This design comes from an exercise in tuning for small area and a short achievable clock period on the open sky130 flow, not from production work. At most, simulation tests tie the RTL to the original design; equivalence was not proved. The series may have gaps, and a smaller design here may also do less where the tests do not look. Only the layout flow was run in run 14; the RTL was not checked for function there. Power figures rest on the tool's default switching activity, not on a simulated workload.

Fig. 1: run 1, cell density map
The die is cut into 22 by 22 equal tiles; dark purple is low, yellow is high, 0 to 100% covered.
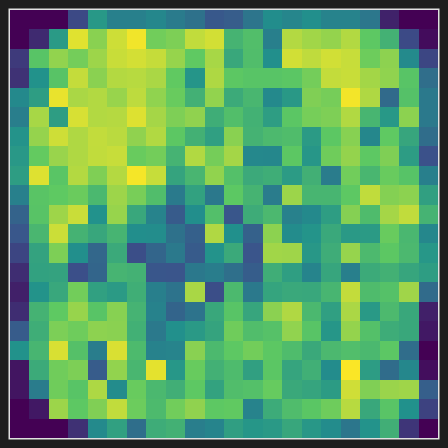
Fig. 2: run 1, track usage over the die
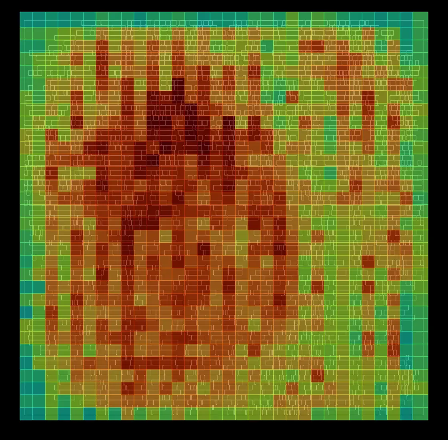
Fig. 3: run 1, metal 2
Bar = 50 um.
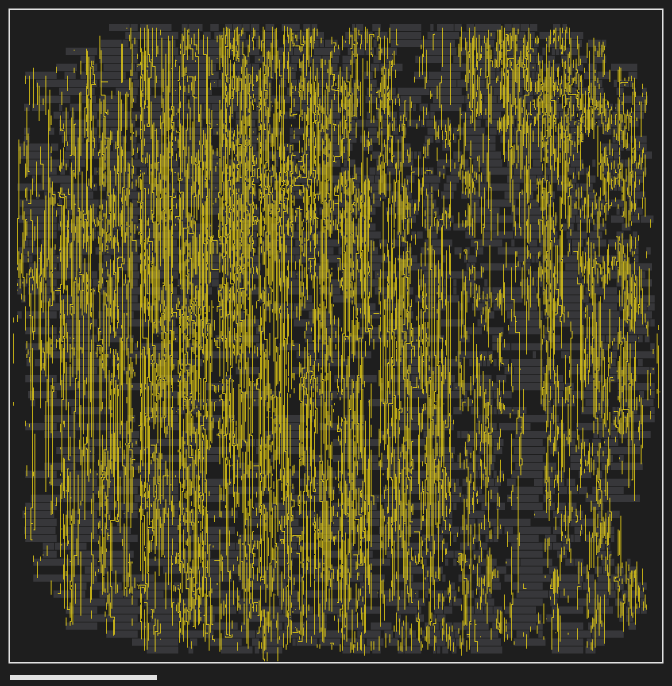
Fig. 4: run 1, signal wires on met4
Bar = 50 um. Supply wires on this layer in gray.
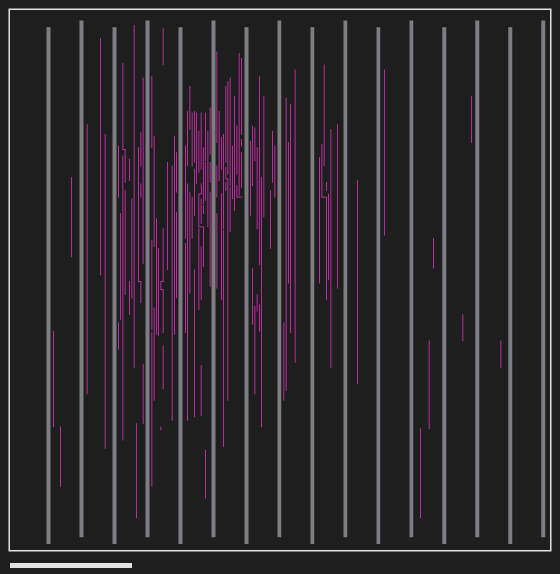
--- flow/design.v: outline only ---
// module CannyEdge: 1190 lines
module CannyEdge(dAddrRegRow, dAddrRegCol, bWE, bCE, InData, OutData,
	OPMode, bOPEnable, dReadReg, dWriteReg, clk, rst_b);
  // ...
==> flow/flow/run.sh <==
#!/bin/bash
# Standard layout with two changes:
#  - after the standard synthesis, flow/polarity.py removes inverters between
#    full adders (a full adder is self-dual, so an adder can be implemented in
#    its inverted form); registers and all other cells are untouched;
#  - timing repair aims at a setup slack margin of MARGIN ns, and the port
#    buffers are plain buffers instead of the delay cell buffer_ports picks.
set -euo pipefail
MARGIN=6.7
R=orfs/results/sky130hd/CannyEdge/base
bash standard.sh synth > log_synth.txt 2>&1
cp $R/1_2_yosys.v $R/1_2_yosys_std.v
python3 flow/polarity.py $R/1_2_yosys_std.v $R/1_2_yosys.v > log_polarity.txt 2>&1
rm -f $R/1_synth.odb $R/1_synth.sdc
bash standard.sh SETUP_SLACK_MARGIN=$MARGIN "BUFFER_PORTS_ARGS=-buffer_cell sky130_fd_sc_hd__buf_2" finish > log_finish.txt 2>&1
==> flow/flow/polarity.py <==
#!/usr/bin/env python3
# Full-adder polarity clean-up on a Yosys netlist of sky130 cells.
# A full adder is self-dual: FA(~a,~b,~c) = (~cout, ~sum). Yosys's extract_fa
# picks input/output inversions freely, which leaves many inverters between
# adders. This pass chooses, for each fa cell, whether to implement it in the
# inverted form, so that as few signals as possible need an inverter, and then
# rebuilds the inverters (one per signal that needs the inverted polarity).
# Registers and all other cells are left as they are.
# usage: polarity.py in.v out.v
import re, sys, random

OUTPINS = {"X", "Y", "Q", "Q_N", "SUM", "COUT", "HI", "LO"}
src = open(sys.argv[1]).read()
cell_re = re.compile(r"^  (sky130_fd_sc_hd__\w+) (\S+)\s+\((.*?)\n  \);\n", re.S | re.M)
pin_re = re.compile(r"\.(\w+)\(([^()]*)\)")

cells = []
for m in cell_re.finditer(src):
    pins = [(p, n.strip()) for p, n in pin_re.findall(m.group(3))]
    cells.append([m.group(1), m.group(2), pins, m.start(), m.end()])

def is_inv(t):
    return t in ("sky130_fd_sc_hd__inv_1", "sky130_fd_sc_hd__clkinv_1")
def is_fa(t):
    return t.startswith("sky130_fd_sc_hd__fa_")

inv_of = {}       # inverter output net -> input net
for c in cells:
    if is_inv(c[0]):
        d = dict(c[2])
        inv_of[d["Y"]] = d["A"]
drv = {}          # net -> cell index (non-inverter drivers)
for i, c in enumerate(cells):
    if is_inv(c[0]):
        continue
    for p, n in c[2]:
        if p in OUTPINS:
            drv[n] = i

def root(n):
    par = 0
    seen = 0
    while n in inv_of:
        n = inv_of[n]; par ^= 1; seen += 1
        if seen > 100:
            raise SystemExit("inverter loop")
    return n, par

# consumers of each root: list of (cell index, pin, parity)
cons = {}
ext_inv_roots = set()
for i, c in enumerate(cells):
    if is_inv(c[0]):
        continue
    for p, n in c[2]:
        if p in OUTPINS:
            continue
        r, par = root(n)
        cons.setdefault(r, []).append((i, p, par))
# inverter outputs that are not consumed by any cell (e.g. ports) keep their inverters
consumed = set()
for c in cells:
    for p, n in c[2]:
        if p not in OUTPINS:
            consumed.add(n)
port_nets = set()
for m in re.finditer(r"^\s*output\s+(?:\[(\d+):(\d+)\]\s+)?(\S+);", src, re.M):
    if m.group(1):
        for b in range(int(m.group(2)), int(m.group(1)) + 1):
            port_nets.add("%s[%d]" % (m.group(3), b))
    else:
        port_nets.add(m.group(3))
for n in inv_of:
    if n in port_nets:
        raise SystemExit("inverter drives a port; not handled")

fa_idx = [i for i, c in enumerate(cells) if is_fa(c[0])]
f = {i: 0 for i in fa_idx}
def fl(i):
    return f.get(i, 0)
def root_cost(r):
    fd = fl(drv[r]) if r in drv else 0
    return 1 if any(par ^ fl(ci) ^ fd for ci, p, par in cons.get(r, [])) else 0

# roots touched by each fa: its outputs and its inputs
touch = {}
for i in fa_idx:
    rs = set()
    for p, n in cells[i][2]:
        if p in OUTPINS:
            rs.add(n)
        else:
            rs.add(root(n)[0])
    touch[i] = rs
before = sum(root_cost(r) for r in cons)
def local_search(seed):
    improved = True
    it = 0
    while improved and it < 50:
        improved = False
        it += 1
        order = fa_idx[:]
        random.Random(seed * 1000 + it).shuffle(order)
        for i in order:
            rs = touch[i]
            c0 = sum(root_cost(r) for r in rs)
            f[i] ^= 1
            c1 = sum(root_cost(r) for r in rs)
            if c1 < c0 or (c1 == c0 and random.Random(seed * 7 + i + it).random() < 0.3):
                improved = improved or c1 < c0
            else:
                f[i] ^= 1
local_search(0)
best = dict(f); bestc = sum(root_cost(r) for r in cons)
# perturb and re-optimise a few times; keep the best assignment
rng = random.Random(12345)
for rnd in range(1, 200):
    for i in rng.sample(fa_idx, max(1, len(fa_idx) // 20)):
        f[i] ^= 1
    local_search(rnd)
    c = sum(root_cost(r) for r in cons)
    if c < bestc:
        best = dict(f); bestc = c
    else:
        f.clear(); f.update(best)
f.clear(); f.update(best)
after = sum(root_cost(r) for r in cons)
sys.stderr.write("polarity: %d fa cells, %d flipped, inverted signals %d -> %d, old inverter cells %d\n"
                 % (len(fa_idx), sum(f.values()), before, after, len(inv_of)))

# rebuild connections
newconn = {}   # (cell index, pin) -> net
newinv = []
k = 0
for r, lst in cons.items():
    fd = fl(drv[r]) if r in drv else 0
    need = [(ci, p) for ci, p, par in lst if par ^ fl(ci) ^ fd]
    keep = [(ci, p) for ci, p, par in lst if not (par ^ fl(ci) ^ fd)]
    for ci, p in keep:
        newconn[(ci, p)] = r
    if need:
        k += 1
        nn = "_pol%d_" % k
        newinv.append((nn, r))
        for ci, p in need:
            newconn[(ci, p)] = nn

out = []
pos = 0
wire_decl = "".join("  wire %s;\n" % nn for nn, r in newinv)
for i, c in enumerate(cells):
    out.append(src[pos:c[3]])
    pos = c[4]
    if is_inv(c[0]):
        continue
    pins = []
    for p, n in c[2]:
        if p not in OUTPINS:
            n = newconn[(i, p)]
        pins.append("    .%s(%s)" % (p, n if not n.startswith("\\") else n + " "))
    nm = c[1] + " " if c[1].startswith("\\") else c[1]
    out.append("  %s %s (\n%s\n  );\n" % (c[0], nm, ",\n".join(pins)))
tail = src[pos:]
for j, (nn, r) in enumerate(newinv):
    tail_cell = "  sky130_fd_sc_hd__inv_1 _polinv%d_ (\n    .A(%s),\n    .Y(%s)\n  );\n" % (
        j + 1, r if not r.startswith("\\") else r + " ", nn)
    out.append(tail_cell)
out.append(tail)
res = "".join(out)
# declare the new wires after the module header
mh = re.search(r"^module [^;]*;\n", res, re.M | re.S)
res = res[:mh.end()] + wire_decl + res[mh.end():]
n_in = len(re.findall(r"^  sky130_fd_sc_hd__", src, re.M))
if n_in != len(cells):
    raise SystemExit("parsed %d of %d cells" % (len(cells), n_in))
open(sys.argv[2], "w").write(res)
==> flow/standard.sh <==
#!/bin/bash
# synth_recipe.tcl (not shown) runs the flow's synth.tcl, then flattens the netlist and writes it again
# the make line also repeats each setting of config.mk as NAME=value (left out here)
make -C /OpenROAD-flow-scripts/flow DESIGN_CONFIG=/design/flow/config.mk WORK_HOME=/design/flow/orfs CLKGATE_MAP_FILE= SYNTH_SCRIPT=/design/flow/synth_recipe.tcl "${@:-finish}"
==> flow/config.mk <==
export PLATFORM = sky130hd
export DESIGN_NAME = CannyEdge
export DESIGN_NICKNAME = CannyEdge
export VERILOG_FILES = /design/flow/design.v
export SDC_FILE = /design/flow/constraint.sdc
export NUM_CORES = 4
export LEC_CHECK = 0
export CAP_MARGIN = 20
export CORE_MARGIN = 2
export CORE_UTILIZATION = 55
export CTS_BUF_LIST = sky130_fd_sc_hd__clkbuf_8
export CTS_CLUSTER_DIAMETER = 60
export CTS_CLUSTER_SIZE = 12
export PLACE_DENSITY = 0.7
export SLEW_MARGIN = 20
==> flow/constraint.sdc <==
create_clock -name core_clock -period 10.0 [get_ports {clk}]
set_input_delay 2.0000 -clock core_clock [delete_from_list [all_inputs] [get_ports {clk}]]
set_output_delay 2.0000 -clock core_clock [all_outputs]
set_load 0.01 [all_outputs]
==> impl_metrics.toml, run 1 <==
[outcome]
status = "timing/DRC/antenna clean"

[final_layout]
final_nets = 2833
largest_reg_flops = 200
final-seq-area_sq_um = 9790
syn_to_final_growth_pct = 19.7
instances_no_fill = 3073
multi_input_area_sq_um = 16500

[power]
intPower_uw = 2010
ir_drop_uv = 109
pwr-share-seq_pct = 56.6
p_leak_uw = 0.0117
p_switching_uw = 656
p_sw_share_pct = 24.6
pwr-share-clk_pct = 34.8

[yosys]
netlist_instances = 2154
synth_fp_nets = 2540
syn_avg_cell_area_sq_um = 12.2

[sta]
max_slew.worst_pin.slew_ns = 0.794
hold_viol = 0
finalSetupViolCount = 0
max_freq_ghz = 0.295
setup-tns-final_ns = 0
finalCriticalPeriod_ns = 3.39
slew_headroom_pct = 46.4
clock_skew_ns = 0.0305
grt_setup_unrepaired = "yes"

[setup_path]
arrival_ns = 3.76
start_kind = "flip-flop"
cp-end-kind = "flip-flop"

[clock_network]
cts_tree = "yes"
ctsHtreeMaxLevel = 2
cts_buffers = 39
clk_latency_ns = 0.64
path_clk_slew_ns = 0.08

[die]
die_x_um = 222
io_pins = 38
fp.dieArea_sq_um = 49400

[placed_design]
port_buffers = 37
hpwl_um = 63100

[route]
met3_length_um = 11700
wl_per_cell_um = 28.7
via_per_inst = 6.21
drtIter0Drc = 2533

[global_routing]
grt_max_degree = 54
antenna_found_initial = 1
grt_pass1_vias = 18166

[run]
maxCapViolations = 0

[min_path]
hold_class = "flip-flop to flip-flop"
About Fig. 1:
fullest tile = 100%
tiles over 75% full = 33%
nearly empty tiles = 2.5%
mean over tiles = 62%
Core ar.: 46800 sq um
Final Util: 67.1%
Initial Util: 56.0%

About Fig. 2:
met2 usage in global routing: 50.5%
Tot GR Track Use: 34.6%
Top Usage Layer GRT: met2

About Fig. 3:
wire length on this layer = 37.0 mm
longest straight run = 133 um
WL final: 88300 um
via count: 19096

About Fig. 4:
main direction = vertical
longest straight run = 141 um

[run 1: critical path, cell delays in order (launching register included)]
cell	delay, ns
edfxtp_1	0.55
buf_4	0.21
buf_6	0.13
a21oi_1	0.15
a21oi_1	0.10
nor2_1	0.11
o21ai_0	0.14
maj3_1	0.41
ha_4	0.27
nand2_1	0.07
o21ai_2	0.06
or4_4	0.43
a31o_4	0.26
a21oi_4	0.13
xnor2_2	0.10
[run 1: routing by layer]
layer / GRT usage, % / vias to the layer above
met5: 0 / -
met4: 14.4 / 2
met3: 9.51 / 275
met2: 50.5 / 1250
met1: 49.2 / 9425
li1: - / 8144
[run 1: what timing repair did]
action	in CTS	in global routing
setup endpoints to repair	317	238
setup buffers	140	121
resized for setup	69	139
cloned	0	7
pin swaps	25	111
[run 1: placed cells by master (no fill, tap or decap), types with 16 or more instances in the layout]
cell and count:
a21o_1 24, a21oi_1 77, a22o_1 16, a22oi_1 27, and2_1 66, buf_12 29
buf_2 33, buf_4 220, buf_6 19, clkbuf_8 40, edfxtp_1 323, fa_1 210
ha_1 127, inv_1 174, maj3_1 71, mux4_2 59, nand2_1 102, nor2_1 96
nor2_4 18, nor2b_1 30, nor3_1 18, o21ai_0 81, o21ai_1 16, xnor2_1 244
xnor2_2 19, xor2_1 59
[run 1: metrics by stage]
step                      util, %  setup WS, ns  hold WS (ns)  total power, uW  area [sq um]
after floorplan                 -          6.32         0.386             1680         26600
after global routing         67.1          6.50         0.435             2740         31300
after CTS                    63.4          6.64         0.429             2650         29600
after detailed placement     58.3          5.42         0.410             1740         27200
after global placement       58.3          5.60         0.401             1730         27200
final                        67.1          6.61         0.424             2660         31400
[run 1: power groups by stage]
stage | combinational [uW] | sequential, uW | clock (uW)
floorplan | 143 | 1540 | 0
global placement | 193 | 1540 | 0
detailed placement | 198 | 1540 | 0
CTS | 208 | 1510 | 933
global route | 249 | 1510 | 984
finish | 229 | 1510 | 926
[run 1: final cells by class]
cell class,instances,share of cell area (%)
multi-input cells,1585,52.8
flip-flops and latches,327,31.2
repair buffers,312,9.10
well taps,607,2.42
inverters,182,2.22
clock buffers,40,1.76
clock inverters,18,0.499
diodes,2,0.0160
Fig. 5: run 1, clock wires, drivers and flops
Bar = 50 um.
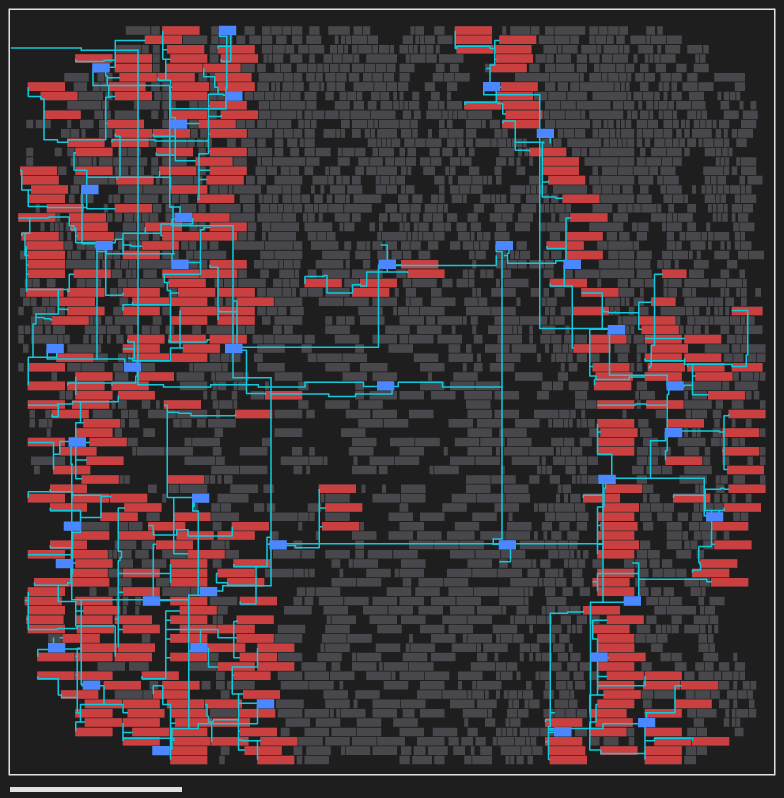

==> run 2, diff against run 1 <==
--- a/flow/flow/run.sh
+++ b/flow/flow/run.sh
@@ -6,7 +6,7 @@
 #  - timing repair aims at a setup slack margin of MARGIN ns, and the port
 #    buffers are plain buffers instead of the delay cell buffer_ports picks.
 set -euo pipefail
-MARGIN=6.7
+MARGIN=6.5
 R=orfs/results/sky130hd/CannyEdge/base
 bash standard.sh synth > log_synth.txt 2>&1
 cp $R/1_2_yosys.v $R/1_2_yosys_std.v
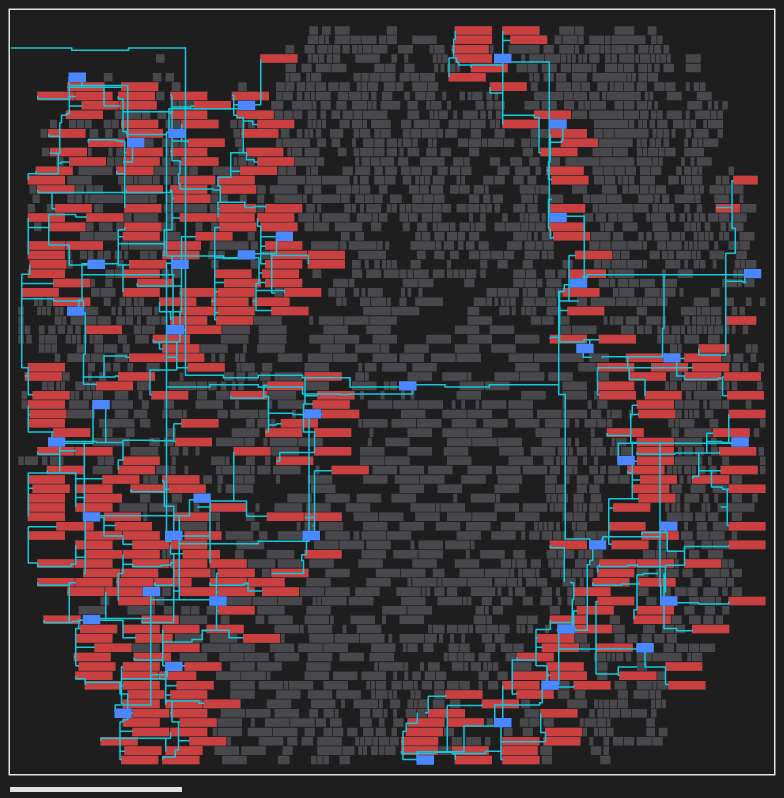
Fig. 6. Clock wires, drivers and flops (run 2).
Bar = 50 um.
clock wires -> cyan  # length 4180 um
flip-flops -> red  # count 327
clock-net drivers -> blue  # count 40
flops lie = widely spread
routed clock nets = 41
Skew-Pair Late Insertion Delay: 0.64 ns
Clk pwr share: 36.1%

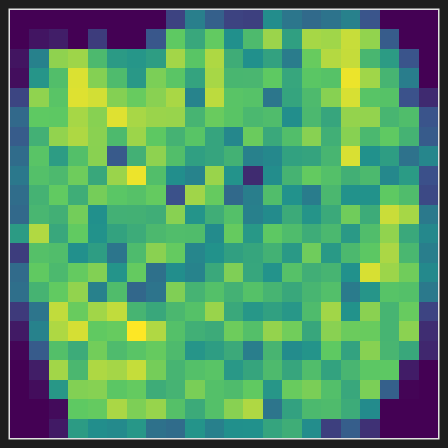
Fig. 7. Cell density map (run 2).
The die is cut into 22 by 22 equal tiles; dark purple is low, yellow is high, 0 to 100% covered.
mean over tiles = 58%
fullest tile = 100%
tiles over 75% full = 26%
nearly empty tiles = 7.2%
Final Util: 62.5%

==> run 2 against run 1 <==
Final area decreased by 6.9%. Count of clock-buffer cells in the layout unchanged. Clock skew increased by 0.022 ns. Worst setup slack got worse by 0.065 ns. Still clean on timing, DRC and antenna. Register-to-register slack got worse by 0.06 ns.
==> impl_metrics.toml, run 2 <==
[run]
maxCapViolations = 0

[power]
power_uw = 2680
p_switching_uw = 658
pwr-share-comb_pct = 7.7
p_leak_uw = 0.0107
intPower_uw = 2020
p_sw_share_pct = 24.5
pwr-share-seq_pct = 56.2

[final_layout]
most-common-layout-cells = "edfxtp_1 (323), xnor2_1 (256), fa_1 (225)"
final_nets = 2661
final_common_cell = "edfxtp_1"
largest_reg_flops = 200
fin_area_sq_um = 29200
syn_to_final_growth_pct = 11.5

[sta]
finalSetupViolCount = 0
setup-tns-final_ns = 0
grt_setup_unrepaired = "no"
max_freq_ghz = 0.290
hold_viol = 0
clock_skew_ns = 0.0520
max_slew.worst_pin.slew_ns = 0.913
finalWorstSetupSlack_ns = 6.55
finalCriticalPeriod_ns = 3.45
slew_headroom_pct = 38.9

[clock_network]
cts_tree = "yes"
path_clk_slew_ns = 0.09
clock_sink_count = 327
ctsHtreeMaxLevel = 2
cts_buffers = 40

[placed_design]
port_buffers = 37
postPlaceCellArea_sq_um = 27100
hpwl_um = 59900
place_ws_ns = 5.56

[global_routing]
grt_max_degree = 54
antenna_found_initial = 6
globalRouteTotalUtil_pct = 32.1

[min_path]
hold_class = "flip-flop to flip-flop"

[route]
wl_per_cell_um = 27.2
drtIter0Drc = 2181
via_per_inst = 6.20

[die]
die_x_um = 222
core_sq_um = 46800
io_pins = 38
fp.dieArea_sq_um = 49400

[yosys]
synth_fp_nets = 2540
syn_avg_cell_area_sq_um = 12.2

[setup_path]
cp-end-kind = "flip-flop"
start_kind = "flip-flop"
arrival_ns = 3.80
criticalPathCategory = "flip-flop to flip-flop"

[outcome]
status = "timing/DRC/antenna clean"
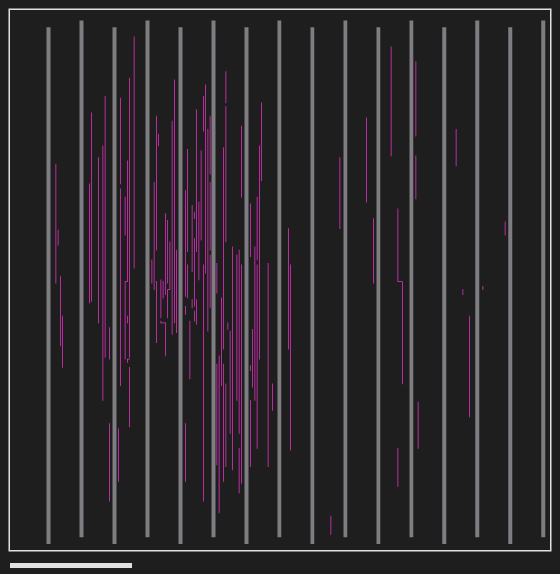
Fig. 8. Signal wires on met4 (run 2).
Bar = 50 um. Supply wires on this layer in gray.
share of all routed wire = 5.0%
main direction = vertical
WL final: 79000 um
via count: 17980

[run 2: cell types whose count changed in the layout (fill, tap and decap cells not counted), moves of 8 or more]
cell     delta
fa_1       +15
buf_4     -129
buf_12     -20
xnor2_2    -10
o21ai_1     -8
o21ai_0    +11
xnor2_1    +12
buf_6      -17
a21oi_2     -8
fa_2       -15
a21oi_1     +9
[run 2: routing by layer]
layer	vias to the layer above	GRT usage (%)	wire, um
met2	1101	46.8	34000
li1	7775	-	-
met3	225	10.6	10300
met1	8875	44.0	30600
met4	4	14.0	3960
met5	-	0	57
[run 2: area by class of cell]
| cell class | count | area (sq um) |
|---|---|---|
| Antenna cell | 3 | 7.51 |
| Clock buffer | 40 | 551 |
| Clock inverter | 19 | 204 |
| Fill cell | 3608 | 17500 |
| Inverter | 182 | 686 |
| Multi-Input combinational cell | 1584 | 16100 |
| Sequential cell | 327 | 9790 |
| Tap cell | 607 | 759 |
| Timing Repair Buffer | 140 | 1090 |
[run 2: through the flow]
| step | hold WS, ns | instances |
|---|---|---|
| after floorplan | 0.386 | 2154 |
| after global placement | 0.499 | 2746 |
| after detailed placement | 0.463 | 2746 |
| after CTS | 0.502 | 2854 |
| after global routing | 0.487 | 2899 |
| final | 0.486 | 2902 |
[run 2: timing repair]
| action | in CTS | in global routing |
|---|---|---|
| gates resized for setup | 23 | 73 |
| buffers inserted | 49 | 45 |
| pin swaps | 1 | 18 |
| endpoints found under the setup margin | 116 | 103 |
[run 2: critical path, stage by stage (launching register included)]
cell and delay [ns]:
edfxtp_1 0.80, fa_1 0.56, fa_1 0.49, fa_1 0.52, maj3_1 0.41, maj3_1 0.38
[run 2: power by group through the flow]
stage / clock network [uW] / logic (uW) / registers [uW]
CTS: 980 / 199 / 1510
global placement: 0 / 189 / 1540
finish: 969 / 206 / 1510
detailed placement: 0 / 195 / 1540
global route: 1030 / 226 / 1510
floorplan: 0 / 140 / 1540
Fig. 9: run 2, track usage over the die
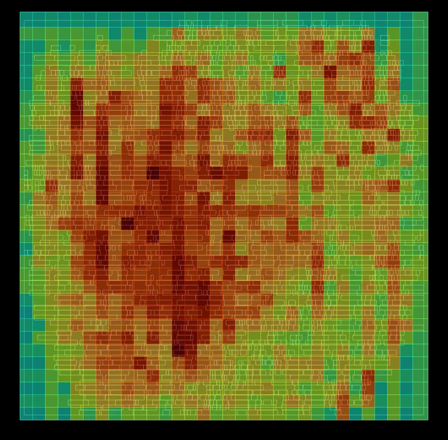

==> run 3, diff against run 2 <==
--- a/flow/config.mk
+++ b/flow/config.mk
@@ -7,9 +7,9 @@
 export LEC_CHECK = 0
 export CAP_MARGIN = 20
 export CORE_MARGIN = 2
-export CORE_UTILIZATION = 55
+export CORE_UTILIZATION = 70
 export CTS_BUF_LIST = sky130_fd_sc_hd__clkbuf_8
 export CTS_CLUSTER_DIAMETER = 60
 export CTS_CLUSTER_SIZE = 12
-export PLACE_DENSITY = 0.7
+export PLACE_DENSITY = 0.8
 export SLEW_MARGIN = 20
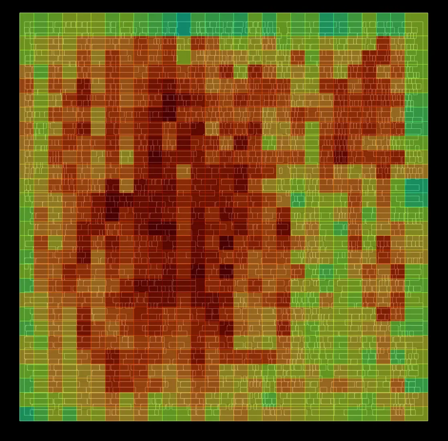
Fig. 10. Track usage over the die (run 3).
GR Util met1: 53.2%
wire per inst: 28.9 um
Tot GR Track Use: 41.3%
met2 usage in global routing: 59.5%

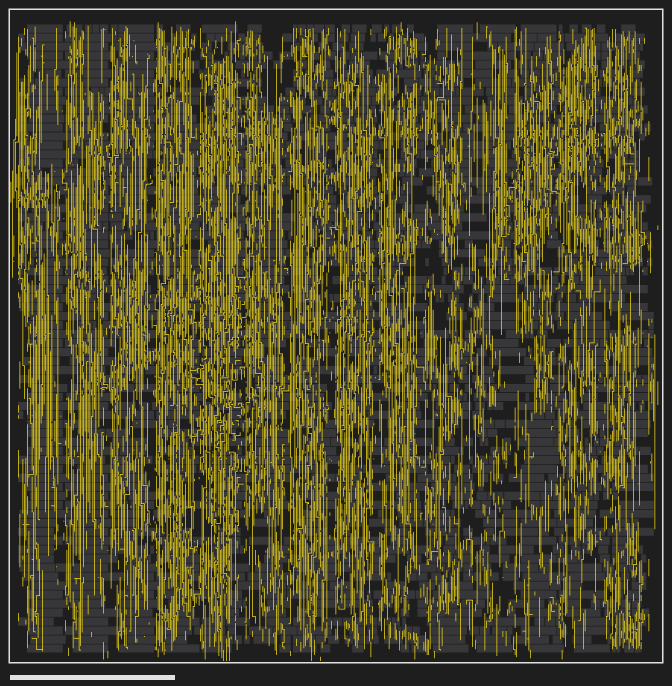
Fig. 11. Metal 2 (run 3).
Bar = 50 um.
share of all routed wire = 42%
wire length on this layer = 33.7 mm
WL final: 80300 um
via count: 18661

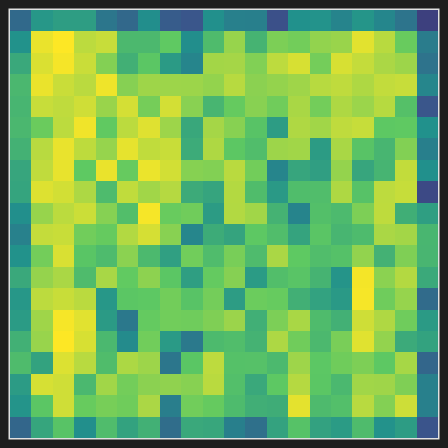
Fig. 12. Cell density map (run 3).
The die is cut into 20 by 20 equal tiles; dark purple is low, yellow is high, 0 to 100% covered.
tiles over 75% full = 53%
fullest tile = 100%
mean over tiles = 73%
Final Util: 79.2%
Initial Util: 71.4%

==> run 3 against run 2 <==
Count of clock-buffer cells in the layout fell by 3. Combinational power about the same. Critical path depth up 3. Global-route usage grew 9.2 points. Non-clock buffer count is 22 higher. Critical endpoint is now x[5][7]$_SDFFCE_PN0P_. Largest cell class unchanged.
==> impl_metrics.toml, run 3 <==
[final_layout]
multi_input_area_sq_um = 16100
n_fill_cell = 2104
fin_area_sq_um = 29100
final_nets = 2680
largest_reg_flops = 200
syn_to_final_growth_pct = 11.0
antenna_cells = 0
final-seq-area_sq_um = 9790
final_common_cell = "edfxtp_1"
most-common-layout-cells = "edfxtp_1 (323), xnor2_1 (258), fa_1 (225)"

[yosys]
netlist_instances = 2154
synth_area_sq_um = 26200
syn_avg_cell_area_sq_um = 12.2
synth_fp_nets = 2540

[sta]
clock_skew_ns = 0.0240
max_slew.worst_pin.slew_ns = 1.01
max_freq_ghz = 0.284
slew_headroom_pct = 32.1
finalMaxSlewViolations = 0
finalSetupViolCount = 0
grt_setup_unrepaired = "yes"
hold_viol = 0
finalCriticalPeriod_ns = 3.53
setup-tns-final_ns = 0

[global_routing]
gr-total-overflow = 0
grt_max_degree = 54
antenna_found_initial = 3
grt_pass1_vias = 18345

[clock_network]
ctsHtreeMaxLevel = 2
cts_buffers = 37
path_clk_slew_ns = 0.07
clk_latency_ns = 0.61
clock_sink_count = 327
cts_tree = "yes"

[setup_path]
rrSetupSlack_ns = 6.48
r2r_cells = 6
start_kind = "primary input"
criticalPathCategory = "primary input to flip-flop"
arrival_ns = 3.84
cp-end-kind = "flip-flop"

[die]
rows = 70
fp.dieArea_sq_um = 39000
core_sq_um = 36700
io_pins = 38
die_x_um = 197

[placed_design]
port_buffers = 37
hpwl_um = 59800
place_congestion = 1.08
postPlaceCellArea_sq_um = 26900

[outcome]
status = "timing/DRC/antenna clean"

[route]
drc = 0
via_per_inst = 6.72
antenna_left = 0
drtIter0Drc = 2552

[run]
maxCapViolations = 0

[min_path]
hold_class = "flip-flop to flip-flop"

[power]
p_leak_uw = 0.0108
ir_drop_uv = 142
==> run 3: stage by stage <==
stage	std cells	setup WS (ns)	hold slack [ns]	power, uW
6_report	2775	6.47	0.453	2600
5_1_grt	2775	6.41	0.463	2670
4_1_cts	2682	6.33	0.441	2590
3_5_place_dp	2607	5.56	0.423	1730
3_3_place_gp	2607	5.64	0.413	1720
2_1_floorplan	2154	6.13	0.386	1680
==> run 3: layout make-up <==
| type | count | area share [%] |
|---|---|---|
| Sequential cell | 327 | 33.7 |
| Multi-Input combinational cell | 1584 | 55.3 |
| Clock buffer | 37 | 1.75 |
| Inverter | 182 | 2.36 |
| Tap cell | 468 | 2.01 |
| Timing Repair Buffer | 162 | 4.41 |
| Clock inverter | 15 | 0.508 |
==> run 3: metal layers <==
metal,up-vias,wire length [um],global-route usage [%]
li1,7800,-,-
met2,1429,33700,59.5
met5,-,125,0.766
met1,9064,28100,53.2
met3,362,12800,18.2
met4,6,5540,21.4
==> run 3: repair_timing <==
| item | 4_1_cts | 5_1_grt |
|---|---|---|
| gates cloned | 0 | 0 |
| endpoints found under the setup margin | 111 | 153 |
| pin swaps | 1 | 12 |
| gates resized for setup | 17 | 59 |
| buffers inserted | 23 | 93 |
==> run 3: worst max-delay path, cell delays in order <==
cell	delay (ns)
buf_2	0.25
nor2_1	0.19
and2_1	0.48
nand2_2	0.25
nor2_4	0.24
inv_1	0.12
o41ai_4	0.07
buf_4	0.23
==> run 3: power breakdown <==
part / internal, uW / switching, uW / leakage (uW)
Sequential: 1500 / 6.17 / 0.00274
Combinational: 83.2 / 124 / 0.00769
Clock: 400 / 483 / 0.000342
Total: 1990 / 613 / 0.0108
Fig. 13: run 3, signal wires on met4
Bar = 50 um. Supply wires on this layer in gray.
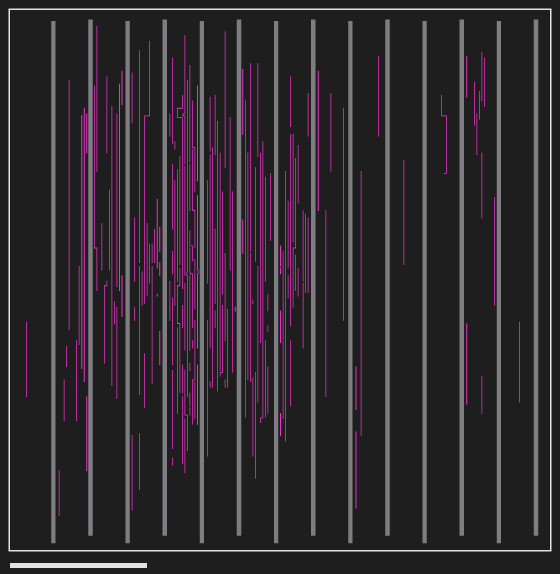

==> run 4, diff against run 3 <==
--- a/flow/config.mk
+++ b/flow/config.mk
@@ -7,9 +7,9 @@
 export LEC_CHECK = 0
 export CAP_MARGIN = 20
 export CORE_MARGIN = 2
-export CORE_UTILIZATION = 70
+export CORE_UTILIZATION = 55
 export CTS_BUF_LIST = sky130_fd_sc_hd__clkbuf_8
-export CTS_CLUSTER_DIAMETER = 60
-export CTS_CLUSTER_SIZE = 12
-export PLACE_DENSITY = 0.8
+export CTS_CLUSTER_DIAMETER = 70
+export CTS_CLUSTER_SIZE = 14
+export PLACE_DENSITY = 0.7
 export SLEW_MARGIN = 20
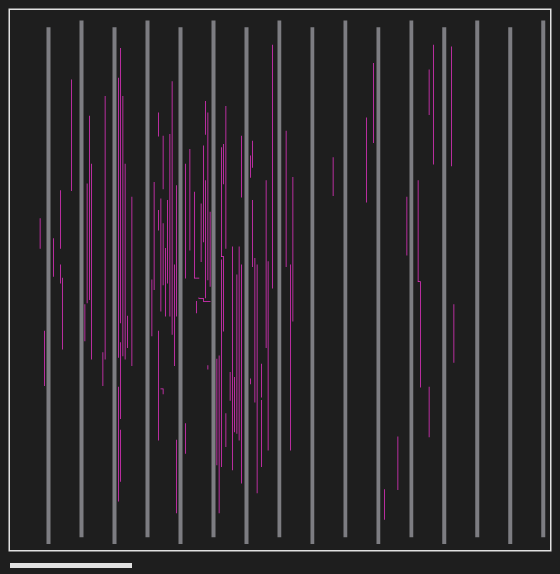
Fig. 14. Signal wires on met4 (run 4).
Bar = 50 um. Supply wires on this layer in gray.
main direction = vertical
share of all routed wire = 4.9%
via count: 17929
WL final: 78800 um

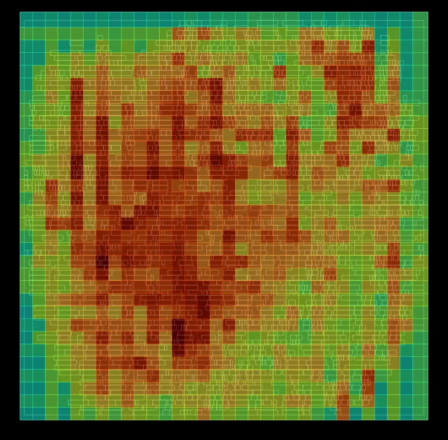
Fig. 15. Track usage over the die (run 4).
Tot GR Track Use: 32.0%
Final Util: 62.2%
GR Util met1: 43.8%
met3 GRT Util: 10.5%
wire per inst: 27.3 um

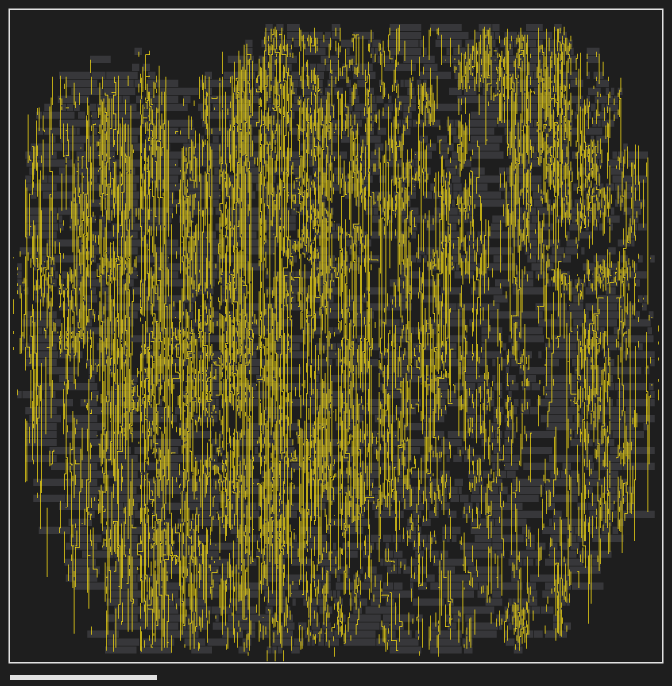
Fig. 16. Metal 2 (run 4).
Bar = 50 um.
wire length on this layer = 33.9 mm
main direction = vertical
met2 usage in global routing: 46.7%

==> run 4 against run 3 <==
Still clean on timing, DRC and antenna. Sequential power about the same. Routed wire length down 1.8%. Sequential share of layout area about the same. Worst setup slack improved by 0.023 ns. Clock skew is 0.035 ns higher. Power is 0.92% lower. Global-route usage fell by 9.3 points. Critical path type is now flip-flop to flip-flop. Critical endpoint is now gq[23]$_DFFE_PP_.
==> impl_metrics.toml, run 4 <==
[outcome]
status = "timing/DRC/antenna clean"

[yosys]
syn_avg_cell_area_sq_um = 12.2
synth_area_sq_um = 26200
synth_fp_nets = 2540
netlist_instances = 2154

[die]
fp.dieArea_sq_um = 49400
die_x_um = 222
start_util_pct = 56.0
io_pins = 38
rows = 79
core_sq_um = 46800

[global_routing]
gr-total-overflow = 0
grt_pass1_vias = 17856
grt_max_degree = 54
antenna_found_initial = 4

[sta]
hold_viol = 0
max_slew.worst_pin.slew_ns = 0.947
finalMaxSlewViolations = 0
finalSetupViolCount = 0
clock_skew_ns = 0.0591

[placed_design]
hpwl_um = 59900
place_congestion = 1.03

[setup_path]
slowest_stage = "edfxtp_1"
crit_chain = "inv_1, fa_1, fa_1, fa_1, maj3_1, maj3_1"
rrSetupSlack_ns = 6.50
criticalPathCategory = "flip-flop to flip-flop"

[power]
ir_drop_uv = 96.1
power_uw = 2580
p_leak_uw = 0.0107

[final_layout]
syn_to_final_growth_pct = 11.0
final_common_cell = "edfxtp_1"
multi_input_area_sq_um = 16100
final-seq-area_sq_um = 9790
most-common-layout-cells = "edfxtp_1 (323), xnor2_1 (256), fa_1 (225)"
final_nets = 2655
largest_reg_flops = 200

[clock_network]
path_clk_slew_ns = 0.09
cts_buffers = 34
ctsHtreeMaxLevel = 2
cts_tree = "yes"

[route]
drtIter0Drc = 2114
run 4: stage by stage:
stage | hold WS, ns | instances | setup slack [ns] | area, sq um
after detailed placement | 0.463 | 2746 | 5.56 | 27100
after floorplan | 0.386 | 2154 | 6.13 | 26400
after CTS | 0.497 | 2842 | 6.37 | 28300
after global routing | 0.483 | 2887 | 6.43 | 29000
final | 0.483 | 2891 | 6.50 | 29100
after global placement | 0.499 | 2746 | 5.60 | 27100
run 4: power by group:
part | internal (uW) | total [uW] | switching, uW
combinational | 82.6 | 206 | 123
clock | 359 | 862 | 502
sequential | 1500 | 1510 | 6.01
total | 1940 | 2580 | 632
run 4: worst max-delay path: cells and delay by family (launching register included):
family / cells / cell delay, ns
DFF: 1 / 0.69
buffers and inverters: 1 / 0.12
adders and majority gates: 5 / 2.39
run 4: timing repair:
action | in CTS | in global routing
hold endpoints to repair | 0 | 0
endpoints found under the setup margin | 118 | 94
gates resized for setup | 26 | 69
buffers inserted | 49 | 45
pin swaps | 1 | 19
run 4: final cells by class:
| cell class | instances | share of cell area, % |
|---|---|---|
| clock inverters | 13 | 0.538 |
| diodes | 4 | 0.0344 |
| inverters | 182 | 2.36 |
| flip-flops and latches | 327 | 33.7 |
| clock buffers | 34 | 1.61 |
| multi-input cells | 1584 | 55.4 |
| well taps | 607 | 2.61 |
| repair buffers | 140 | 3.71 |
run 4: layer usage:
| metal | vias to the layer above | global-route usage, % | share of wire (%) |
|---|---|---|---|
| li1 | 7763 | - | - |
| met1 | 8872 | 43.8 | 39 |
| met2 | 1096 | 46.7 | 43 |
| met3 | 198 | 10.5 | 13 |
| met4 | 0 | 14.2 | 4.9 |
| met5 | - | 0 | 0 |
Fig. 17: run 4, cell density map
The die is cut into 22 by 22 equal tiles; dark purple is low, yellow is high, 0 to 100% covered.
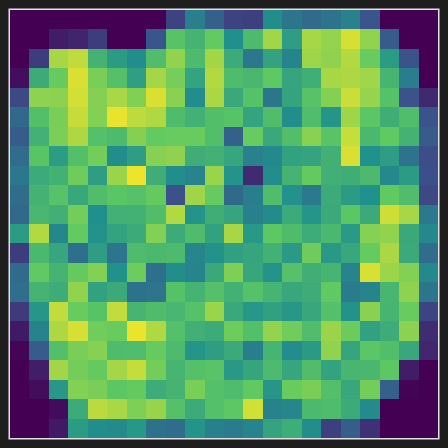

==> run 5, diff against run 4 <==
--- a/flow/flow/run.sh
+++ b/flow/flow/run.sh
@@ -6,7 +6,7 @@
 #  - timing repair aims at a setup slack margin of MARGIN ns, and the port
 #    buffers are plain buffers instead of the delay cell buffer_ports picks.
 set -euo pipefail
-MARGIN=6.5
+MARGIN=6.35
 R=orfs/results/sky130hd/CannyEdge/base
 bash standard.sh synth > log_synth.txt 2>&1
 cp $R/1_2_yosys.v $R/1_2_yosys_std.v
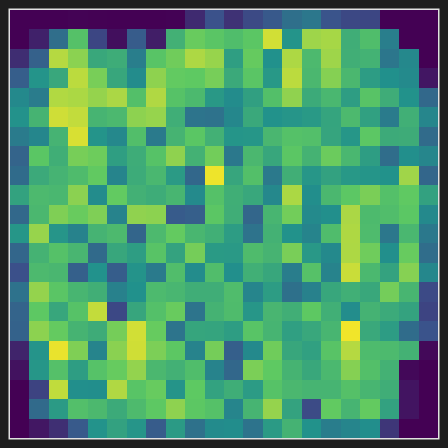
Fig. 18. Cell density map (run 5).
The die is cut into 22 by 22 equal tiles; dark purple is low, yellow is high, 0 to 100% covered.
mean over tiles = 56%
nearly empty tiles = 5.0%
tiles over 75% full = 19%
Initial Util: 56.0%
Final Util: 61.0%

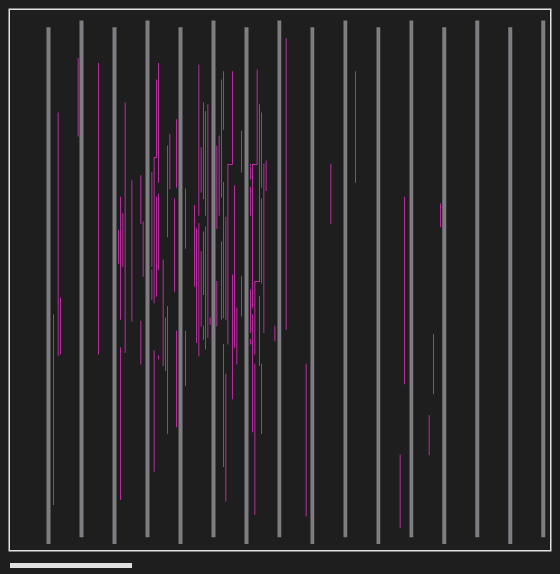
Fig. 19. Signal wires on met4 (run 5).
Bar = 50 um. Supply wires on this layer in gray.
share of all routed wire = 4.4%
nets with wire on the layer = 67
longest straight run = 120 um
via count: 17791
WL final: 79900 um

==> run 5 against run 4 <==
Still clean. Power is 0.52% lower. Fmax is 3.6% lower. Cell count is 0.80% lower. Count of clock-buffer cells in the layout stayed put. Synthesized cell count stayed put. Worst setup slack worse by 0.13 ns. Critical path depth is 1 higher. Area after synthesis stayed put. Sequential power hardly changed. Clock skew is 0.0025 ns lower. Largest cell class unchanged.
==> impl_metrics.toml, run 5 <==
[setup_path]
crit_path_max_incr_delay_ns = 0.64
r2r_cells = 10
start_kind = "primary input"

[yosys]
synth_fp_nets = 2540
syn_avg_cell_area_sq_um = 12.2

[route]
drtIter0Drc = 1997
drc = 0
via_per_inst = 6.20
wl_per_cell_um = 27.9

[sta]
finalCriticalPeriod_ns = 3.64
grt_setup_unrepaired = "yes"
max_slew.worst_pin.slew_ns = 0.996
finalMaxSlewViolations = 0

[die]
fp.dieArea_sq_um = 49400
rows = 79
io_pins = 38
die_x_um = 222

[clock_network]
clock_sink_count = 327
path_clk_slew_ns = 0.09
ctsHtreeMaxLevel = 2
cts_tree = "yes"

[run]
maxCapViolations = 0

[placed_design]
place_ws_ns = 5.46
place_congestion = 1.03
port_buffers = 37

[global_routing]
antenna_found_initial = 5
grt_pass1_vias = 17651
gr-total-overflow = 0
grt_max_degree = 54

[power]
p_switching_uw = 621
p_sw_share_pct = 24.2
pwr-share-comb_pct = 7.9

[final_layout]
final_common_cell = "edfxtp_1"
n_fill_cell = 3738

[min_path]
hold_class = "flip-flop to flip-flop"

[outcome]
status = "timing/DRC/antenna clean"
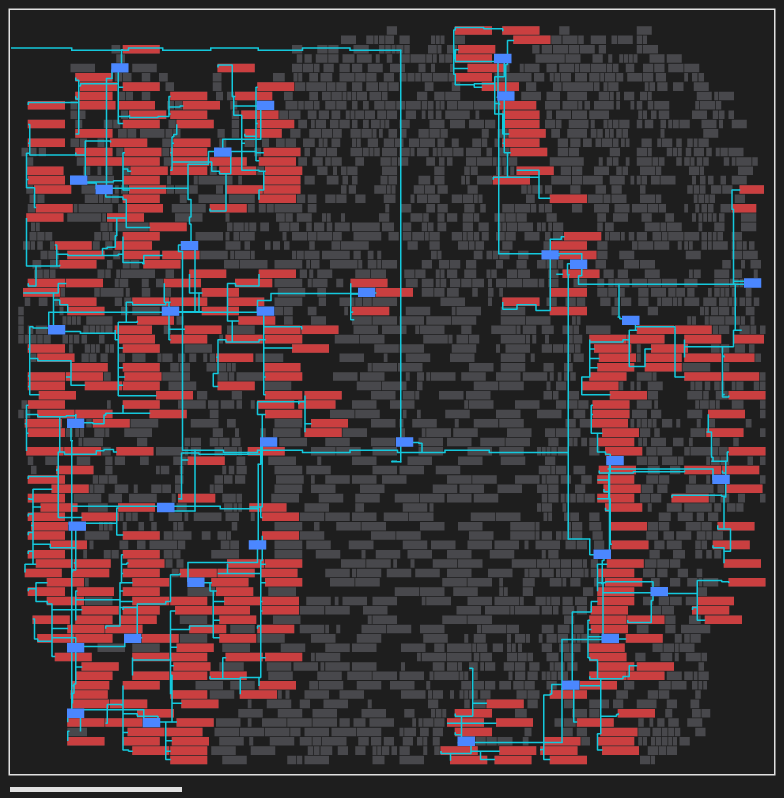
Fig. 20. Clock wires, drivers and flops (run 5).
Bar = 50 um.
clock-net drivers -> blue  # count 34
flip-flops -> red  # count 327
clock wires -> cyan  # length 3950 um
flops lie = widely spread
Skew-Pair Late Insertion Delay: 0.62 ns
Clk pwr share: 33.3%
Clock group: 852 uW
Clock Skews: 0.0566 ns

## run 5: changes by cell type in the layout (fill, tap and decap cells not counted), sizes merged
cell      delta
buf         -23
inv          -2
clkinvlp     +3
diode        -1
## run 5: repair_timing
item                       CTS  global route
buffers inserted            20            48
pin swaps                    0             5
gates resized for setup     14            42
setup endpoints to repair   77           203
hold endpoints to repair     0             0
## run 5: per-layer routing
layer	GRT usage [%]	vias to the layer above	wire length, um
met2	48.2	999	34200
met4	12.9	2	3520
li1	-	7710	-
met1	44.7	8883	32100
met5	0	-	12
met3	10.9	197	10000
## run 5: power by group through the flow
| stage | Sequential (uW) | Clock [uW] | Combinational, uW |
|---|---|---|---|
| 5_1_grt | 1510 | 917 | 222 |
| 6_report | 1510 | 852 | 202 |
| 3_5_place_dp | 1540 | 0 | 194 |
| 4_1_cts | 1510 | 864 | 196 |
| 2_1_floorplan | 1540 | 0 | 136 |
| 3_3_place_gp | 1540 | 0 | 188 |
## run 5: stage by stage
step | hold WS (ns) | std cells | instance area (sq um) | power, uW
after floorplan | 0.386 | 2154 | 26200 | 1670
after global placement | 0.471 | 2748 | 27000 | 1730
after detailed placement | 0.462 | 2749 | 27000 | 1730
after CTS | 0.504 | 2817 | 27900 | 2570
after global routing | 0.497 | 2866 | 28500 | 2650
final | 0.495 | 2868 | 28500 | 2560
## run 5: final cells by class
type | count | area (sq um) | area share [%]
multi-input cells | 1584 | 15800 | 55.3
flip-flops and latches | 327 | 9790 | 34.3
repair buffers | 117 | 867 | 3.04
well taps | 607 | 759 | 2.66
inverters | 182 | 684 | 2.40
clock buffers | 34 | 468 | 1.64
clock inverters | 14 | 154 | 0.540
diodes | 3 | 7.51 | 0.0263
## run 5: worst max-delay path, delay by kind of cell
kind	cells	cell delay [ns]
AOI/OAI and AO/OA	3	0.77
buffers and inverters	2	0.60
and+or+nand+nor	2	0.72
Fig. 21: run 5, metal 2
Bar = 50 um.
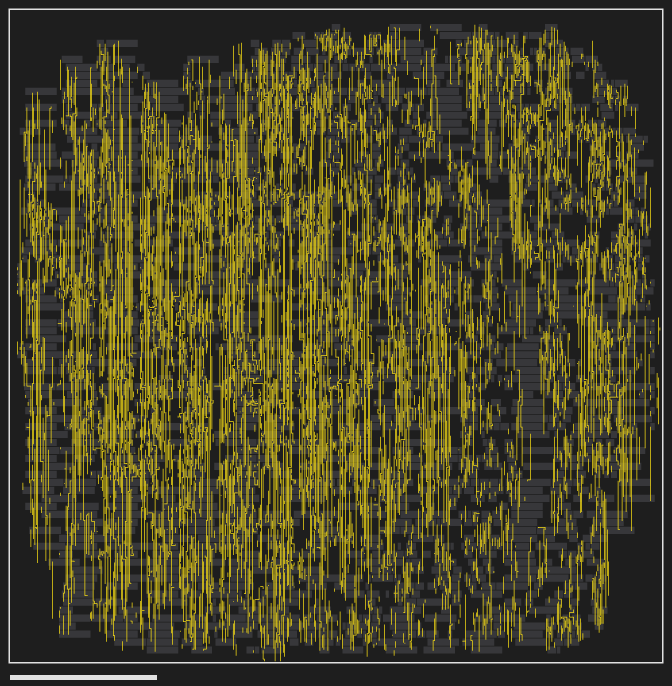

==> run 6, diff against run 5 <==
--- a/flow/flow/run.sh
+++ b/flow/flow/run.sh
@@ -6,7 +6,7 @@
 #  - timing repair aims at a setup slack margin of MARGIN ns, and the port
 #    buffers are plain buffers instead of the delay cell buffer_ports picks.
 set -euo pipefail
-MARGIN=6.35
+MARGIN=6.6
 R=orfs/results/sky130hd/CannyEdge/base
 bash standard.sh synth > log_synth.txt 2>&1
 cp $R/1_2_yosys.v $R/1_2_yosys_std.v
--- a/flow/config.mk
+++ b/flow/config.mk
@@ -9,7 +9,7 @@
 export CORE_MARGIN = 2
 export CORE_UTILIZATION = 55
 export CTS_BUF_LIST = sky130_fd_sc_hd__clkbuf_8
-export CTS_CLUSTER_DIAMETER = 70
-export CTS_CLUSTER_SIZE = 14
+export CTS_CLUSTER_DIAMETER = 80
+export CTS_CLUSTER_SIZE = 16
 export PLACE_DENSITY = 0.7
 export SLEW_MARGIN = 20
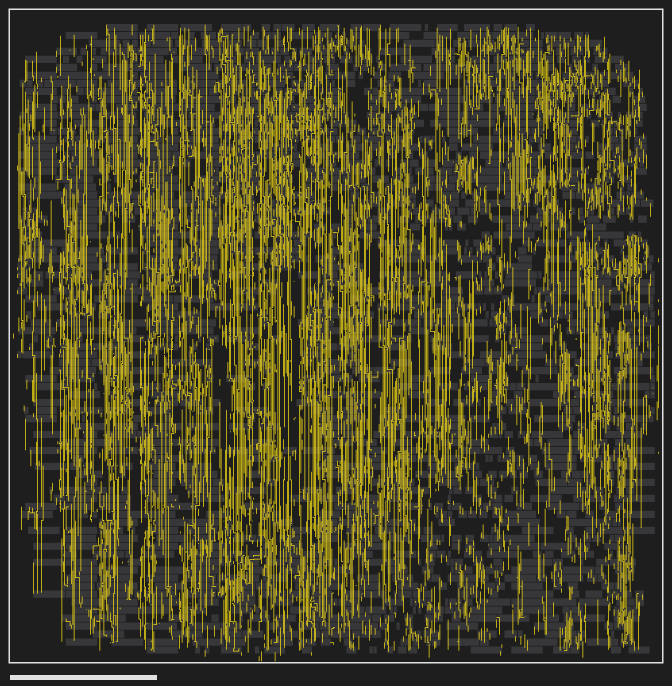
Fig. 22. Metal 2 (run 6).
Bar = 50 um.
main direction = vertical
nets with wire on the layer = 2341
share of all routed wire = 43%
longest straight run = 98.1 um
met2 usage in global routing: 49.3%
WL final: 83600 um
via count: 18202

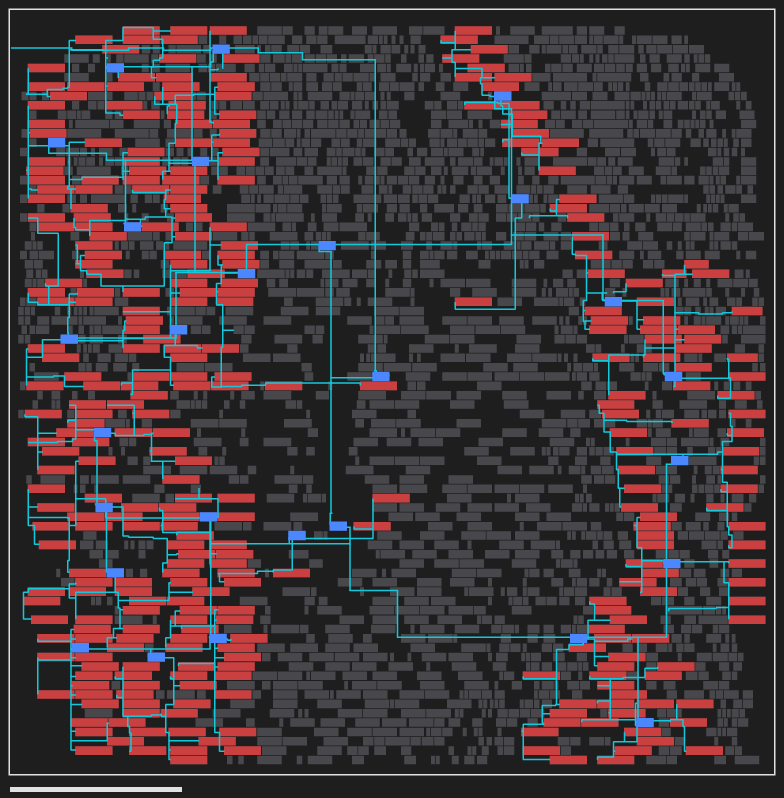
Fig. 23. Clock wires, drivers and flops (run 6).
Bar = 50 um.
flip-flops -> red  # count 327
clock-net drivers -> blue  # count 27
clock wires -> cyan  # length 3760 um
flops lie = widely spread
Clock group: 747 uW
Skew-Pair Late Insertion Delay: 0.65 ns

==> run 6 against run 5 <==
Still clean. Worst hold slack lost 0.046 ns. Cell count grew 3.1%. Via count grew 2.3%. First-iteration DRC count grew 5.0%. Sequential cell count is the same. Combinational power grew 5%. Routed wire length grew 4.7%. Count of clock-buffer cells in the layout shrank 7. Critical path depth grew 3. Register-to-register slack gained 0.23 ns. Utilization grew 2.8 points. Highest routed layer unchanged.
==> impl_metrics.toml, run 6 <==
[clock_network]
cts_tree = "yes"
clock_sink_count = 327
cts_buffers = 27
ctsHtreeMaxLevel = 1

[setup_path]
slowest_stage = "or4_4"
start_kind = "flip-flop"
crit_chain = "buf_4, maj3_1, xnor2_1, xnor2_1, maj3_1, ha_1, or4_4, a31o_4, a21oi_4, xnor2_2"
arrival_ns = 3.75
criticalPathCategory = "flip-flop to flip-flop"
crit_path_max_incr_delay_ns = 0.56
cp-end-kind = "flip-flop"
r2r_cells = 10
rrSetupSlack_ns = 6.64

[sta]
max_slew.worst_pin.slew_ns = 0.815
finalCriticalPeriod_ns = 3.36
finalSetupViolCount = 0
max_freq_ghz = 0.297
slew_headroom_pct = 45.6
hold_viol = 0
finalMaxSlewViolations = 0
clock_skew_ns = 0.0385
setup-tns-final_ns = 0

[power]
p_leak_uw = 0.0111
ir_drop_uv = 135
power_uw = 2470

[final_layout]
syn_to_final_growth_pct = 13.9
n_fill_cell = 3561
final_common_cell = "edfxtp_1"
postLayoutCoreUtil_pct = 63.8
most-common-layout-cells = "edfxtp_1 (323), xnor2_1 (255), fa_1 (218)"
largest_reg_flops = 200
multi_input_area_sq_um = 16200
final-seq-area_sq_um = 9790

[die]
rows = 79
core_sq_um = 46800
die_x_um = 222
io_pins = 38
fp.dieArea_sq_um = 49400

[yosys]
netlist_instances = 2154
synth_area_sq_um = 26200
synth_fp_nets = 2540
syn_avg_cell_area_sq_um = 12.2

[global_routing]
grt_max_degree = 54
antenna_found_initial = 5
globalRouteTotalUtil_pct = 33.7

[route]
drt-met1-wl_um = 34000
antenna_left = 0
met3_length_um = 10300
wl_met2_um = 35900
via_per_inst = 6.15
wl_per_cell_um = 28.3
drc = 0

[placed_design]
place_congestion = 1.01
hpwl_um = 63900

[outcome]
status = "timing/DRC/antenna clean"

[run]
maxCapViolations = 0
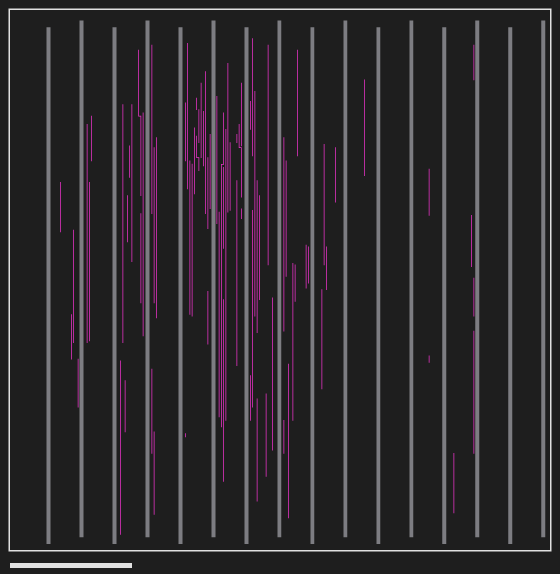
Fig. 24. Signal wires on met4 (run 6).
Bar = 50 um. Supply wires on this layer in gray.
nets with wire on the layer = 65
share of all routed wire = 4.2%
wire length on this layer = 3480 um

## run 6: worst max-delay path, delay by kind of cell (launching register included)
| kind | cells | cell delay, ns |
|---|---|---|
| fa+ha+maj | 3 | 1.04 |
| buf+inv | 1 | 0.19 |
| xor+xnor | 3 | 0.42 |
| simple gates | 1 | 0.56 |
| compound gates | 2 | 0.38 |
| flops | 1 | 0.50 |
## run 6: timing repair
item                                    CTS  global route
hold buffers                              0             0
endpoints found under the setup margin  289           118
resized for setup                        36            85
pin swaps                                 7            36
buffers inserted                         92            76
## run 6: area by class of cell
type / count / share of cell area, %
clock buffers: 27 / 1.25
well taps: 607 / 2.55
diodes: 2 / 0.0168
multi-input cells: 1584 / 54.4
clock inverters: 14 / 0.424
flip-flops and latches: 327 / 32.8
inverters: 182 / 2.30
repair buffers: 215 / 6.25
## run 6: where the power goes
group | internal (uW) | leakage, uW | switching [uW]
registers | 1500 | 0.00274 | 5.77
clock network | 286 | 0.000278 | 461
logic | 86.5 | 0.00810 | 126
## run 6: per-layer routing
layer / GRT usage [%] / vias up
li1: - / 7899
met1: 48.9 / 9096
met2: 49.3 / 1028
met3: 8.56 / 177
met4: 12.2 / 2
met5: 0 / -
## run 6: metrics by stage
stage	cells	hold slack (ns)	setup slack, ns	area [sq um]
after CTS	2880	0.449	6.57	28800
after detailed placement	2747	0.423	5.46	27200
final	2958	0.449	6.64	29800
after floorplan	2154	0.386	6.32	26600
after global placement	2747	0.423	5.57	27200
after global routing	2956	0.453	6.52	29800
Fig. 25: run 6, track usage over the die
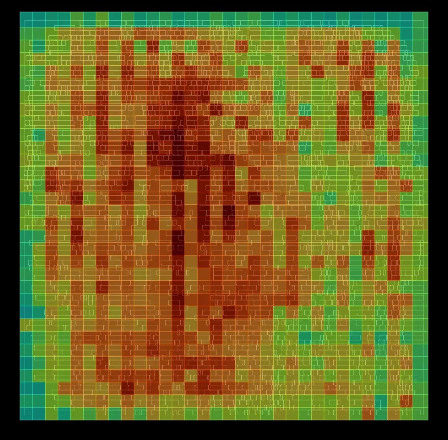

==> run 7, diff against run 6 <==
--- a/flow/flow/run.sh
+++ b/flow/flow/run.sh
@@ -6,7 +6,7 @@
 #  - timing repair aims at a setup slack margin of MARGIN ns, and the port
 #    buffers are plain buffers instead of the delay cell buffer_ports picks.
 set -euo pipefail
-MARGIN=6.6
+MARGIN=6.5
 R=orfs/results/sky130hd/CannyEdge/base
 bash standard.sh synth > log_synth.txt 2>&1
 cp $R/1_2_yosys.v $R/1_2_yosys_std.v
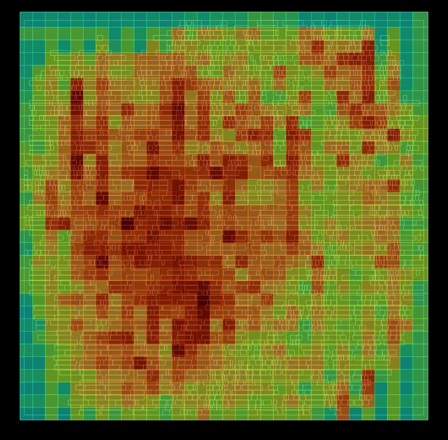
Fig. 26. Track usage over the die (run 7).
GR Util met1: 43.9%
met3 GRT Util: 10.4%
Final Util: 61.7%

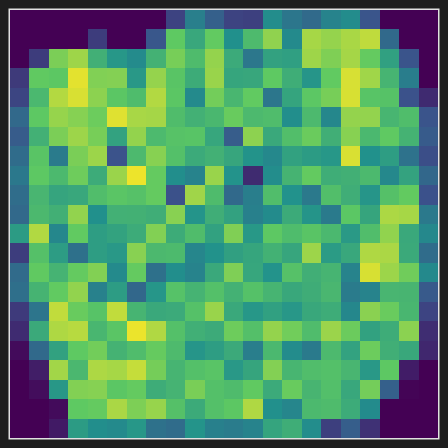
Fig. 27. Cell density map (run 7).
The die is cut into 22 by 22 equal tiles; dark purple is low, yellow is high, 0 to 100% covered.
tiles over 75% full = 25%
mean over tiles = 57%
nearly empty tiles = 7.6%

==> run 7 against run 6 <==
Still clean on timing, DRC and antenna. Clock power shrank 3%. Worst hold slack improved by 0.039 ns. Global-route usage shrank 1.9 points. Register-to-register slack got worse by 0.09 ns. Combinational power fell by 3%. Synthesized cell count did not move.
==> impl_metrics.toml, run 7 <==
[global_routing]
antenna_found_initial = 5
grt_max_degree = 54
grt_pass1_vias = 17810
gr-total-overflow = 0

[route]
drc = 0
via_per_inst = 6.23
antenna_left = 0
drtIter0Drc = 2238
wl_per_cell_um = 27.3
vias = 17933

[clock_network]
cts_buffers = 27
clock_sink_count = 327
clk_latency_ns = 0.65
cts_tree = "yes"
path_clk_slew_ns = 0.09

[die]
rows = 79
fp.dieArea_sq_um = 49400
die_x_um = 222
core_sq_um = 46800

[final_layout]
largest_reg_flops = 200
final_nets = 2646
syn_to_final_growth_pct = 10.2
n_fill_cell = 3651

[run]
maxCapViolations = 0

[sta]
whs_ns = 0.488
slew_headroom_pct = 36.3
max_freq_ghz = 0.290
max_slew.worst_pin.slew_ns = 0.952
finalSetupViolCount = 0
hold_viol = 0
finalMaxSlewViolations = 0

[setup_path]
cp-end-kind = "flip-flop"
start_kind = "primary input"
rrSetupSlack_ns = 6.55
criticalPathCategory = "primary input to flip-flop"

[placed_design]
hpwl_um = 59900
place_ws_ns = 5.56
port_buffers = 37
place_congestion = 1.03

[yosys]
synth_fp_nets = 2540
netlist_instances = 2154
synth_area_sq_um = 26200

[power]
ir_drop_uv = 116

[outcome]
status = "timing/DRC/antenna clean"

[min_path]
hold_class = "flip-flop to flip-flop"
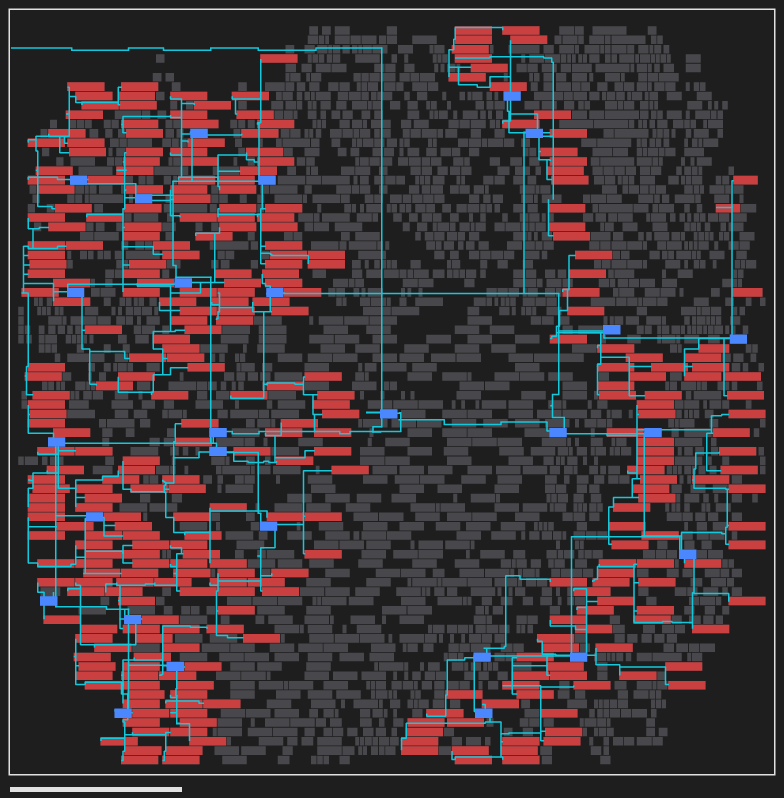
Fig. 28. Clock wires, drivers and flops (run 7).
Bar = 50 um.
flip-flops -> red  # count 327
clock wires -> cyan  # length 3910 um
clock-net drivers -> blue  # count 27
flops lie = widely spread
Clk pwr share: 29.8%
Clock group: 728 uW
Clock Skews: 0.0355 ns

-- run 7: changes by cell type in the layout (fill, tap and decap cells not counted), moves of 4 or more --
cell / delta
buf_4: -56
buf_12: -18
a21oi_1: +7
fa_1: +7
fa_2: -7
a21oi_2: -6
o21ai_1: -6
inv_1: -5
o21ai_0: +5
diode_2: +4
nor2_4: +4
-- run 7: stage by stage --
stage | std cells | instance area, sq um | total power (uW)
floorplan | 2154 | 26400 | 1680
CTS | 2829 | 28100 | 2440
global route | 2874 | 28800 | 2520
global placement | 2746 | 27100 | 1730
finish | 2880 | 28800 | 2440
detailed placement | 2746 | 27100 | 1730
-- run 7: repair_timing --
action / 4_1_cts / 5_1_grt
resized for setup: 27 / 63
pin swaps: 2 / 12
setup buffers: 47 / 45
endpoints found under the setup margin: 115 / 105
hold buffers: 0 / 0
-- run 7: final cells by class --
type | instances | area, sq um | area share [%]
inverters | 182 | 686 | 2.38
clock buffers | 27 | 372 | 1.29
well taps | 607 | 759 | 2.63
flip-flops and latches | 327 | 9790 | 33.9
multi-input cells | 1584 | 16100 | 55.8
diodes | 6 | 15.0 | 0.0520
clock inverters | 9 | 88.8 | 0.308
repair buffers | 138 | 1050 | 3.66
-- run 7: power breakdown --
group	internal [uW]	switching [uW]
clock	260	468
combinational	83.0	123
sequential	1500	6.22
total	1840	596
-- run 7: worst max-delay path, cell delays in order --
cell	delay, ns
buf_2	0.11
or3_1	0.46
nor3b_4	0.31
buf_4	0.17
buf_4	0.11
nand3_4	0.15
nor2_4	0.42
-- run 7: metal layers --
metal | up-vias | track usage (%) | wire, um
met4 | 2 | 13.1 | 3620
met1 | 8873 | 43.9 | 30600
met5 | - | 0 | 17
met2 | 1118 | 46.5 | 33900
met3 | 193 | 10.4 | 10400
li1 | 7747 | - | -
Fig. 29: run 7, signal wires on met4
Bar = 50 um. Supply wires on this layer in gray.
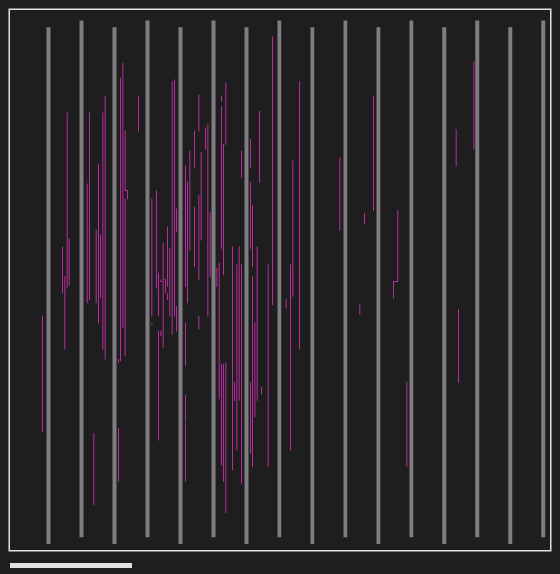

==> run 8, diff against run 7 <==
--- a/flow/config.mk
+++ b/flow/config.mk
@@ -5,6 +5,7 @@
 export SDC_FILE = /design/flow/constraint.sdc
 export NUM_CORES = 4
 export LEC_CHECK = 0
+export ABC_AREA = 1
 export CAP_MARGIN = 20
 export CORE_MARGIN = 2
 export CORE_UTILIZATION = 55
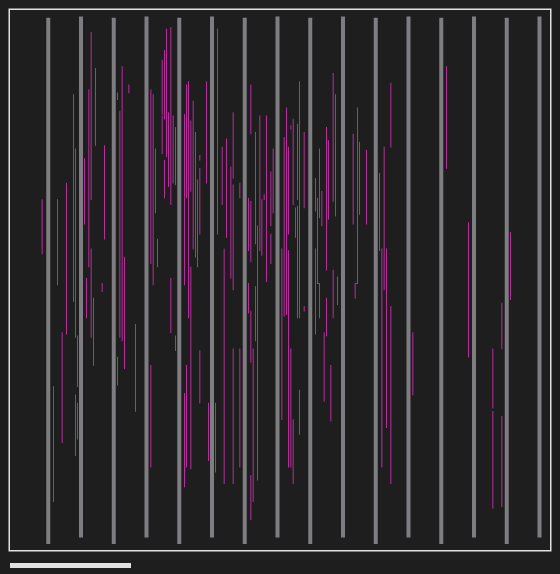
Fig. 30. Signal wires on met4 (run 8).
Bar = 50 um. Supply wires on this layer in gray.
share of all routed wire = 6.2%
longest straight run = 114 um
WL final: 85400 um
via count: 21175

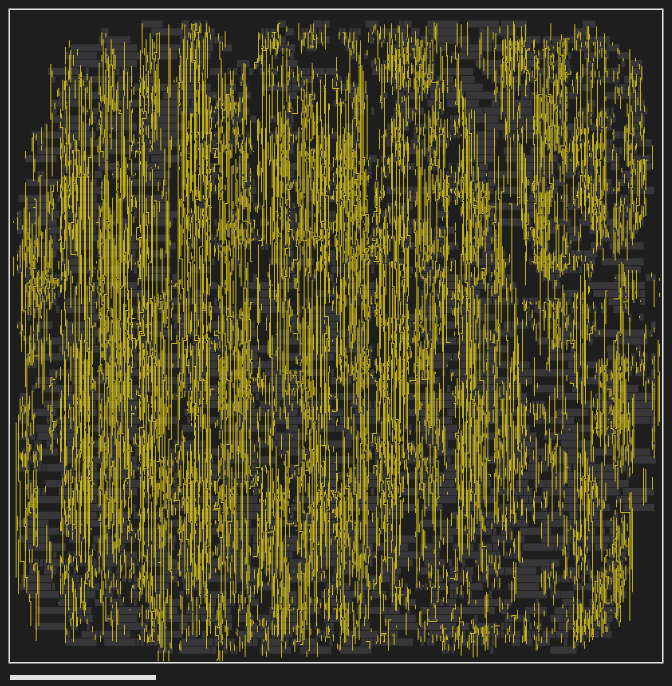
Fig. 31. Metal 2 (run 8).
Bar = 50 um.
main direction = vertical
share of all routed wire = 46%
nets with wire on the layer = 2897
wire length on this layer = 38.9 mm
met2 usage in global routing: 55.3%

==> run 8 against run 7 <==
Synthesized cell count grew 32%. Highest routed layer unchanged. Utilization grew 0.44 points. Cell count grew 26%. Area after synthesis grew 1.4%. Power grew 2.6%. Via count grew 18%. Clock skew grew 0.033 ns. Still clean.
==> impl_metrics.toml, run 8 <==
[route]
wl_per_cell_um = 23.5
via_per_inst = 5.82
drtIter0Drc = 2198
drc = 0
antenna_left = 0

[run]
maxCapViolations = 0

[sta]
hold_viol = 0
max_slew.worst_pin.slew_ns = 1.05
grt_setup_unrepaired = "yes"
whs_ns = 0.426
setup-tns-final_ns = 0
finalMaxSlewViolations = 0
max_freq_ghz = 0.284
finalSetupViolCount = 0

[power]
p_leak_uw = 0.0132
ir_drop_uv = 131
power_density_nw_per_um2 = 84.4
power_uw = 2500

[clock_network]
ctsHtreeMaxLevel = 1
cts_hold_buf = 0
path_clk_slew_ns = 0.10
cts_buffers = 28
cts_tree = "yes"

[final_layout]
most-common-layout-cells = "nand2_1 (624), inv_1 (395), edfxtp_1 (323)"
largest_reg_flops = 200
antenna_cells = 0
n_fill_cell = 3969
syn_to_final_growth_pct = 11.7
final_common_cell = "nand2_1"
fin_area_sq_um = 29700
multi_input_area_sq_um = 15700
final_nets = 3398

[die]
rows = 80
fp.dieArea_sq_um = 50100
die_x_um = 224
die_h_um = 224
io_pins = 38

[yosys]
syn_avg_cell_area_sq_um = 9.36
netlist_instances = 2837
synth_area_sq_um = 26600
synth_fp_nets = 3223

[placed_design]
postPlaceCellArea_sq_um = 27500
port_buffers = 37
hpwl_um = 67700
place_congestion = 1.04

[outcome]
status = "timing/DRC/antenna clean"

[global_routing]
gr-total-overflow = 0
grt_max_degree = 54
antenna_found_initial = 1
use_met3_pct = 6.44
grt_pass1_vias = 20868
grt_util_met1_pct = 45.1

[setup_path]
start_kind = "flip-flop"
criticalPathCategory = "flip-flop to flip-flop"
cp-end-kind = "flip-flop"
arrival_ns = 3.98
rrSetupSlack_ns = 6.47
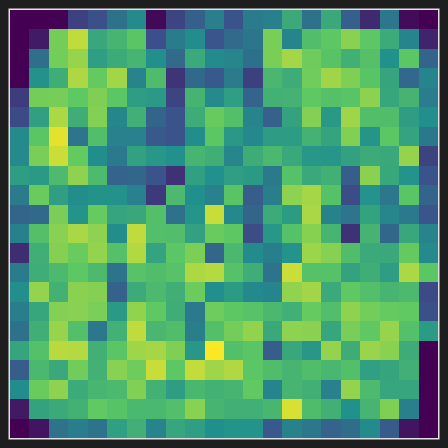
Fig. 32. Cell density map (run 8).
The die is cut into 22 by 22 equal tiles; dark purple is low, yellow is high, 0 to 100% covered.
emptiest ninth of the die = north
tiles over 75% full = 23%
nearly empty tiles = 2.7%
mean over tiles = 58%
fullest tile = 100%
Initial Util: 55.6%
Core ar.: 47700 sq um

-- run 8: per-stage QoR --
step	utilization [%]	cells	setup WS, ns
2_1_floorplan	-	2837	5.98
3_3_place_gp	57.6	3470	5.47
5_1_grt	62.1	3637	6.32
3_5_place_dp	57.6	3470	5.37
6_report	62.1	3637	6.47
4_1_cts	60.2	3578	6.51
-- run 8: worst max-delay path, cell delays in order (launching register included) --
cell	delay (ns)
edfxtp_1	0.50
buf_6	0.18
fa_1	0.52
fa_2	0.48
fa_2	0.67
nand2_2	0.11
o21a_1	0.20
a21oi_2	0.16
xor2_1	0.23
xor2_1	0.24
-- run 8: layer usage --
metal	wire, um	part of all wire [%]	up-vias
met2	38900	46	1095
li1	-	-	9627
met5	16	0.019	-
met1	33300	39	10177
met4	5320	6.2	2
met3	7870	9.2	274
-- run 8: repair_timing --
item                       in CTS  in global routing
setup endpoints to repair     242                195
pin swaps                       3                 48
setup buffers                  68                 59
gates resized for setup        36                111
-- run 8: cell type report --
cell class	instances	share of cell area, %
clock inverter	12	0.544
tap	615	2.59
inverter	408	5.23
sequential	327	33.0
clock buffer	28	1.30
multi-input combinational	2073	52.8
timing repair buffer	174	4.50
-- run 8: where the power goes --
group | internal, uW | leakage (uW) | switching [uW]
Sequential | 1500 | 0.00302 | 3.69
Combinational | 58.5 | 0.00991 | 128
Clock | 324 | 0.000281 | 491
Fig. 33: run 8, track usage over the die
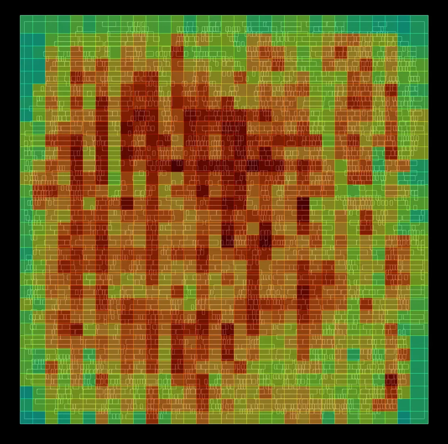

==> run 9, diff against run 8 <==
--- a/flow/flow/run.sh
+++ b/flow/flow/run.sh
@@ -6,7 +6,7 @@
 #  - timing repair aims at a setup slack margin of MARGIN ns, and the port
 #    buffers are plain buffers instead of the delay cell buffer_ports picks.
 set -euo pipefail
-MARGIN=6.5
+MARGIN=6.8
 R=orfs/results/sky130hd/CannyEdge/base
 bash standard.sh synth > log_synth.txt 2>&1
 cp $R/1_2_yosys.v $R/1_2_yosys_std.v
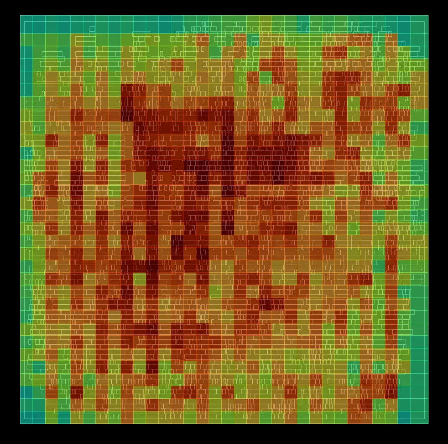
Fig. 34. Track usage over the die (run 9).
GR Util met1: 45.0%
wire per inst: 24.0 um
Final Util: 67.7%
met2 usage in global routing: 57.4%
Tot GR Track Use: 35.2%

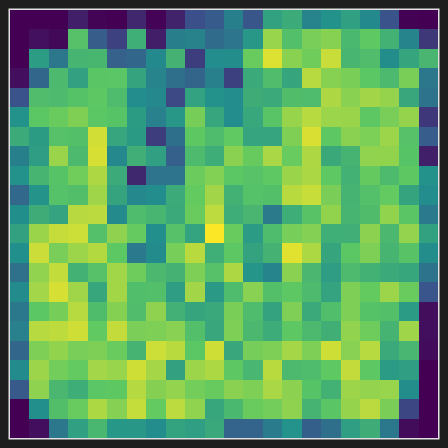
Fig. 35. Cell density map (run 9).
The die is cut into 22 by 22 equal tiles; dark purple is low, yellow is high, 0 to 100% covered.
mean over tiles = 63%
nearly empty tiles = 3.3%
emptiest ninth of the die = north-west

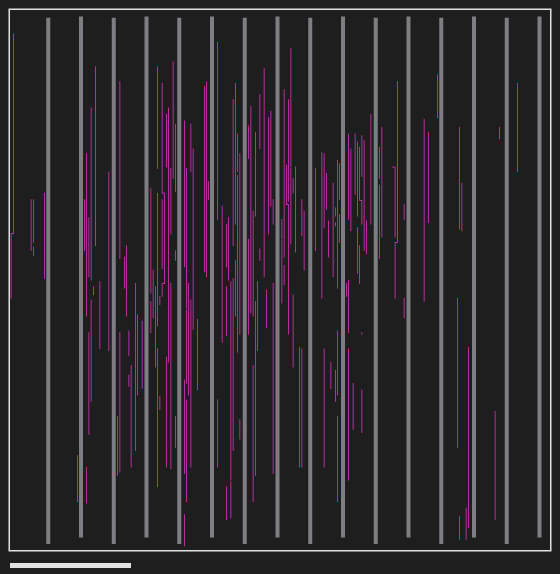
Fig. 36. Signal wires on met4 (run 9).
Bar = 50 um. Supply wires on this layer in gray.
longest straight run = 105 um
main direction = vertical
wire length on this layer = 5890 um
share of all routed wire = 6.5%
nets with wire on the layer = 139
via count: 22259
WL final: 90400 um

==> run 9 against run 8 <==
Still clean. Clock skew decreased by 0.023 ns. Cell count increased by 3.4%. Fmax increased by 2.3%. Non-clock buffer count increased by 121. Critical path depth increased by 1. Count of clock-buffer cells in the layout increased by 1. Power increased by 1.8%. Worst setup slack improved by 0.078 ns. Routed wire length increased by 5.8%. Sequential share of layout area decreased by 2.7 points. Synthesized cell count unchanged. Clock power increased by 2%. Critical path type unchanged. Largest cell class unchanged.
==> impl_metrics.toml, run 9 <==
[yosys]
netlist_instances = 2837
synth_fp_nets = 3223

[route]
drc = 0
antenna_left = 0

[clock_network]
ctsHtreeMaxLevel = 1
cts_buffers = 28
clock_sink_count = 327
cts_tree = "yes"

[sta]
hold_viol = 0
setup-tns-final_ns = 0
finalCriticalPeriod_ns = 3.45
clock_skew_ns = 0.0462
grt_setup_unrepaired = "yes"
max_freq_ghz = 0.290
max_slew.worst_pin.slew_ns = 0.891

[power]
p_leak_uw = 0.0141
power_density_nw_per_um2 = 78.8

[setup_path]
arrival_ns = 3.86
start_kind = "flip-flop"
criticalPathCategory = "flip-flop to flip-flop"

[min_path]
hold_class = "flip-flop to flip-flop"

[global_routing]
gr-total-overflow = 0

[placed_design]
place_congestion = 1.03

[final_layout]
multi_input_area_sq_um = 17200
final_nets = 3520
final-seq-area_sq_um = 9790
instances_no_fill = 3762
most-common-layout-cells = "nand2_1 (562), inv_1 (353), edfxtp_1 (323)"

[die]
die_h_um = 224
rows = 80
fp.dieArea_sq_um = 50100
start_util_pct = 55.6

[outcome]
status = "timing/DRC/antenna clean"
[run 9: report_power, final]
group          total [uW]  switching (uW)  internal [uW]
clock network         829             500            329
logic                 217             143           73.6
registers            1500            3.51           1500
total                2550             646           1900
[run 9: critical path: stages, from the launching register on]
cell      delay, ns
edfxtp_1       0.57
buf_6          0.20
fa_1           0.48
fa_1           0.52
fa_2           0.61
inv_2          0.06
xor2_2         0.19
xnor2_2        0.20
or2_4          0.18
nand2_4        0.05
xnor2_2        0.13
[run 9: stage by stage]
| stage | cell area, sq um | worst slack (ns) |
|---|---|---|
| 5_1_grt | 32300 | 6.53 |
| 6_report | 32300 | 6.55 |
| 3_5_place_dp | 27700 | 5.38 |
| 2_1_floorplan | 26800 | 6.00 |
| 3_3_place_gp | 27700 | 5.51 |
| 4_1_cts | 30400 | 6.58 |
[run 9: metal layers]
metal	share of wire, %	wire, um
met4	6.5	5890
met2	46	41700
met1	37	33100
met5	0.092	83
met3	11	9590
[run 9: repair_timing]
action,CTS,global route
hold buffers,0,0
buffers inserted,159,86
pin swaps,108,171
resized for setup,207,317
setup endpoints to repair,316,235
gates cloned,1,4
[run 9: cell type report]
cell class	count	area share [%]
multi-input combinational	2074	53.1
sequential	327	30.3
timing repair buffer	295	7.65
inverter	408	4.88
tap	615	2.38
clock buffer	29	1.23
clock inverter	13	0.460
antenna	1	0.00774
Fig. 37: run 9, metal 2
Bar = 50 um.
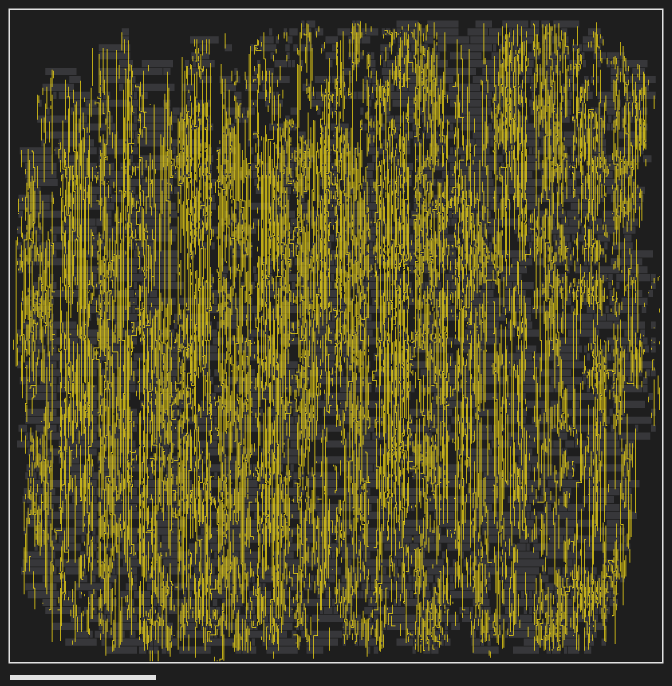

==> run 10, diff against run 9 <==
--- a/flow/flow/run.sh
+++ b/flow/flow/run.sh
@@ -6,7 +6,7 @@
 #  - timing repair aims at a setup slack margin of MARGIN ns, and the port
 #    buffers are plain buffers instead of the delay cell buffer_ports picks.
 set -euo pipefail
-MARGIN=6.8
+MARGIN=6.5
 R=orfs/results/sky130hd/CannyEdge/base
 bash standard.sh synth > log_synth.txt 2>&1
 cp $R/1_2_yosys.v $R/1_2_yosys_std.v
==> flow/config.mk (replaced) <==
export PLATFORM = sky130hd
export DESIGN_NAME = CannyEdge
export DESIGN_NICKNAME = CannyEdge
export VERILOG_FILES = /design/flow/design.v
export SDC_FILE = /design/flow/constraint.sdc
export NUM_CORES = 4
export LEC_CHECK = 0
export CAP_MARGIN = 20
export CORE_MARGIN = 2
export CORE_UTILIZATION = 62
export CTS_BUF_LIST = sky130_fd_sc_hd__clkbuf_8
export CTS_CLUSTER_DIAMETER = 80
export CTS_CLUSTER_SIZE = 16
export PLACE_DENSITY = 0.75
export SLEW_MARGIN = 20
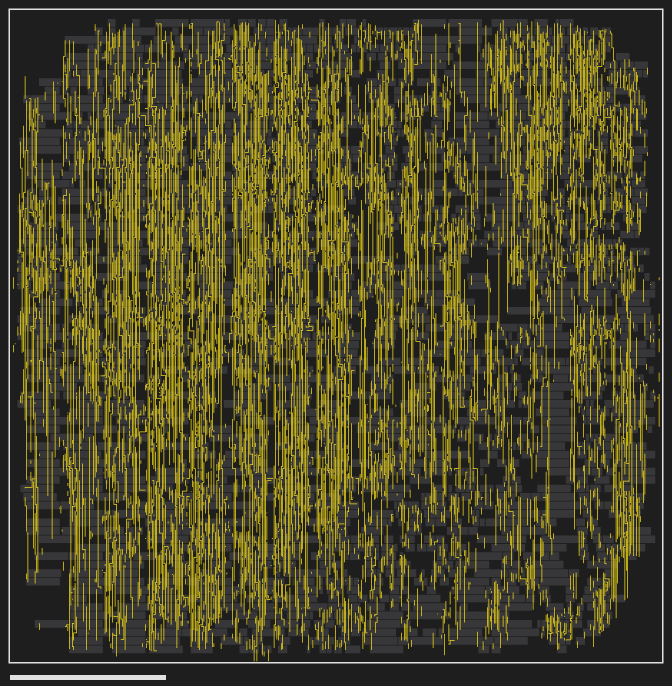
Fig. 38. Metal 2 (run 10).
Bar = 50 um.
wire length on this layer = 33.8 mm
longest straight run = 73.1 um
WL final: 78700 um
met2 usage in global routing: 53.5%
via count: 18173

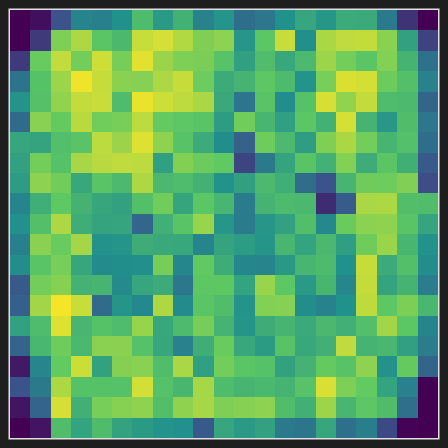
Fig. 39. Cell density map (run 10).
The die is cut into 21 by 21 equal tiles; dark purple is low, yellow is high, 0 to 100% covered.
tiles over 75% full = 32%
nearly empty tiles = 1.8%
mean over tiles = 64%
fullest tile = 99%
Initial Util: 62.6%
Core ar.: 41900 sq um
Final Util: 69.0%

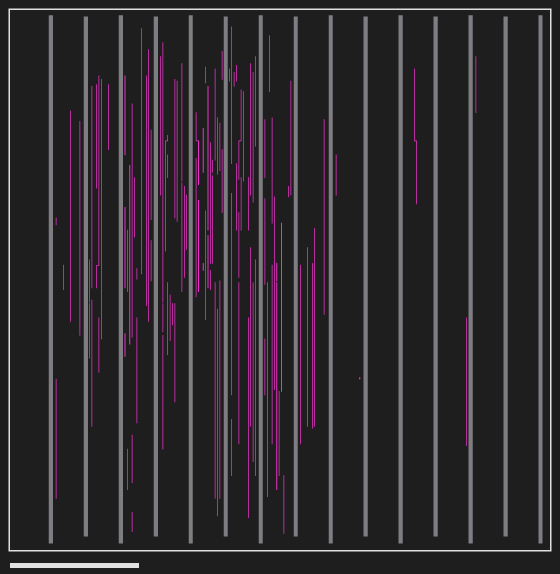
Fig. 40. Signal wires on met4 (run 10).
Bar = 50 um. Supply wires on this layer in gray.
main direction = vertical
share of all routed wire = 5.9%
nets with wire on the layer = 102
longest straight run = 105 um

==> run 10 against run 9 <==
Still clean on timing, DRC and antenna. Critical path depth is 4 lower. Area after synthesis is 1.4% lower. Via count is 18% lower. Clock power is 15% lower. First-iteration DRC count is 11% lower. Non-clock buffer count is 139 lower. Worst setup slack worse by 0.075 ns. Sequential share of layout area is 3.6 points higher. Sequential power hardly changed. Largest cell class unchanged. Largest power group unchanged.
==> impl_metrics.toml, run 10 <==
[outcome]
status = "timing/DRC/antenna clean"

[die]
fp.dieArea_sq_um = 43900
die_h_um = 210
rows = 75
io_pins = 38
die_x_um = 210

[setup_path]
criticalPathCategory = "primary input to flip-flop"
arrival_ns = 3.80
start_kind = "primary input"
slowest_stage = "o31ai_2"
rrSetupSlack_ns = 6.52
timing.critical_path.mode_cell = "nand2_2"
r2r_cells = 5
cp-end-kind = "flip-flop"
crit_path_max_incr_delay_ns = 0.76

[clock_network]
clock_sink_count = 327
cts_hold_buf = 0
cts_buffers = 27
cts_tree = "yes"
ctsHtreeMaxLevel = 1
clk_latency_ns = 0.64
path_clk_slew_ns = 0.10

[sta]
max_slew.worst_pin.slew_ns = 0.999
slew_headroom_pct = 33.3
finalMaxSlewViolations = 0
finalSetupViolCount = 0
whs_ns = 0.427
max_freq_ghz = 0.284
grt_setup_unrepaired = "yes"
hold_viol = 0
finalCriticalPeriod_ns = 3.52

[yosys]
syn_avg_cell_area_sq_um = 12.2
synth_area_sq_um = 26200
netlist_instances = 2154
synth_fp_nets = 2540

[global_routing]
grt_pass1_vias = 17585
antenna_found_initial = 4

[route]
drtIter0Drc = 2186
drc = 0
wl_per_cell_um = 27.9
via_per_inst = 6.44
antenna_left = 0

[final_layout]
final_nets = 2664
most-common-layout-cells = "edfxtp_1 (323), xnor2_1 (262), fa_1 (225)"
fin_area_sq_um = 28900
instances_no_fill = 2824
final_common_cell = "edfxtp_1"
largest_reg_flops = 200

[power]
power_density_nw_per_um2 = 83.6
ir_drop_uv = 145
p_leak_uw = 0.0106

[placed_design]
port_buffers = 37
hpwl_um = 59900
placed_cells = 2679
place_congestion = 1.08
postPlaceCellArea_sq_um = 27000

[run]
maxCapViolations = 0
==> run 10: cell types whose count changed in the layout (fill, tap and decap cells not counted), sizes merged, moves of 40 or more <==
cell	delta
and2	+66
buf	-137
inv	-221
maj3	+72
mux4	+59
nand2	-541
nand3	-81
nor2	-137
o211ai	-40
xnor2	+202
xor2	-87
==> run 10: repair_timing <==
item                       in CTS  in global routing
setup buffers                  42                 66
setup endpoints to repair      97                120
gates cloned                    0                  1
gates resized for setup        30                 58
pin swaps                       4                  8
==> run 10: final cells by class <==
| class | count | area [sq um] |
|---|---|---|
| sequential | 327 | 9790 |
| clock buffer | 27 | 372 |
| inverter | 182 | 686 |
| clock inverter | 9 | 83.8 |
| tap | 539 | 674 |
| multi-input combinational | 1584 | 16000 |
| fill | 2981 | 13000 |
| timing repair buffer | 156 | 1240 |
==> run 10: power by group <==
part           total [uW]  internal [uW]  switching (uW)
sequential           1510           1500            5.78
clock                 701            257             443
combinational         204           82.4             122
total                2410           1840             571
==> run 10: per-layer routing <==
layer | global-route usage, % | vias up | wire [um]
met5 | 0 | - | 13
met4 | 16.4 | 2 | 4630
met3 | 11.3 | 242 | 10300
met2 | 53.5 | 1167 | 33800
met1 | 49.3 | 8992 | 29900
li1 | - | 7770 | -
==> run 10: critical path: cells and delay by family <==
family,cells,cell delay [ns]
simple gates,4,0.90
compound gates,1,0.76
buf+inv,1,0.13
==> run 10: stage by stage <==
step,power (uW),setup WS [ns]
4_1_cts,2410,6.46
6_report,2410,6.48
5_1_grt,2490,6.39
2_1_floorplan,1680,6.13
3_3_place_gp,1730,5.61
3_5_place_dp,1730,5.51
Fig. 41: run 10, clock wires, drivers and flops
Bar = 50 um.
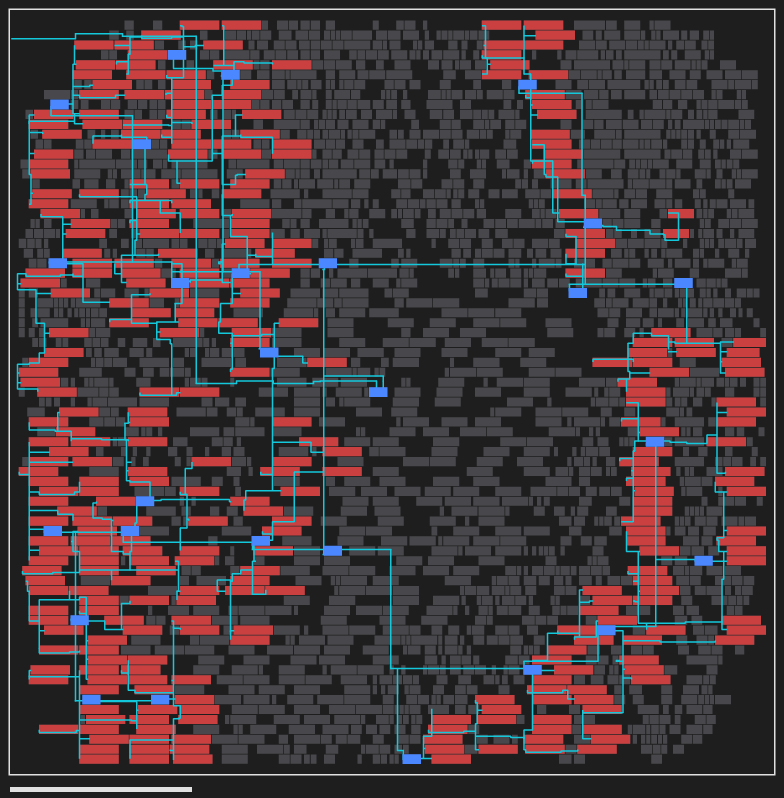

==> run 11, diff against run 10 <==
--- a/flow/config.mk
+++ b/flow/config.mk
@@ -7,9 +7,9 @@
 export LEC_CHECK = 0
 export CAP_MARGIN = 20
 export CORE_MARGIN = 2
-export CORE_UTILIZATION = 62
+export CORE_UTILIZATION = 50
 export CTS_BUF_LIST = sky130_fd_sc_hd__clkbuf_8
 export CTS_CLUSTER_DIAMETER = 80
 export CTS_CLUSTER_SIZE = 16
-export PLACE_DENSITY = 0.75
+export PLACE_DENSITY = 0.65
 export SLEW_MARGIN = 20
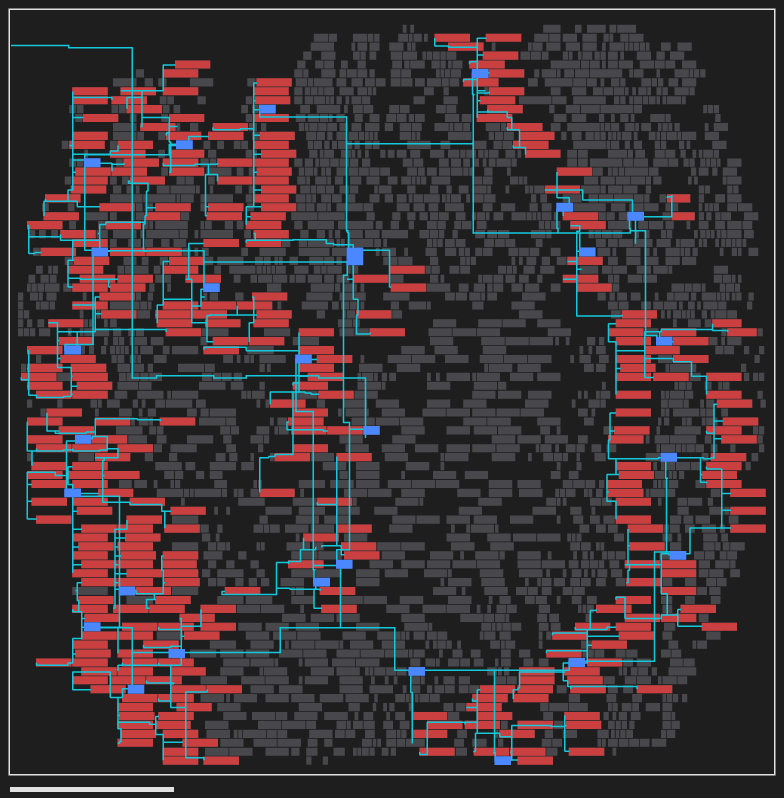
Fig. 42. Clock wires, drivers and flops (run 11).
Bar = 50 um.
clock-net drivers -> blue  # count 28
flip-flops -> red  # count 327
clock wires -> cyan  # length 3840 um
routed clock nets = 29
flops lie = widely spread
Clk pwr share: 31.3%
Clock group: 780 uW
Clock Skews: 0.0268 ns

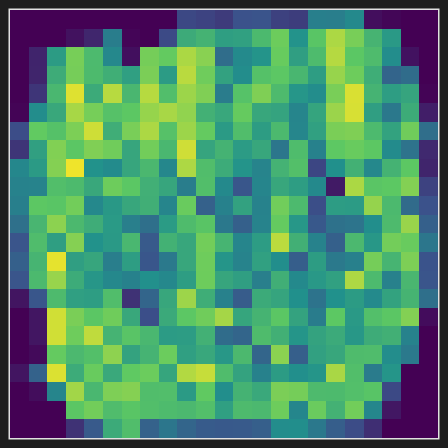
Fig. 43. Cell density map (run 11).
The die is cut into 23 by 23 equal tiles; dark purple is low, yellow is high, 0 to 100% covered.
mean over tiles = 52%
nearly empty tiles = 8.9%
fullest tile = 98%
Initial Util: 50.8%
Core ar.: 51500 sq um

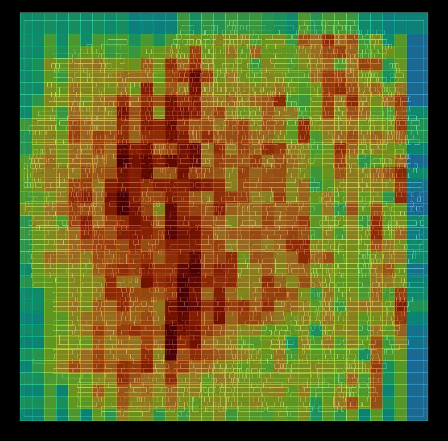
Fig. 44. Track usage over the die (run 11).
met2 usage in global routing: 44.6%
GR Util met1: 43.0%
met3 GRT Util: 7.23%
Tot GR Track Use: 30.1%
Final Util: 56.9%

==> run 11 against run 10 <==
Clock skew is 0.024 ns lower. Worst setup slack better by 0.057 ns. Count of clock-buffer cells in the layout up 2. Sequential power is essentially flat. Final area grew 1.5%. Critical path depth shrank 1. Die area up 24%. Critical endpoint is now gq[35]$_DFFE_PP_. First-iteration DRC count shrank 6.4%. Sequential share of layout area decreased by 0.50 points. Sequential cell count unchanged. Power up 3.4%. Register-to-register slack is essentially flat.
==> impl_metrics.toml, run 11 <==
[sta]
whs_ns = 0.444
max_slew.worst_pin.slew_ns = 0.927
finalCriticalPeriod_ns = 3.47

[clock_network]
cts_hold_buf = 0
cts_tree = "yes"
cts_buffers = 28
clock_sink_count = 327

[route]
vias = 17904
via_per_inst = 6.01
wl_per_cell_um = 27.1
finalWirelength_um = 80800

[placed_design]
place_congestion = 1.07
placed_cells = 2822
hpwl_um = 62500

[global_routing]
grt_pass1_vias = 17579
antenna_found_initial = 3
grt_max_degree = 54

[final_layout]
final-seq-area_sq_um = 9790
final_common_cell = "edfxtp_1"
final_nets = 2671

[outcome]
status = "timing/DRC/antenna clean"

[die]
die_h_um = 233
io_pins = 38

[setup_path]
r2r_cells = 5
arrival_ns = 3.85
cp-end-kind = "flip-flop"
start_kind = "flip-flop"

[run]
maxCapViolations = 0

[power]
ir_drop_uv = 89.3

[yosys]
synth_area_sq_um = 26200
netlist_instances = 2154
run 11: final cells by class:
cell class / instances / share of cell area (%)
inverters: 182 / 2.34
flip-flops and latches: 327 / 33.4
clock buffers: 29 / 1.36
multi-input cells: 1584 / 55.0
clock inverters: 15 / 0.496
well taps: 680 / 2.90
diodes: 2 / 0.0171
repair buffers: 162 / 4.47
run 11: what timing repair did:
action,CTS,global route
resized for setup,36,58
buffers inserted,42,71
pin swaps,4,17
endpoints found under the setup margin,90,128
endpoints found under the hold margin,0,0
run 11: critical path: stages, from the launching register on:
cell	delay, ns
edfxtp_1	0.73
fa_1	0.56
fa_1	0.59
fa_1	0.50
maj3_1	0.41
maj3_1	0.42
run 11: per-layer routing:
| metal | vias up | share of wire (%) | GRT usage (%) |
|---|---|---|---|
| met3 | 195 | 11 | 7.23 |
| met1 | 8926 | 41 | 43.0 |
| met5 | - | 0 | 0 |
| li1 | 7805 | - | - |
| met4 | 0 | 4.6 | 11.6 |
| met2 | 978 | 43 | 44.6 |
run 11: per-stage QoR:
stage	total power [uW]	util (%)	worst slack (ns)	instance area, sq um
6_report	2490	56.9	6.53	29300
2_1_floorplan	1680	-	6.13	26400
4_1_cts	2500	55.0	6.49	28300
5_1_grt	2580	56.9	6.46	29300
3_3_place_gp	1730	52.8	5.55	27200
3_5_place_dp	1730	52.8	5.56	27200
run 11: power breakdown:
part           total (uW)  internal (uW)  switching (uW)
logic                 206           83.9             122
clock network         780            308             472
registers            1510           1500            5.84
Fig. 45: run 11, signal wires on met4
Bar = 50 um. Supply wires on this layer in gray.
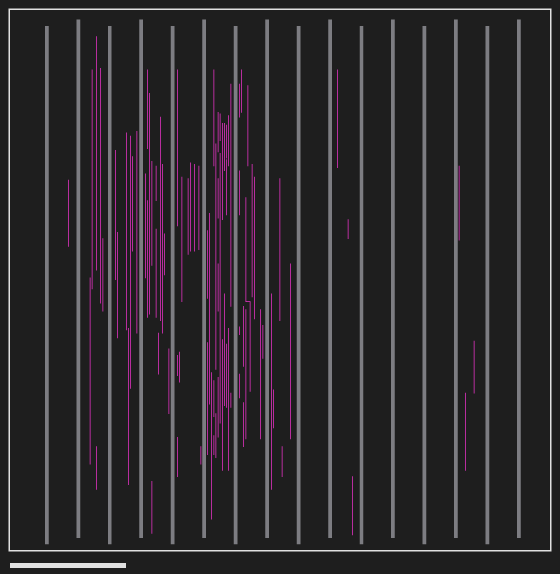

==> run 12, diff against run 11 <==
==> flow/config.mk (replaced) <==
export PLATFORM = sky130hd
export DESIGN_NAME = CannyEdge
export DESIGN_NICKNAME = CannyEdge
export VERILOG_FILES = /design/flow/design.v
export SDC_FILE = /design/flow/constraint.sdc
export NUM_CORES = 4
export LEC_CHECK = 0
export CAP_MARGIN = 5
export CORE_MARGIN = 2
export CORE_UTILIZATION = 55
export CTS_BUF_LIST = sky130_fd_sc_hd__clkbuf_8
export CTS_CLUSTER_DIAMETER = 80
export CTS_CLUSTER_SIZE = 16
export PLACE_DENSITY = 0.7
export SLEW_MARGIN = 5
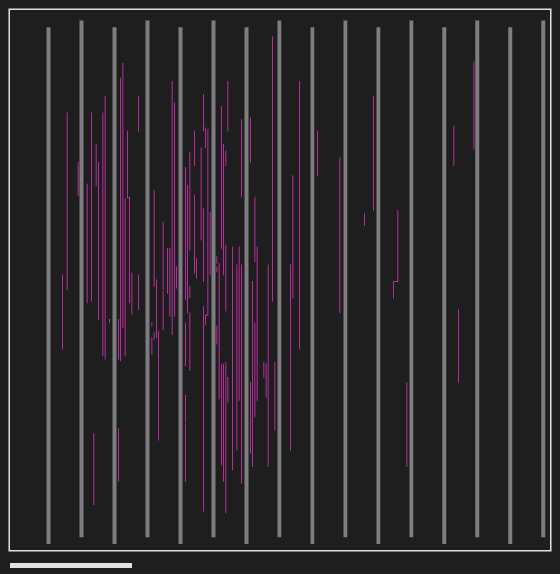
Fig. 46. Signal wires on met4 (run 12).
Bar = 50 um. Supply wires on this layer in gray.
nets with wire on the layer = 77
longest straight run = 116 um
share of all routed wire = 4.8%
main direction = vertical
WL final: 78600 um
via count: 17882

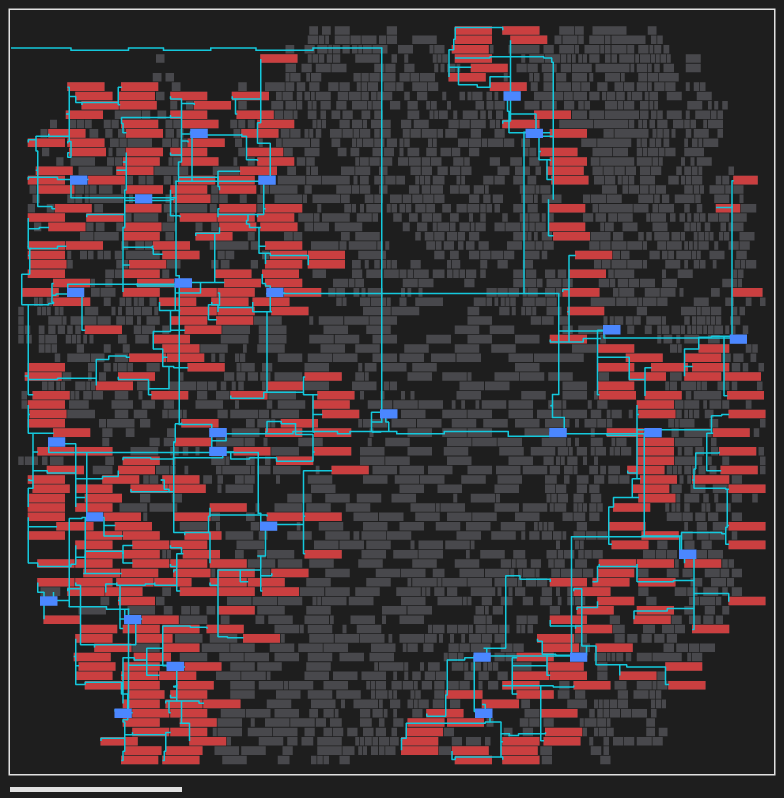
Fig. 47. Clock wires, drivers and flops (run 12).
Bar = 50 um.
clock-net drivers -> blue  # count 27
flip-flops -> red  # count 327
clock wires -> cyan  # length 3940 um
routed clock nets = 28
Clock group: 728 uW
Clk pwr share: 29.8%

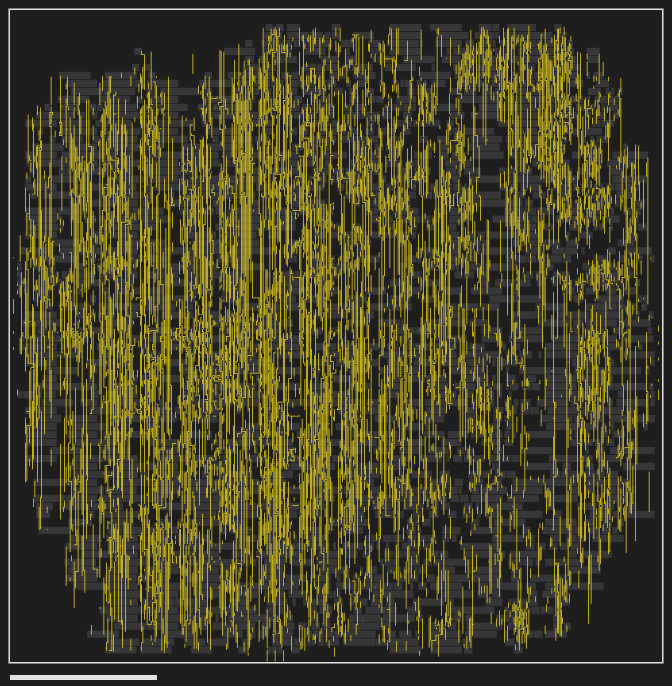
Fig. 48. Metal 2 (run 12).
Bar = 50 um.
nets with wire on the layer = 2300
share of all routed wire = 43%
met2 usage in global routing: 46.5%

==> run 12 against run 11 <==
First-iteration DRC count is 2.8% higher. Register-to-register slack better by 0.03 ns. Still clean on timing, DRC and antenna. Worst hold slack better by 0.045 ns. Via count is 0.12% lower. Die area is 8.9% lower. Count of clock-buffer cells in the layout is 2 lower. Final area is 1.6% lower. Sequential power hardly changed. Critical path depth is 2 higher. Area after synthesis stayed put. Cell count is 3.5% lower. Clock power is 6.7% lower. Largest cell class unchanged.
==> impl_metrics.toml, run 12 <==
[outcome]
status = "timing/DRC/antenna clean"

[placed_design]
place_congestion = 1.03
port_buffers = 37
hpwl_um = 59900
placed_cells = 2746

[sta]
setup-tns-final_ns = 0
hold_viol = 0
slew_headroom_pct = 22.8
finalSetupViolCount = 0
finalCriticalPeriod_ns = 3.46
max_freq_ghz = 0.289

[route]
via_per_inst = 6.22
drc = 0
drtIter0Drc = 2103

[min_path]
hold_class = "flip-flop to flip-flop"

[die]
core_sq_um = 46800
die_h_um = 222
rows = 79
start_util_pct = 56.0

[yosys]
synth_fp_nets = 2540
synth_area_sq_um = 26200
netlist_instances = 2154

[clock_network]
cts_hold_buf = 0
cts_tree = "yes"

[power]
p_leak_uw = 0.0105

[setup_path]
r2r_cells = 6
timing.critical_path.mode_cell = "nand2_2"
slowest_stage = "o41ai_4"
cp-end-kind = "flip-flop"
rrSetupSlack_ns = 6.56
crit_chain = "buf_2, and3b_2, nand2_2, nor3b_2, nand2_2, o41ai_4, buf_4"

[run]
maxCapViolations = 0

[final_layout]
largest_reg_flops = 200
n_fill_cell = 3657
final_nets = 2646
final_common_cell = "edfxtp_1"
multi_input_area_sq_um = 16100

[global_routing]
globalRouteTotalUtil_pct = 31.8
grt_max_degree = 54
run 12: power by group:
part / switching (uW) / leakage (uW) / internal [uW] / total (uW)
logic: 122 / 0.00756 / 82.9 / 205
registers: 6.12 / 0.00274 / 1500 / 1510
clock network: 467 / 0.000237 / 260 / 728
total: 596 / 0.0105 / 1840 / 2440
run 12: layout make-up:
class,count,area share [%]
multi-input cells,1584,55.7
flip-flops and latches,327,34.0
repair buffers,138,3.66
well taps,607,2.63
inverters,182,2.38
clock buffers,27,1.29
clock inverters,9,0.308
diodes,3,0.0260
run 12: metrics by stage:
step                setup WS (ns)  cell area, sq um  hold WS, ns
finish                       6.54             28800        0.489
global placement             5.60             27100        0.499
global route                 6.43             28800        0.503
floorplan                    6.13             26400        0.386
CTS                          6.41             28100        0.509
detailed placement           5.56             27100        0.463
run 12: timing repair:
| action | CTS | global route |
|---|---|---|
| pin swaps | 2 | 12 |
| setup endpoints to repair | 115 | 113 |
| buffers inserted | 47 | 45 |
| resized for setup | 27 | 63 |
run 12: per-layer routing:
layer | vias up | share of wire [%] | GRT usage (%)
li1 | 7737 | - | -
met1 | 8891 | 39 | 43.9
met4 | 2 | 4.8 | 13.1
met2 | 1055 | 43 | 46.5
met3 | 197 | 13 | 10.4
met5 | - | 0.022 | 0
run 12: worst max-delay path, delay by kind of cell:
kind | cells | cell delay (ns)
AOI/OAI and AO/OA | 1 | 0.47
buffers and inverters | 2 | 0.35
and+or+nand+nor | 4 | 0.96
Fig. 49: run 12, track usage over the die
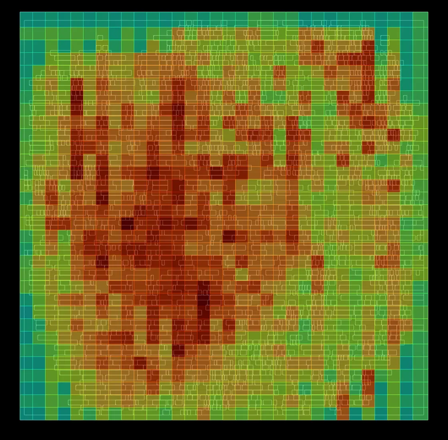

==> run 13, diff against run 12 <==
==> flow/config.mk (replaced) <==
export PLATFORM = sky130hd
export DESIGN_NAME = CannyEdge
export DESIGN_NICKNAME = CannyEdge
export VERILOG_FILES = /design/flow/design.v
export SDC_FILE = /design/flow/constraint.sdc
export NUM_CORES = 4
export LEC_CHECK = 0
export CAP_MARGIN = 20
export CORE_MARGIN = 2
export CORE_UTILIZATION = 55
export CTS_BUF_LIST = sky130_fd_sc_hd__clkbuf_4 sky130_fd_sc_hd__clkbuf_8
export CTS_CLUSTER_DIAMETER = 80
export CTS_CLUSTER_SIZE = 16
export PLACE_DENSITY = 0.7
export SLEW_MARGIN = 20
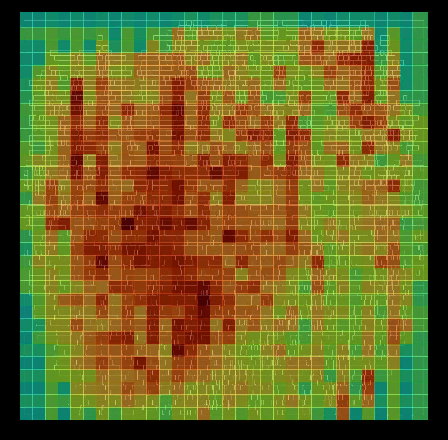
Fig. 50. Track usage over the die (run 13).
Tot GR Track Use: 31.8%
GR Util met1: 43.9%
Final Util: 61.7%
met3 GRT Util: 10.4%

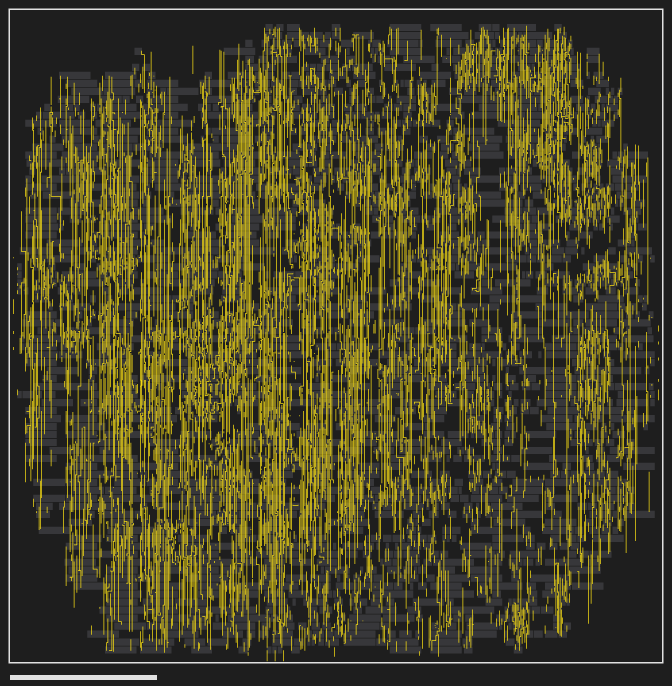
Fig. 51. Metal 2 (run 13).
Bar = 50 um.
main direction = vertical
longest straight run = 105 um
share of all routed wire = 43%
via count: 17930
WL final: 78600 um

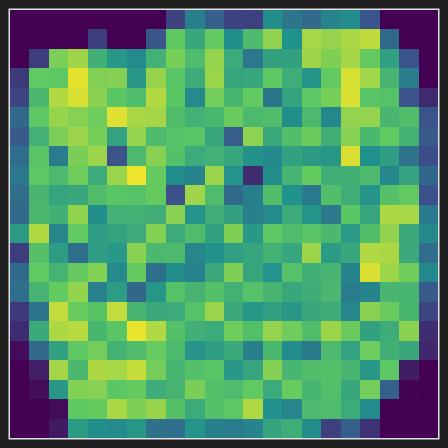
Fig. 52. Cell density map (run 13).
The die is cut into 22 by 22 equal tiles; dark purple is low, yellow is high, 0 to 100% covered.
fullest tile = 98%
nearly empty tiles = 7.6%
mean over tiles = 57%
tiles over 75% full = 25%
Initial Util: 56.0%
Core ar.: 46800 sq um

==> run 13 against run 12 <==
Cell count increased by 0.10%. Clock power barely moved. Synthesized cell count is the same. Clock skew is essentially flat. Highest routed layer unchanged. Worst setup slack improved by 0.0087 ns. First-iteration DRC count is 6.4% higher. Utilization is 0.053 points higher.
==> impl_metrics.toml, run 13 <==
[sta]
max_slew.worst_pin.slew_ns = 0.952
max_freq_ghz = 0.290
finalWorstSetupSlack_ns = 6.55
hold_viol = 0
setup-tns-final_ns = 0
finalCriticalPeriod_ns = 3.45
slew_headroom_pct = 36.3
clock_skew_ns = 0.0355
finalSetupViolCount = 0
finalMaxSlewViolations = 0

[clock_network]
cts_buffers = 27
clk_latency_ns = 0.65
path_clk_slew_ns = 0.09
clock_sink_count = 327
root_buffer = "clkbuf_8"
cts_tree = "yes"
cts_hold_buf = 0

[placed_design]
port_buffers = 37
place_ws_ns = 5.56
place_congestion = 1.03
hpwl_um = 59900

[final_layout]
largest_reg_flops = 200
final_common_cell = "edfxtp_1"
syn_to_final_growth_pct = 10.2
final_nets = 2646
most-common-layout-cells = "edfxtp_1 (323), xnor2_1 (257), fa_1 (225)"

[yosys]
netlist_instances = 2154
syn_avg_cell_area_sq_um = 12.2
synth_fp_nets = 2540

[global_routing]
antenna_found_initial = 5
grt_pass1_vias = 17810
gr-total-overflow = 0
grt_max_degree = 54

[setup_path]
cp-end-kind = "flip-flop"
criticalPathCategory = "primary input to flip-flop"
arrival_ns = 3.74
r2r_cells = 6
start_kind = "primary input"
rrSetupSlack_ns = 6.55

[route]
antenna_left = 0
via_per_inst = 6.23
wl_per_cell_um = 27.3
drtIter0Drc = 2238
drc = 0

[die]
die_x_um = 222
rows = 79
die_h_um = 222
fp.dieArea_sq_um = 49400
io_pins = 38

[power]
p_leak_uw = 0.0105
ir_drop_uv = 116
power_density_nw_per_um2 = 84.7

[min_path]
hold_class = "flip-flop to flip-flop"

[outcome]
status = "timing/DRC/antenna clean"
## run 13: power by group
group,internal (uW),switching [uW],total [uW]
combinational,83.0,123,206
sequential,1500,6.22,1510
clock,264,468,731
## run 13: per-layer routing
metal	vias to the layer above	part of all wire (%)	track usage (%)	routed length, um
met3	193	13	10.4	10400
li1	7746	-	-	-
met4	2	4.6	13.1	3620
met1	8876	39	43.9	30600
met2	1113	43	46.5	33900
met5	-	0.022	0	17
## run 13: critical path: stages
cell     delay, ns
buf_2         0.11
or3_1         0.46
nor3b_4       0.31
buf_4         0.17
buf_4         0.11
nand3_4       0.15
nor2_4        0.42
## run 13: layout make-up
cell class / count / area [sq um]
Fill cell: 3650 / 17900
Clock buffer: 28 / 379
Tap cell: 607 / 759
Multi-Input combinational cell: 1584 / 16100
Clock inverter: 8 / 85.1
Antenna cell: 6 / 15.0
Sequential cell: 327 / 9790
Inverter: 182 / 686
Timing Repair Buffer: 138 / 1050
## run 13: timing repair
item / 4_1_cts / 5_1_grt
endpoints found under the setup margin: 115 / 105
resized for setup: 27 / 63
pin swaps: 2 / 12
buffers inserted: 47 / 45
## run 13: metrics by stage
step	hold WS [ns]	utilization [%]	instances	cell area, sq um	power (uW)
5_1_grt	0.503	61.7	2874	28800	2530
3_3_place_gp	0.499	57.9	2746	27100	1730
2_1_floorplan	0.386	-	2154	26400	1680
4_1_cts	0.509	60.1	2829	28100	2450
3_5_place_dp	0.463	57.9	2746	27100	1730
6_report	0.488	61.7	2880	28900	2440
Fig. 53: run 13, clock wires, drivers and flops
Bar = 50 um.
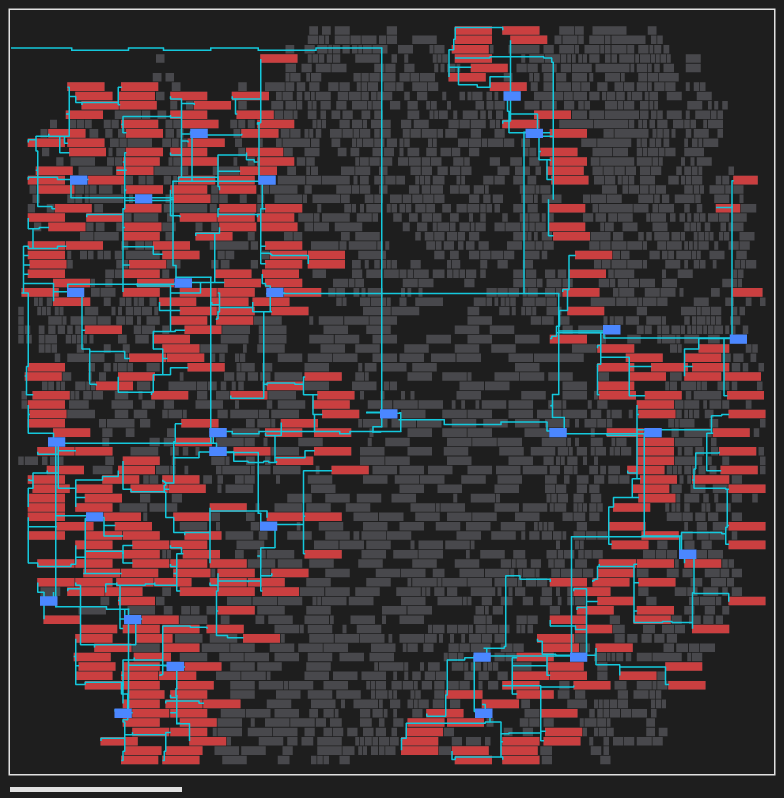

==> run 14, diff against run 13 <==
--- a/flow/design.v
+++ b/flow/design.v
@@ -923,9 +923,8 @@
 wire sx = Gx[10], sy = Gy[10];
 wire [9:0] ga = Gx[9:0] ^ {10{sx}};    
 wire [9:0] gb = Gy[9:0] ^ {10{sy}};    
-wire sm_1_x = ga[0] ^ gb[0];
-wire sm_1 = sm_1_x ^ sx;
-wire sm_2 = sm_1_x ? sx : ga[0];
+wire sm_1 = ~(~ga[0] ^ gb[0] ^ sx);
+wire sm_2 = ~((~ga[0] & ~gb[0]) | (~sx & (~ga[0] | ~gb[0])));
 wire sm_3 = ga[1] ^ gb[1];
 wire sm_4 = ga[1] & gb[1];
 wire sm_5 = ga[2] ^ gb[2];
@@ -1097,18 +1096,12 @@
 assign pdz[1] = nms_zero && pd == 2'd1;
 assign pdz[2] = nms_zero && pd == 2'd2;
 assign pdz[3] = nms_zero && pd == 2'd3;
-reg [7:0] xrow [0:4];
 reg [7:0] xsel;
-integer k, r;
+integer k;
 always @* begin
-	for (r = 0; r < 5; r = r + 1) begin
-		xrow[r] = 8'd0;
-		for (k = 0; k < 5; k = k + 1)
-			xrow[r] = xrow[r] | ({8{cdec[k]}} & x[r*5+k]);
-	end
 	xsel = 8'd0;
-	for (r = 0; r < 5; r = r + 1)
-		xsel = xsel | ({8{rdec[r]}} & xrow[r]);
+	for (k = 0; k < 25; k = k + 1)
+		xsel = xsel | ({8{sel[k]}} & x[k]);
 end
 wire hi6 = x[6] >= 8'd15;
 wire lo6 = x[6] <= 8'd10;
--- a/flow/config.mk
+++ b/flow/config.mk
@@ -8,8 +8,8 @@
 export CAP_MARGIN = 20
 export CORE_MARGIN = 2
 export CORE_UTILIZATION = 55
-export CTS_BUF_LIST = sky130_fd_sc_hd__clkbuf_4 sky130_fd_sc_hd__clkbuf_8
-export CTS_CLUSTER_DIAMETER = 80
-export CTS_CLUSTER_SIZE = 16
+export CTS_BUF_LIST = sky130_fd_sc_hd__clkbuf_8
+export CTS_CLUSTER_DIAMETER = 60
+export CTS_CLUSTER_SIZE = 12
 export PLACE_DENSITY = 0.7
 export SLEW_MARGIN = 20
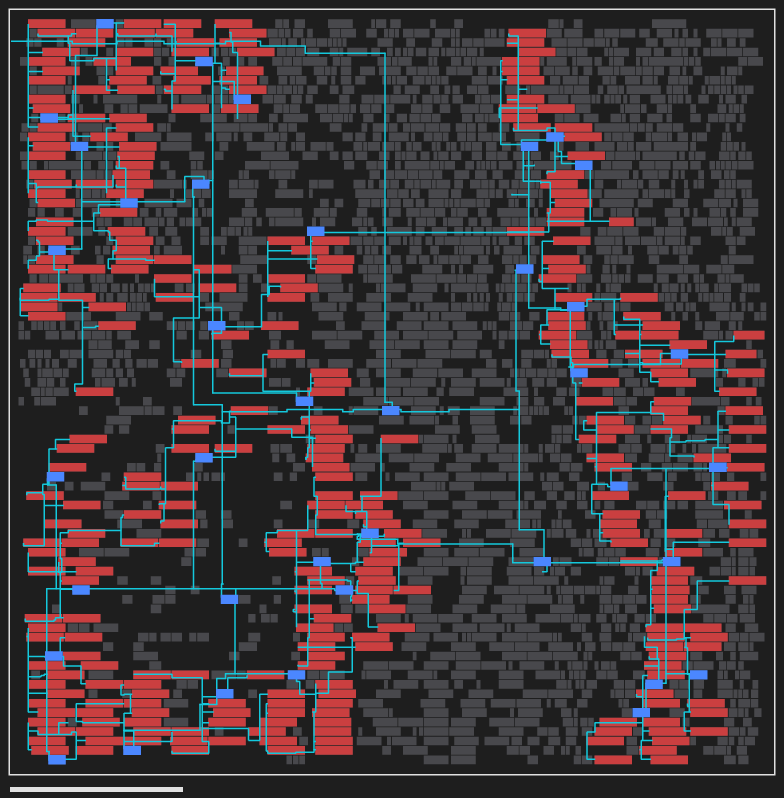
Fig. 54. Clock wires, drivers and flops (run 14).
Bar = 50 um.
clock-net drivers -> blue  # count 38
flip-flops -> red  # count 327
clock wires -> cyan  # length 4210 um
flops lie = widely spread
routed clock nets = 39
Clock group: 964 uW
Clk pwr share: 36.8%
Clock Skews: 0.0527 ns
Skew-Pair Late Insertion Delay: 0.64 ns

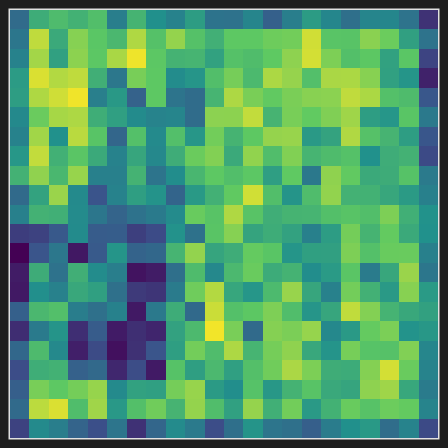
Fig. 55. Cell density map (run 14).
The die is cut into 22 by 22 equal tiles; dark purple is low, yellow is high, 0 to 100% covered.
tiles over 75% full = 26%
mean over tiles = 59%
fullest tile = 98%
nearly empty tiles = 0.20%
Final Util: 63.4%
Initial Util: 55.4%
Core ar.: 46400 sq um

==> run 14 against run 13 <==
Still clean. Count of clock-buffer cells in the layout grew 11. Routed wire length increased by 17%. Via count grew 4.8%. Register-to-register slack worse by 0.04 ns. Critical path type is now flip-flop to flip-flop.
==> impl_metrics.toml, run 14 <==
[outcome]
status = "timing/DRC/antenna clean"

[route]
drc = 0
vias = 18788
via_per_inst = 6.36
drtIter0Drc = 2228
antenna_left = 0
wl_per_cell_um = 31.1

[min_path]
hold_class = "flip-flop to flip-flop"

[sta]
finalSetupViolCount = 0
finalMaxSlewViolations = 0
setup-tns-final_ns = 0
grt_setup_unrepaired = "yes"
finalCriticalPeriod_ns = 3.49
max_freq_ghz = 0.286
slew_headroom_pct = 29.8
hold_viol = 0
max_slew.worst_pin.slew_ns = 1.04

[setup_path]
rrSetupSlack_ns = 6.51
cp-end-kind = "flip-flop"
start_kind = "flip-flop"
arrival_ns = 3.85
r2r_cells = 14
criticalPathCategory = "flip-flop to flip-flop"

[placed_design]
port_buffers = 37
place_congestion = 1.07
hpwl_um = 67900

[clock_network]
root_buffer = "clkbuf_8"
cts_buffers = 38
clock_sink_count = 327
cts_hold_buf = 0
cts_tree = "yes"
path_clk_slew_ns = 0.08

[global_routing]
antenna_found_initial = 2
grt_max_degree = 54
grt_pass1_vias = 17750
gr-total-overflow = 0

[final_layout]
drive_above_1_share_pct = 17.7
largest_reg_flops = 200
final_common_cell = "edfxtp_1"
most-common-layout-cells = "edfxtp_1 (323), xnor2_1 (248), fa_1 (225)"
final_nets = 2717
syn_to_final_growth_pct = 14.3

[yosys]
synth_fp_nets = 2538
syn_avg_cell_area_sq_um = 11.9
synth_area_sq_um = 25700

[run]
maxCapViolations = 0

[die]
fp.dieArea_sq_um = 48500
io_pins = 38
rows = 79
die_x_um = 220
die_h_um = 220

[power]
power_density_nw_per_um2 = 89.2
p_leak_uw = 0.0111
ir_drop_uv = 115
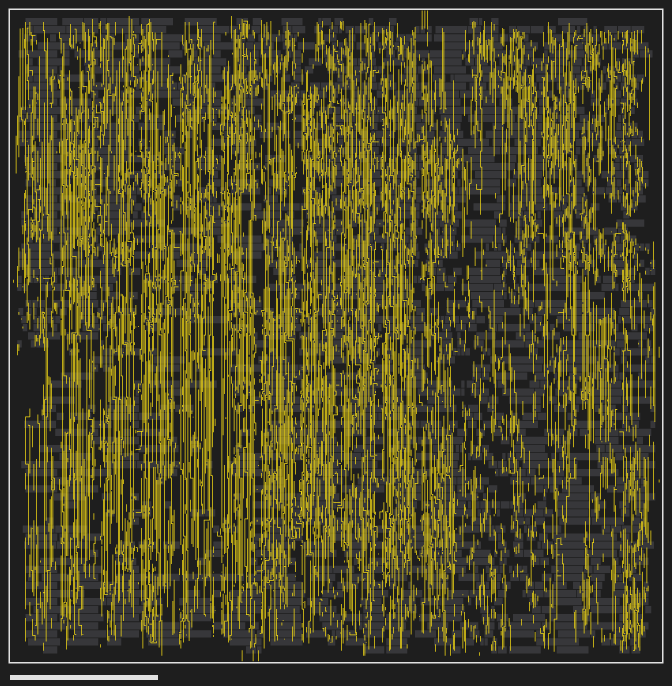
Fig. 56. Metal 2 (run 14).
Bar = 50 um.
nets with wire on the layer = 2328
longest straight run = 98.6 um
main direction = vertical
wire length on this layer = 38.7 mm
met2 usage in global routing: 53.7%
WL final: 91900 um

[run 14: area by class of cell]
type	instances	area, sq um
fillers	3584	17000
flip-flops and latches	327	9790
diodes	1	2.50
clock inverters	17	193
well taps	607	759
multi-input cells	1588	15800
repair buffers	207	1710
inverters	169	634
clock buffers	39	537
[run 14: through the flow]
| step | hold WS [ns] | cell area [sq um] | power, uW | instances | worst slack (ns) |
|---|---|---|---|---|---|
| 2_1_floorplan | 0.386 | 26100 | 1630 | 2152 | 5.64 |
| 3_3_place_gp | 0.388 | 26700 | 1670 | 2737 | 5.51 |
| 3_5_place_dp | 0.389 | 26700 | 1680 | 2737 | 5.46 |
| 4_1_cts | 0.411 | 28300 | 2620 | 2879 | 6.50 |
| 5_1_grt | 0.413 | 29400 | 2690 | 2954 | 6.37 |
| 6_report | 0.410 | 29400 | 2620 | 2955 | 6.51 |
[run 14: worst max-delay path, stage by stage (launching register included)]
cell      delay (ns)
edfxtp_1        0.41
buf_6           0.17
xnor2_2         0.16
xnor2_1         0.14
ha_2            0.20
nand2b_1        0.07
nor2b_1         0.14
xnor2_1         0.24
ha_1            0.32
a21oi_2         0.21
o21ai_2         0.10
or4_4           0.54
a41o_1          0.25
a21oi_2         0.14
xnor2_1         0.10
[run 14: what timing repair did]
item / CTS / global route
pin swaps: 7 / 52
gates cloned: 2 / 1
gates resized for setup: 22 / 83
endpoints found under the setup margin: 226 / 116
buffers inserted: 84 / 72
[run 14: per-layer routing]
metal	track usage [%]	part of all wire, %	vias up
met5	0.606	0.042	-
met4	21.9	6.3	2
met3	14.0	14	250
met2	53.7	42	1269
met1	50.2	38	9261
li1	-	-	8006
[run 14: report_power, final]
part / switching [uW] / internal [uW]
registers: 4.76 / 1500
logic: 96.7 / 55.3
clock network: 515 / 449

==> separate check: timing with driven ports <==
Ports are ideal in the flow. The routed layouts listed here were re-timed in OpenROAD. Step 1 sets driving cells, clkbuf_16 on the clock port and buf_2 on the other inputs (assumed; they add their load-dependent delay and slew). Step 2, shift: input delay + t, output delay - t, t = (earliest + latest rising clock arrival at the registers) / 2. This alone moves slack from input paths to output paths. Slacks: no drivers / after step 1 / after step 2; pairs: no drivers / after step 1.
run	shift t [ns]	setup slack, ns	worst hold slack (ns)	worst setup path at the end	worst register clock-pin slew, ns
run 1	0.680	6.612 / 6.612 / 6.002	0.424 / 0.424 / 0.424	input to register	0.09 / 0.09
run 2	0.667	6.547 / 6.547 / 5.935	0.486 / 0.486 / 0.486	input to register	0.09 / 0.09
run 3	0.655	6.473 / 6.477 / 5.837	0.453 / 0.453 / 0.453	input to register	0.08 / 0.08
run 4	0.650	6.496 / 6.496 / 5.911	0.483 / 0.483 / 0.483	input to register	0.11 / 0.11
run 5	0.659	6.365 / 6.403 / 5.744	0.495 / 0.495 / 0.495	input to register	0.09 / 0.09
run 6	0.680	6.635 / 6.635 / 5.997	0.449 / 0.449 / 0.449	input to register	0.11 / 0.11
run 7	0.695	6.549 / 6.553 / 5.888	0.488 / 0.488 / 0.488	input to register	0.12 / 0.12
run 8	0.710	6.474 / 6.474 / 5.812	0.426 / 0.426 / 0.426	input to register	0.11 / 0.11
run 9	0.710	6.551 / 6.551 / 6.114	0.414 / 0.414 / 0.414	input to register	0.11 / 0.11
run 10	0.665	6.476 / 6.509 / 5.844	0.427 / 0.427 / 0.427	input to register	0.11 / 0.11
run 11	0.694	6.533 / 6.533 / 5.877	0.444 / 0.444 / 0.444	input to register	0.11 / 0.11
run 12	0.694	6.541 / 6.561 / 5.882	0.489 / 0.489 / 0.489	input to register	0.12 / 0.12
run 13	0.696	6.550 / 6.553 / 5.889	0.488 / 0.488 / 0.488	input to register	0.12 / 0.12
run 14	0.678	6.507 / 6.507 / 5.914	0.410 / 0.410 / 0.410	input to register	0.09 / 0.09
After both steps setup and hold are still met in every run listed. The setup slack of run 8, which loses most, moves by 0.000 ns with the drivers and by -0.662 ns with both steps.
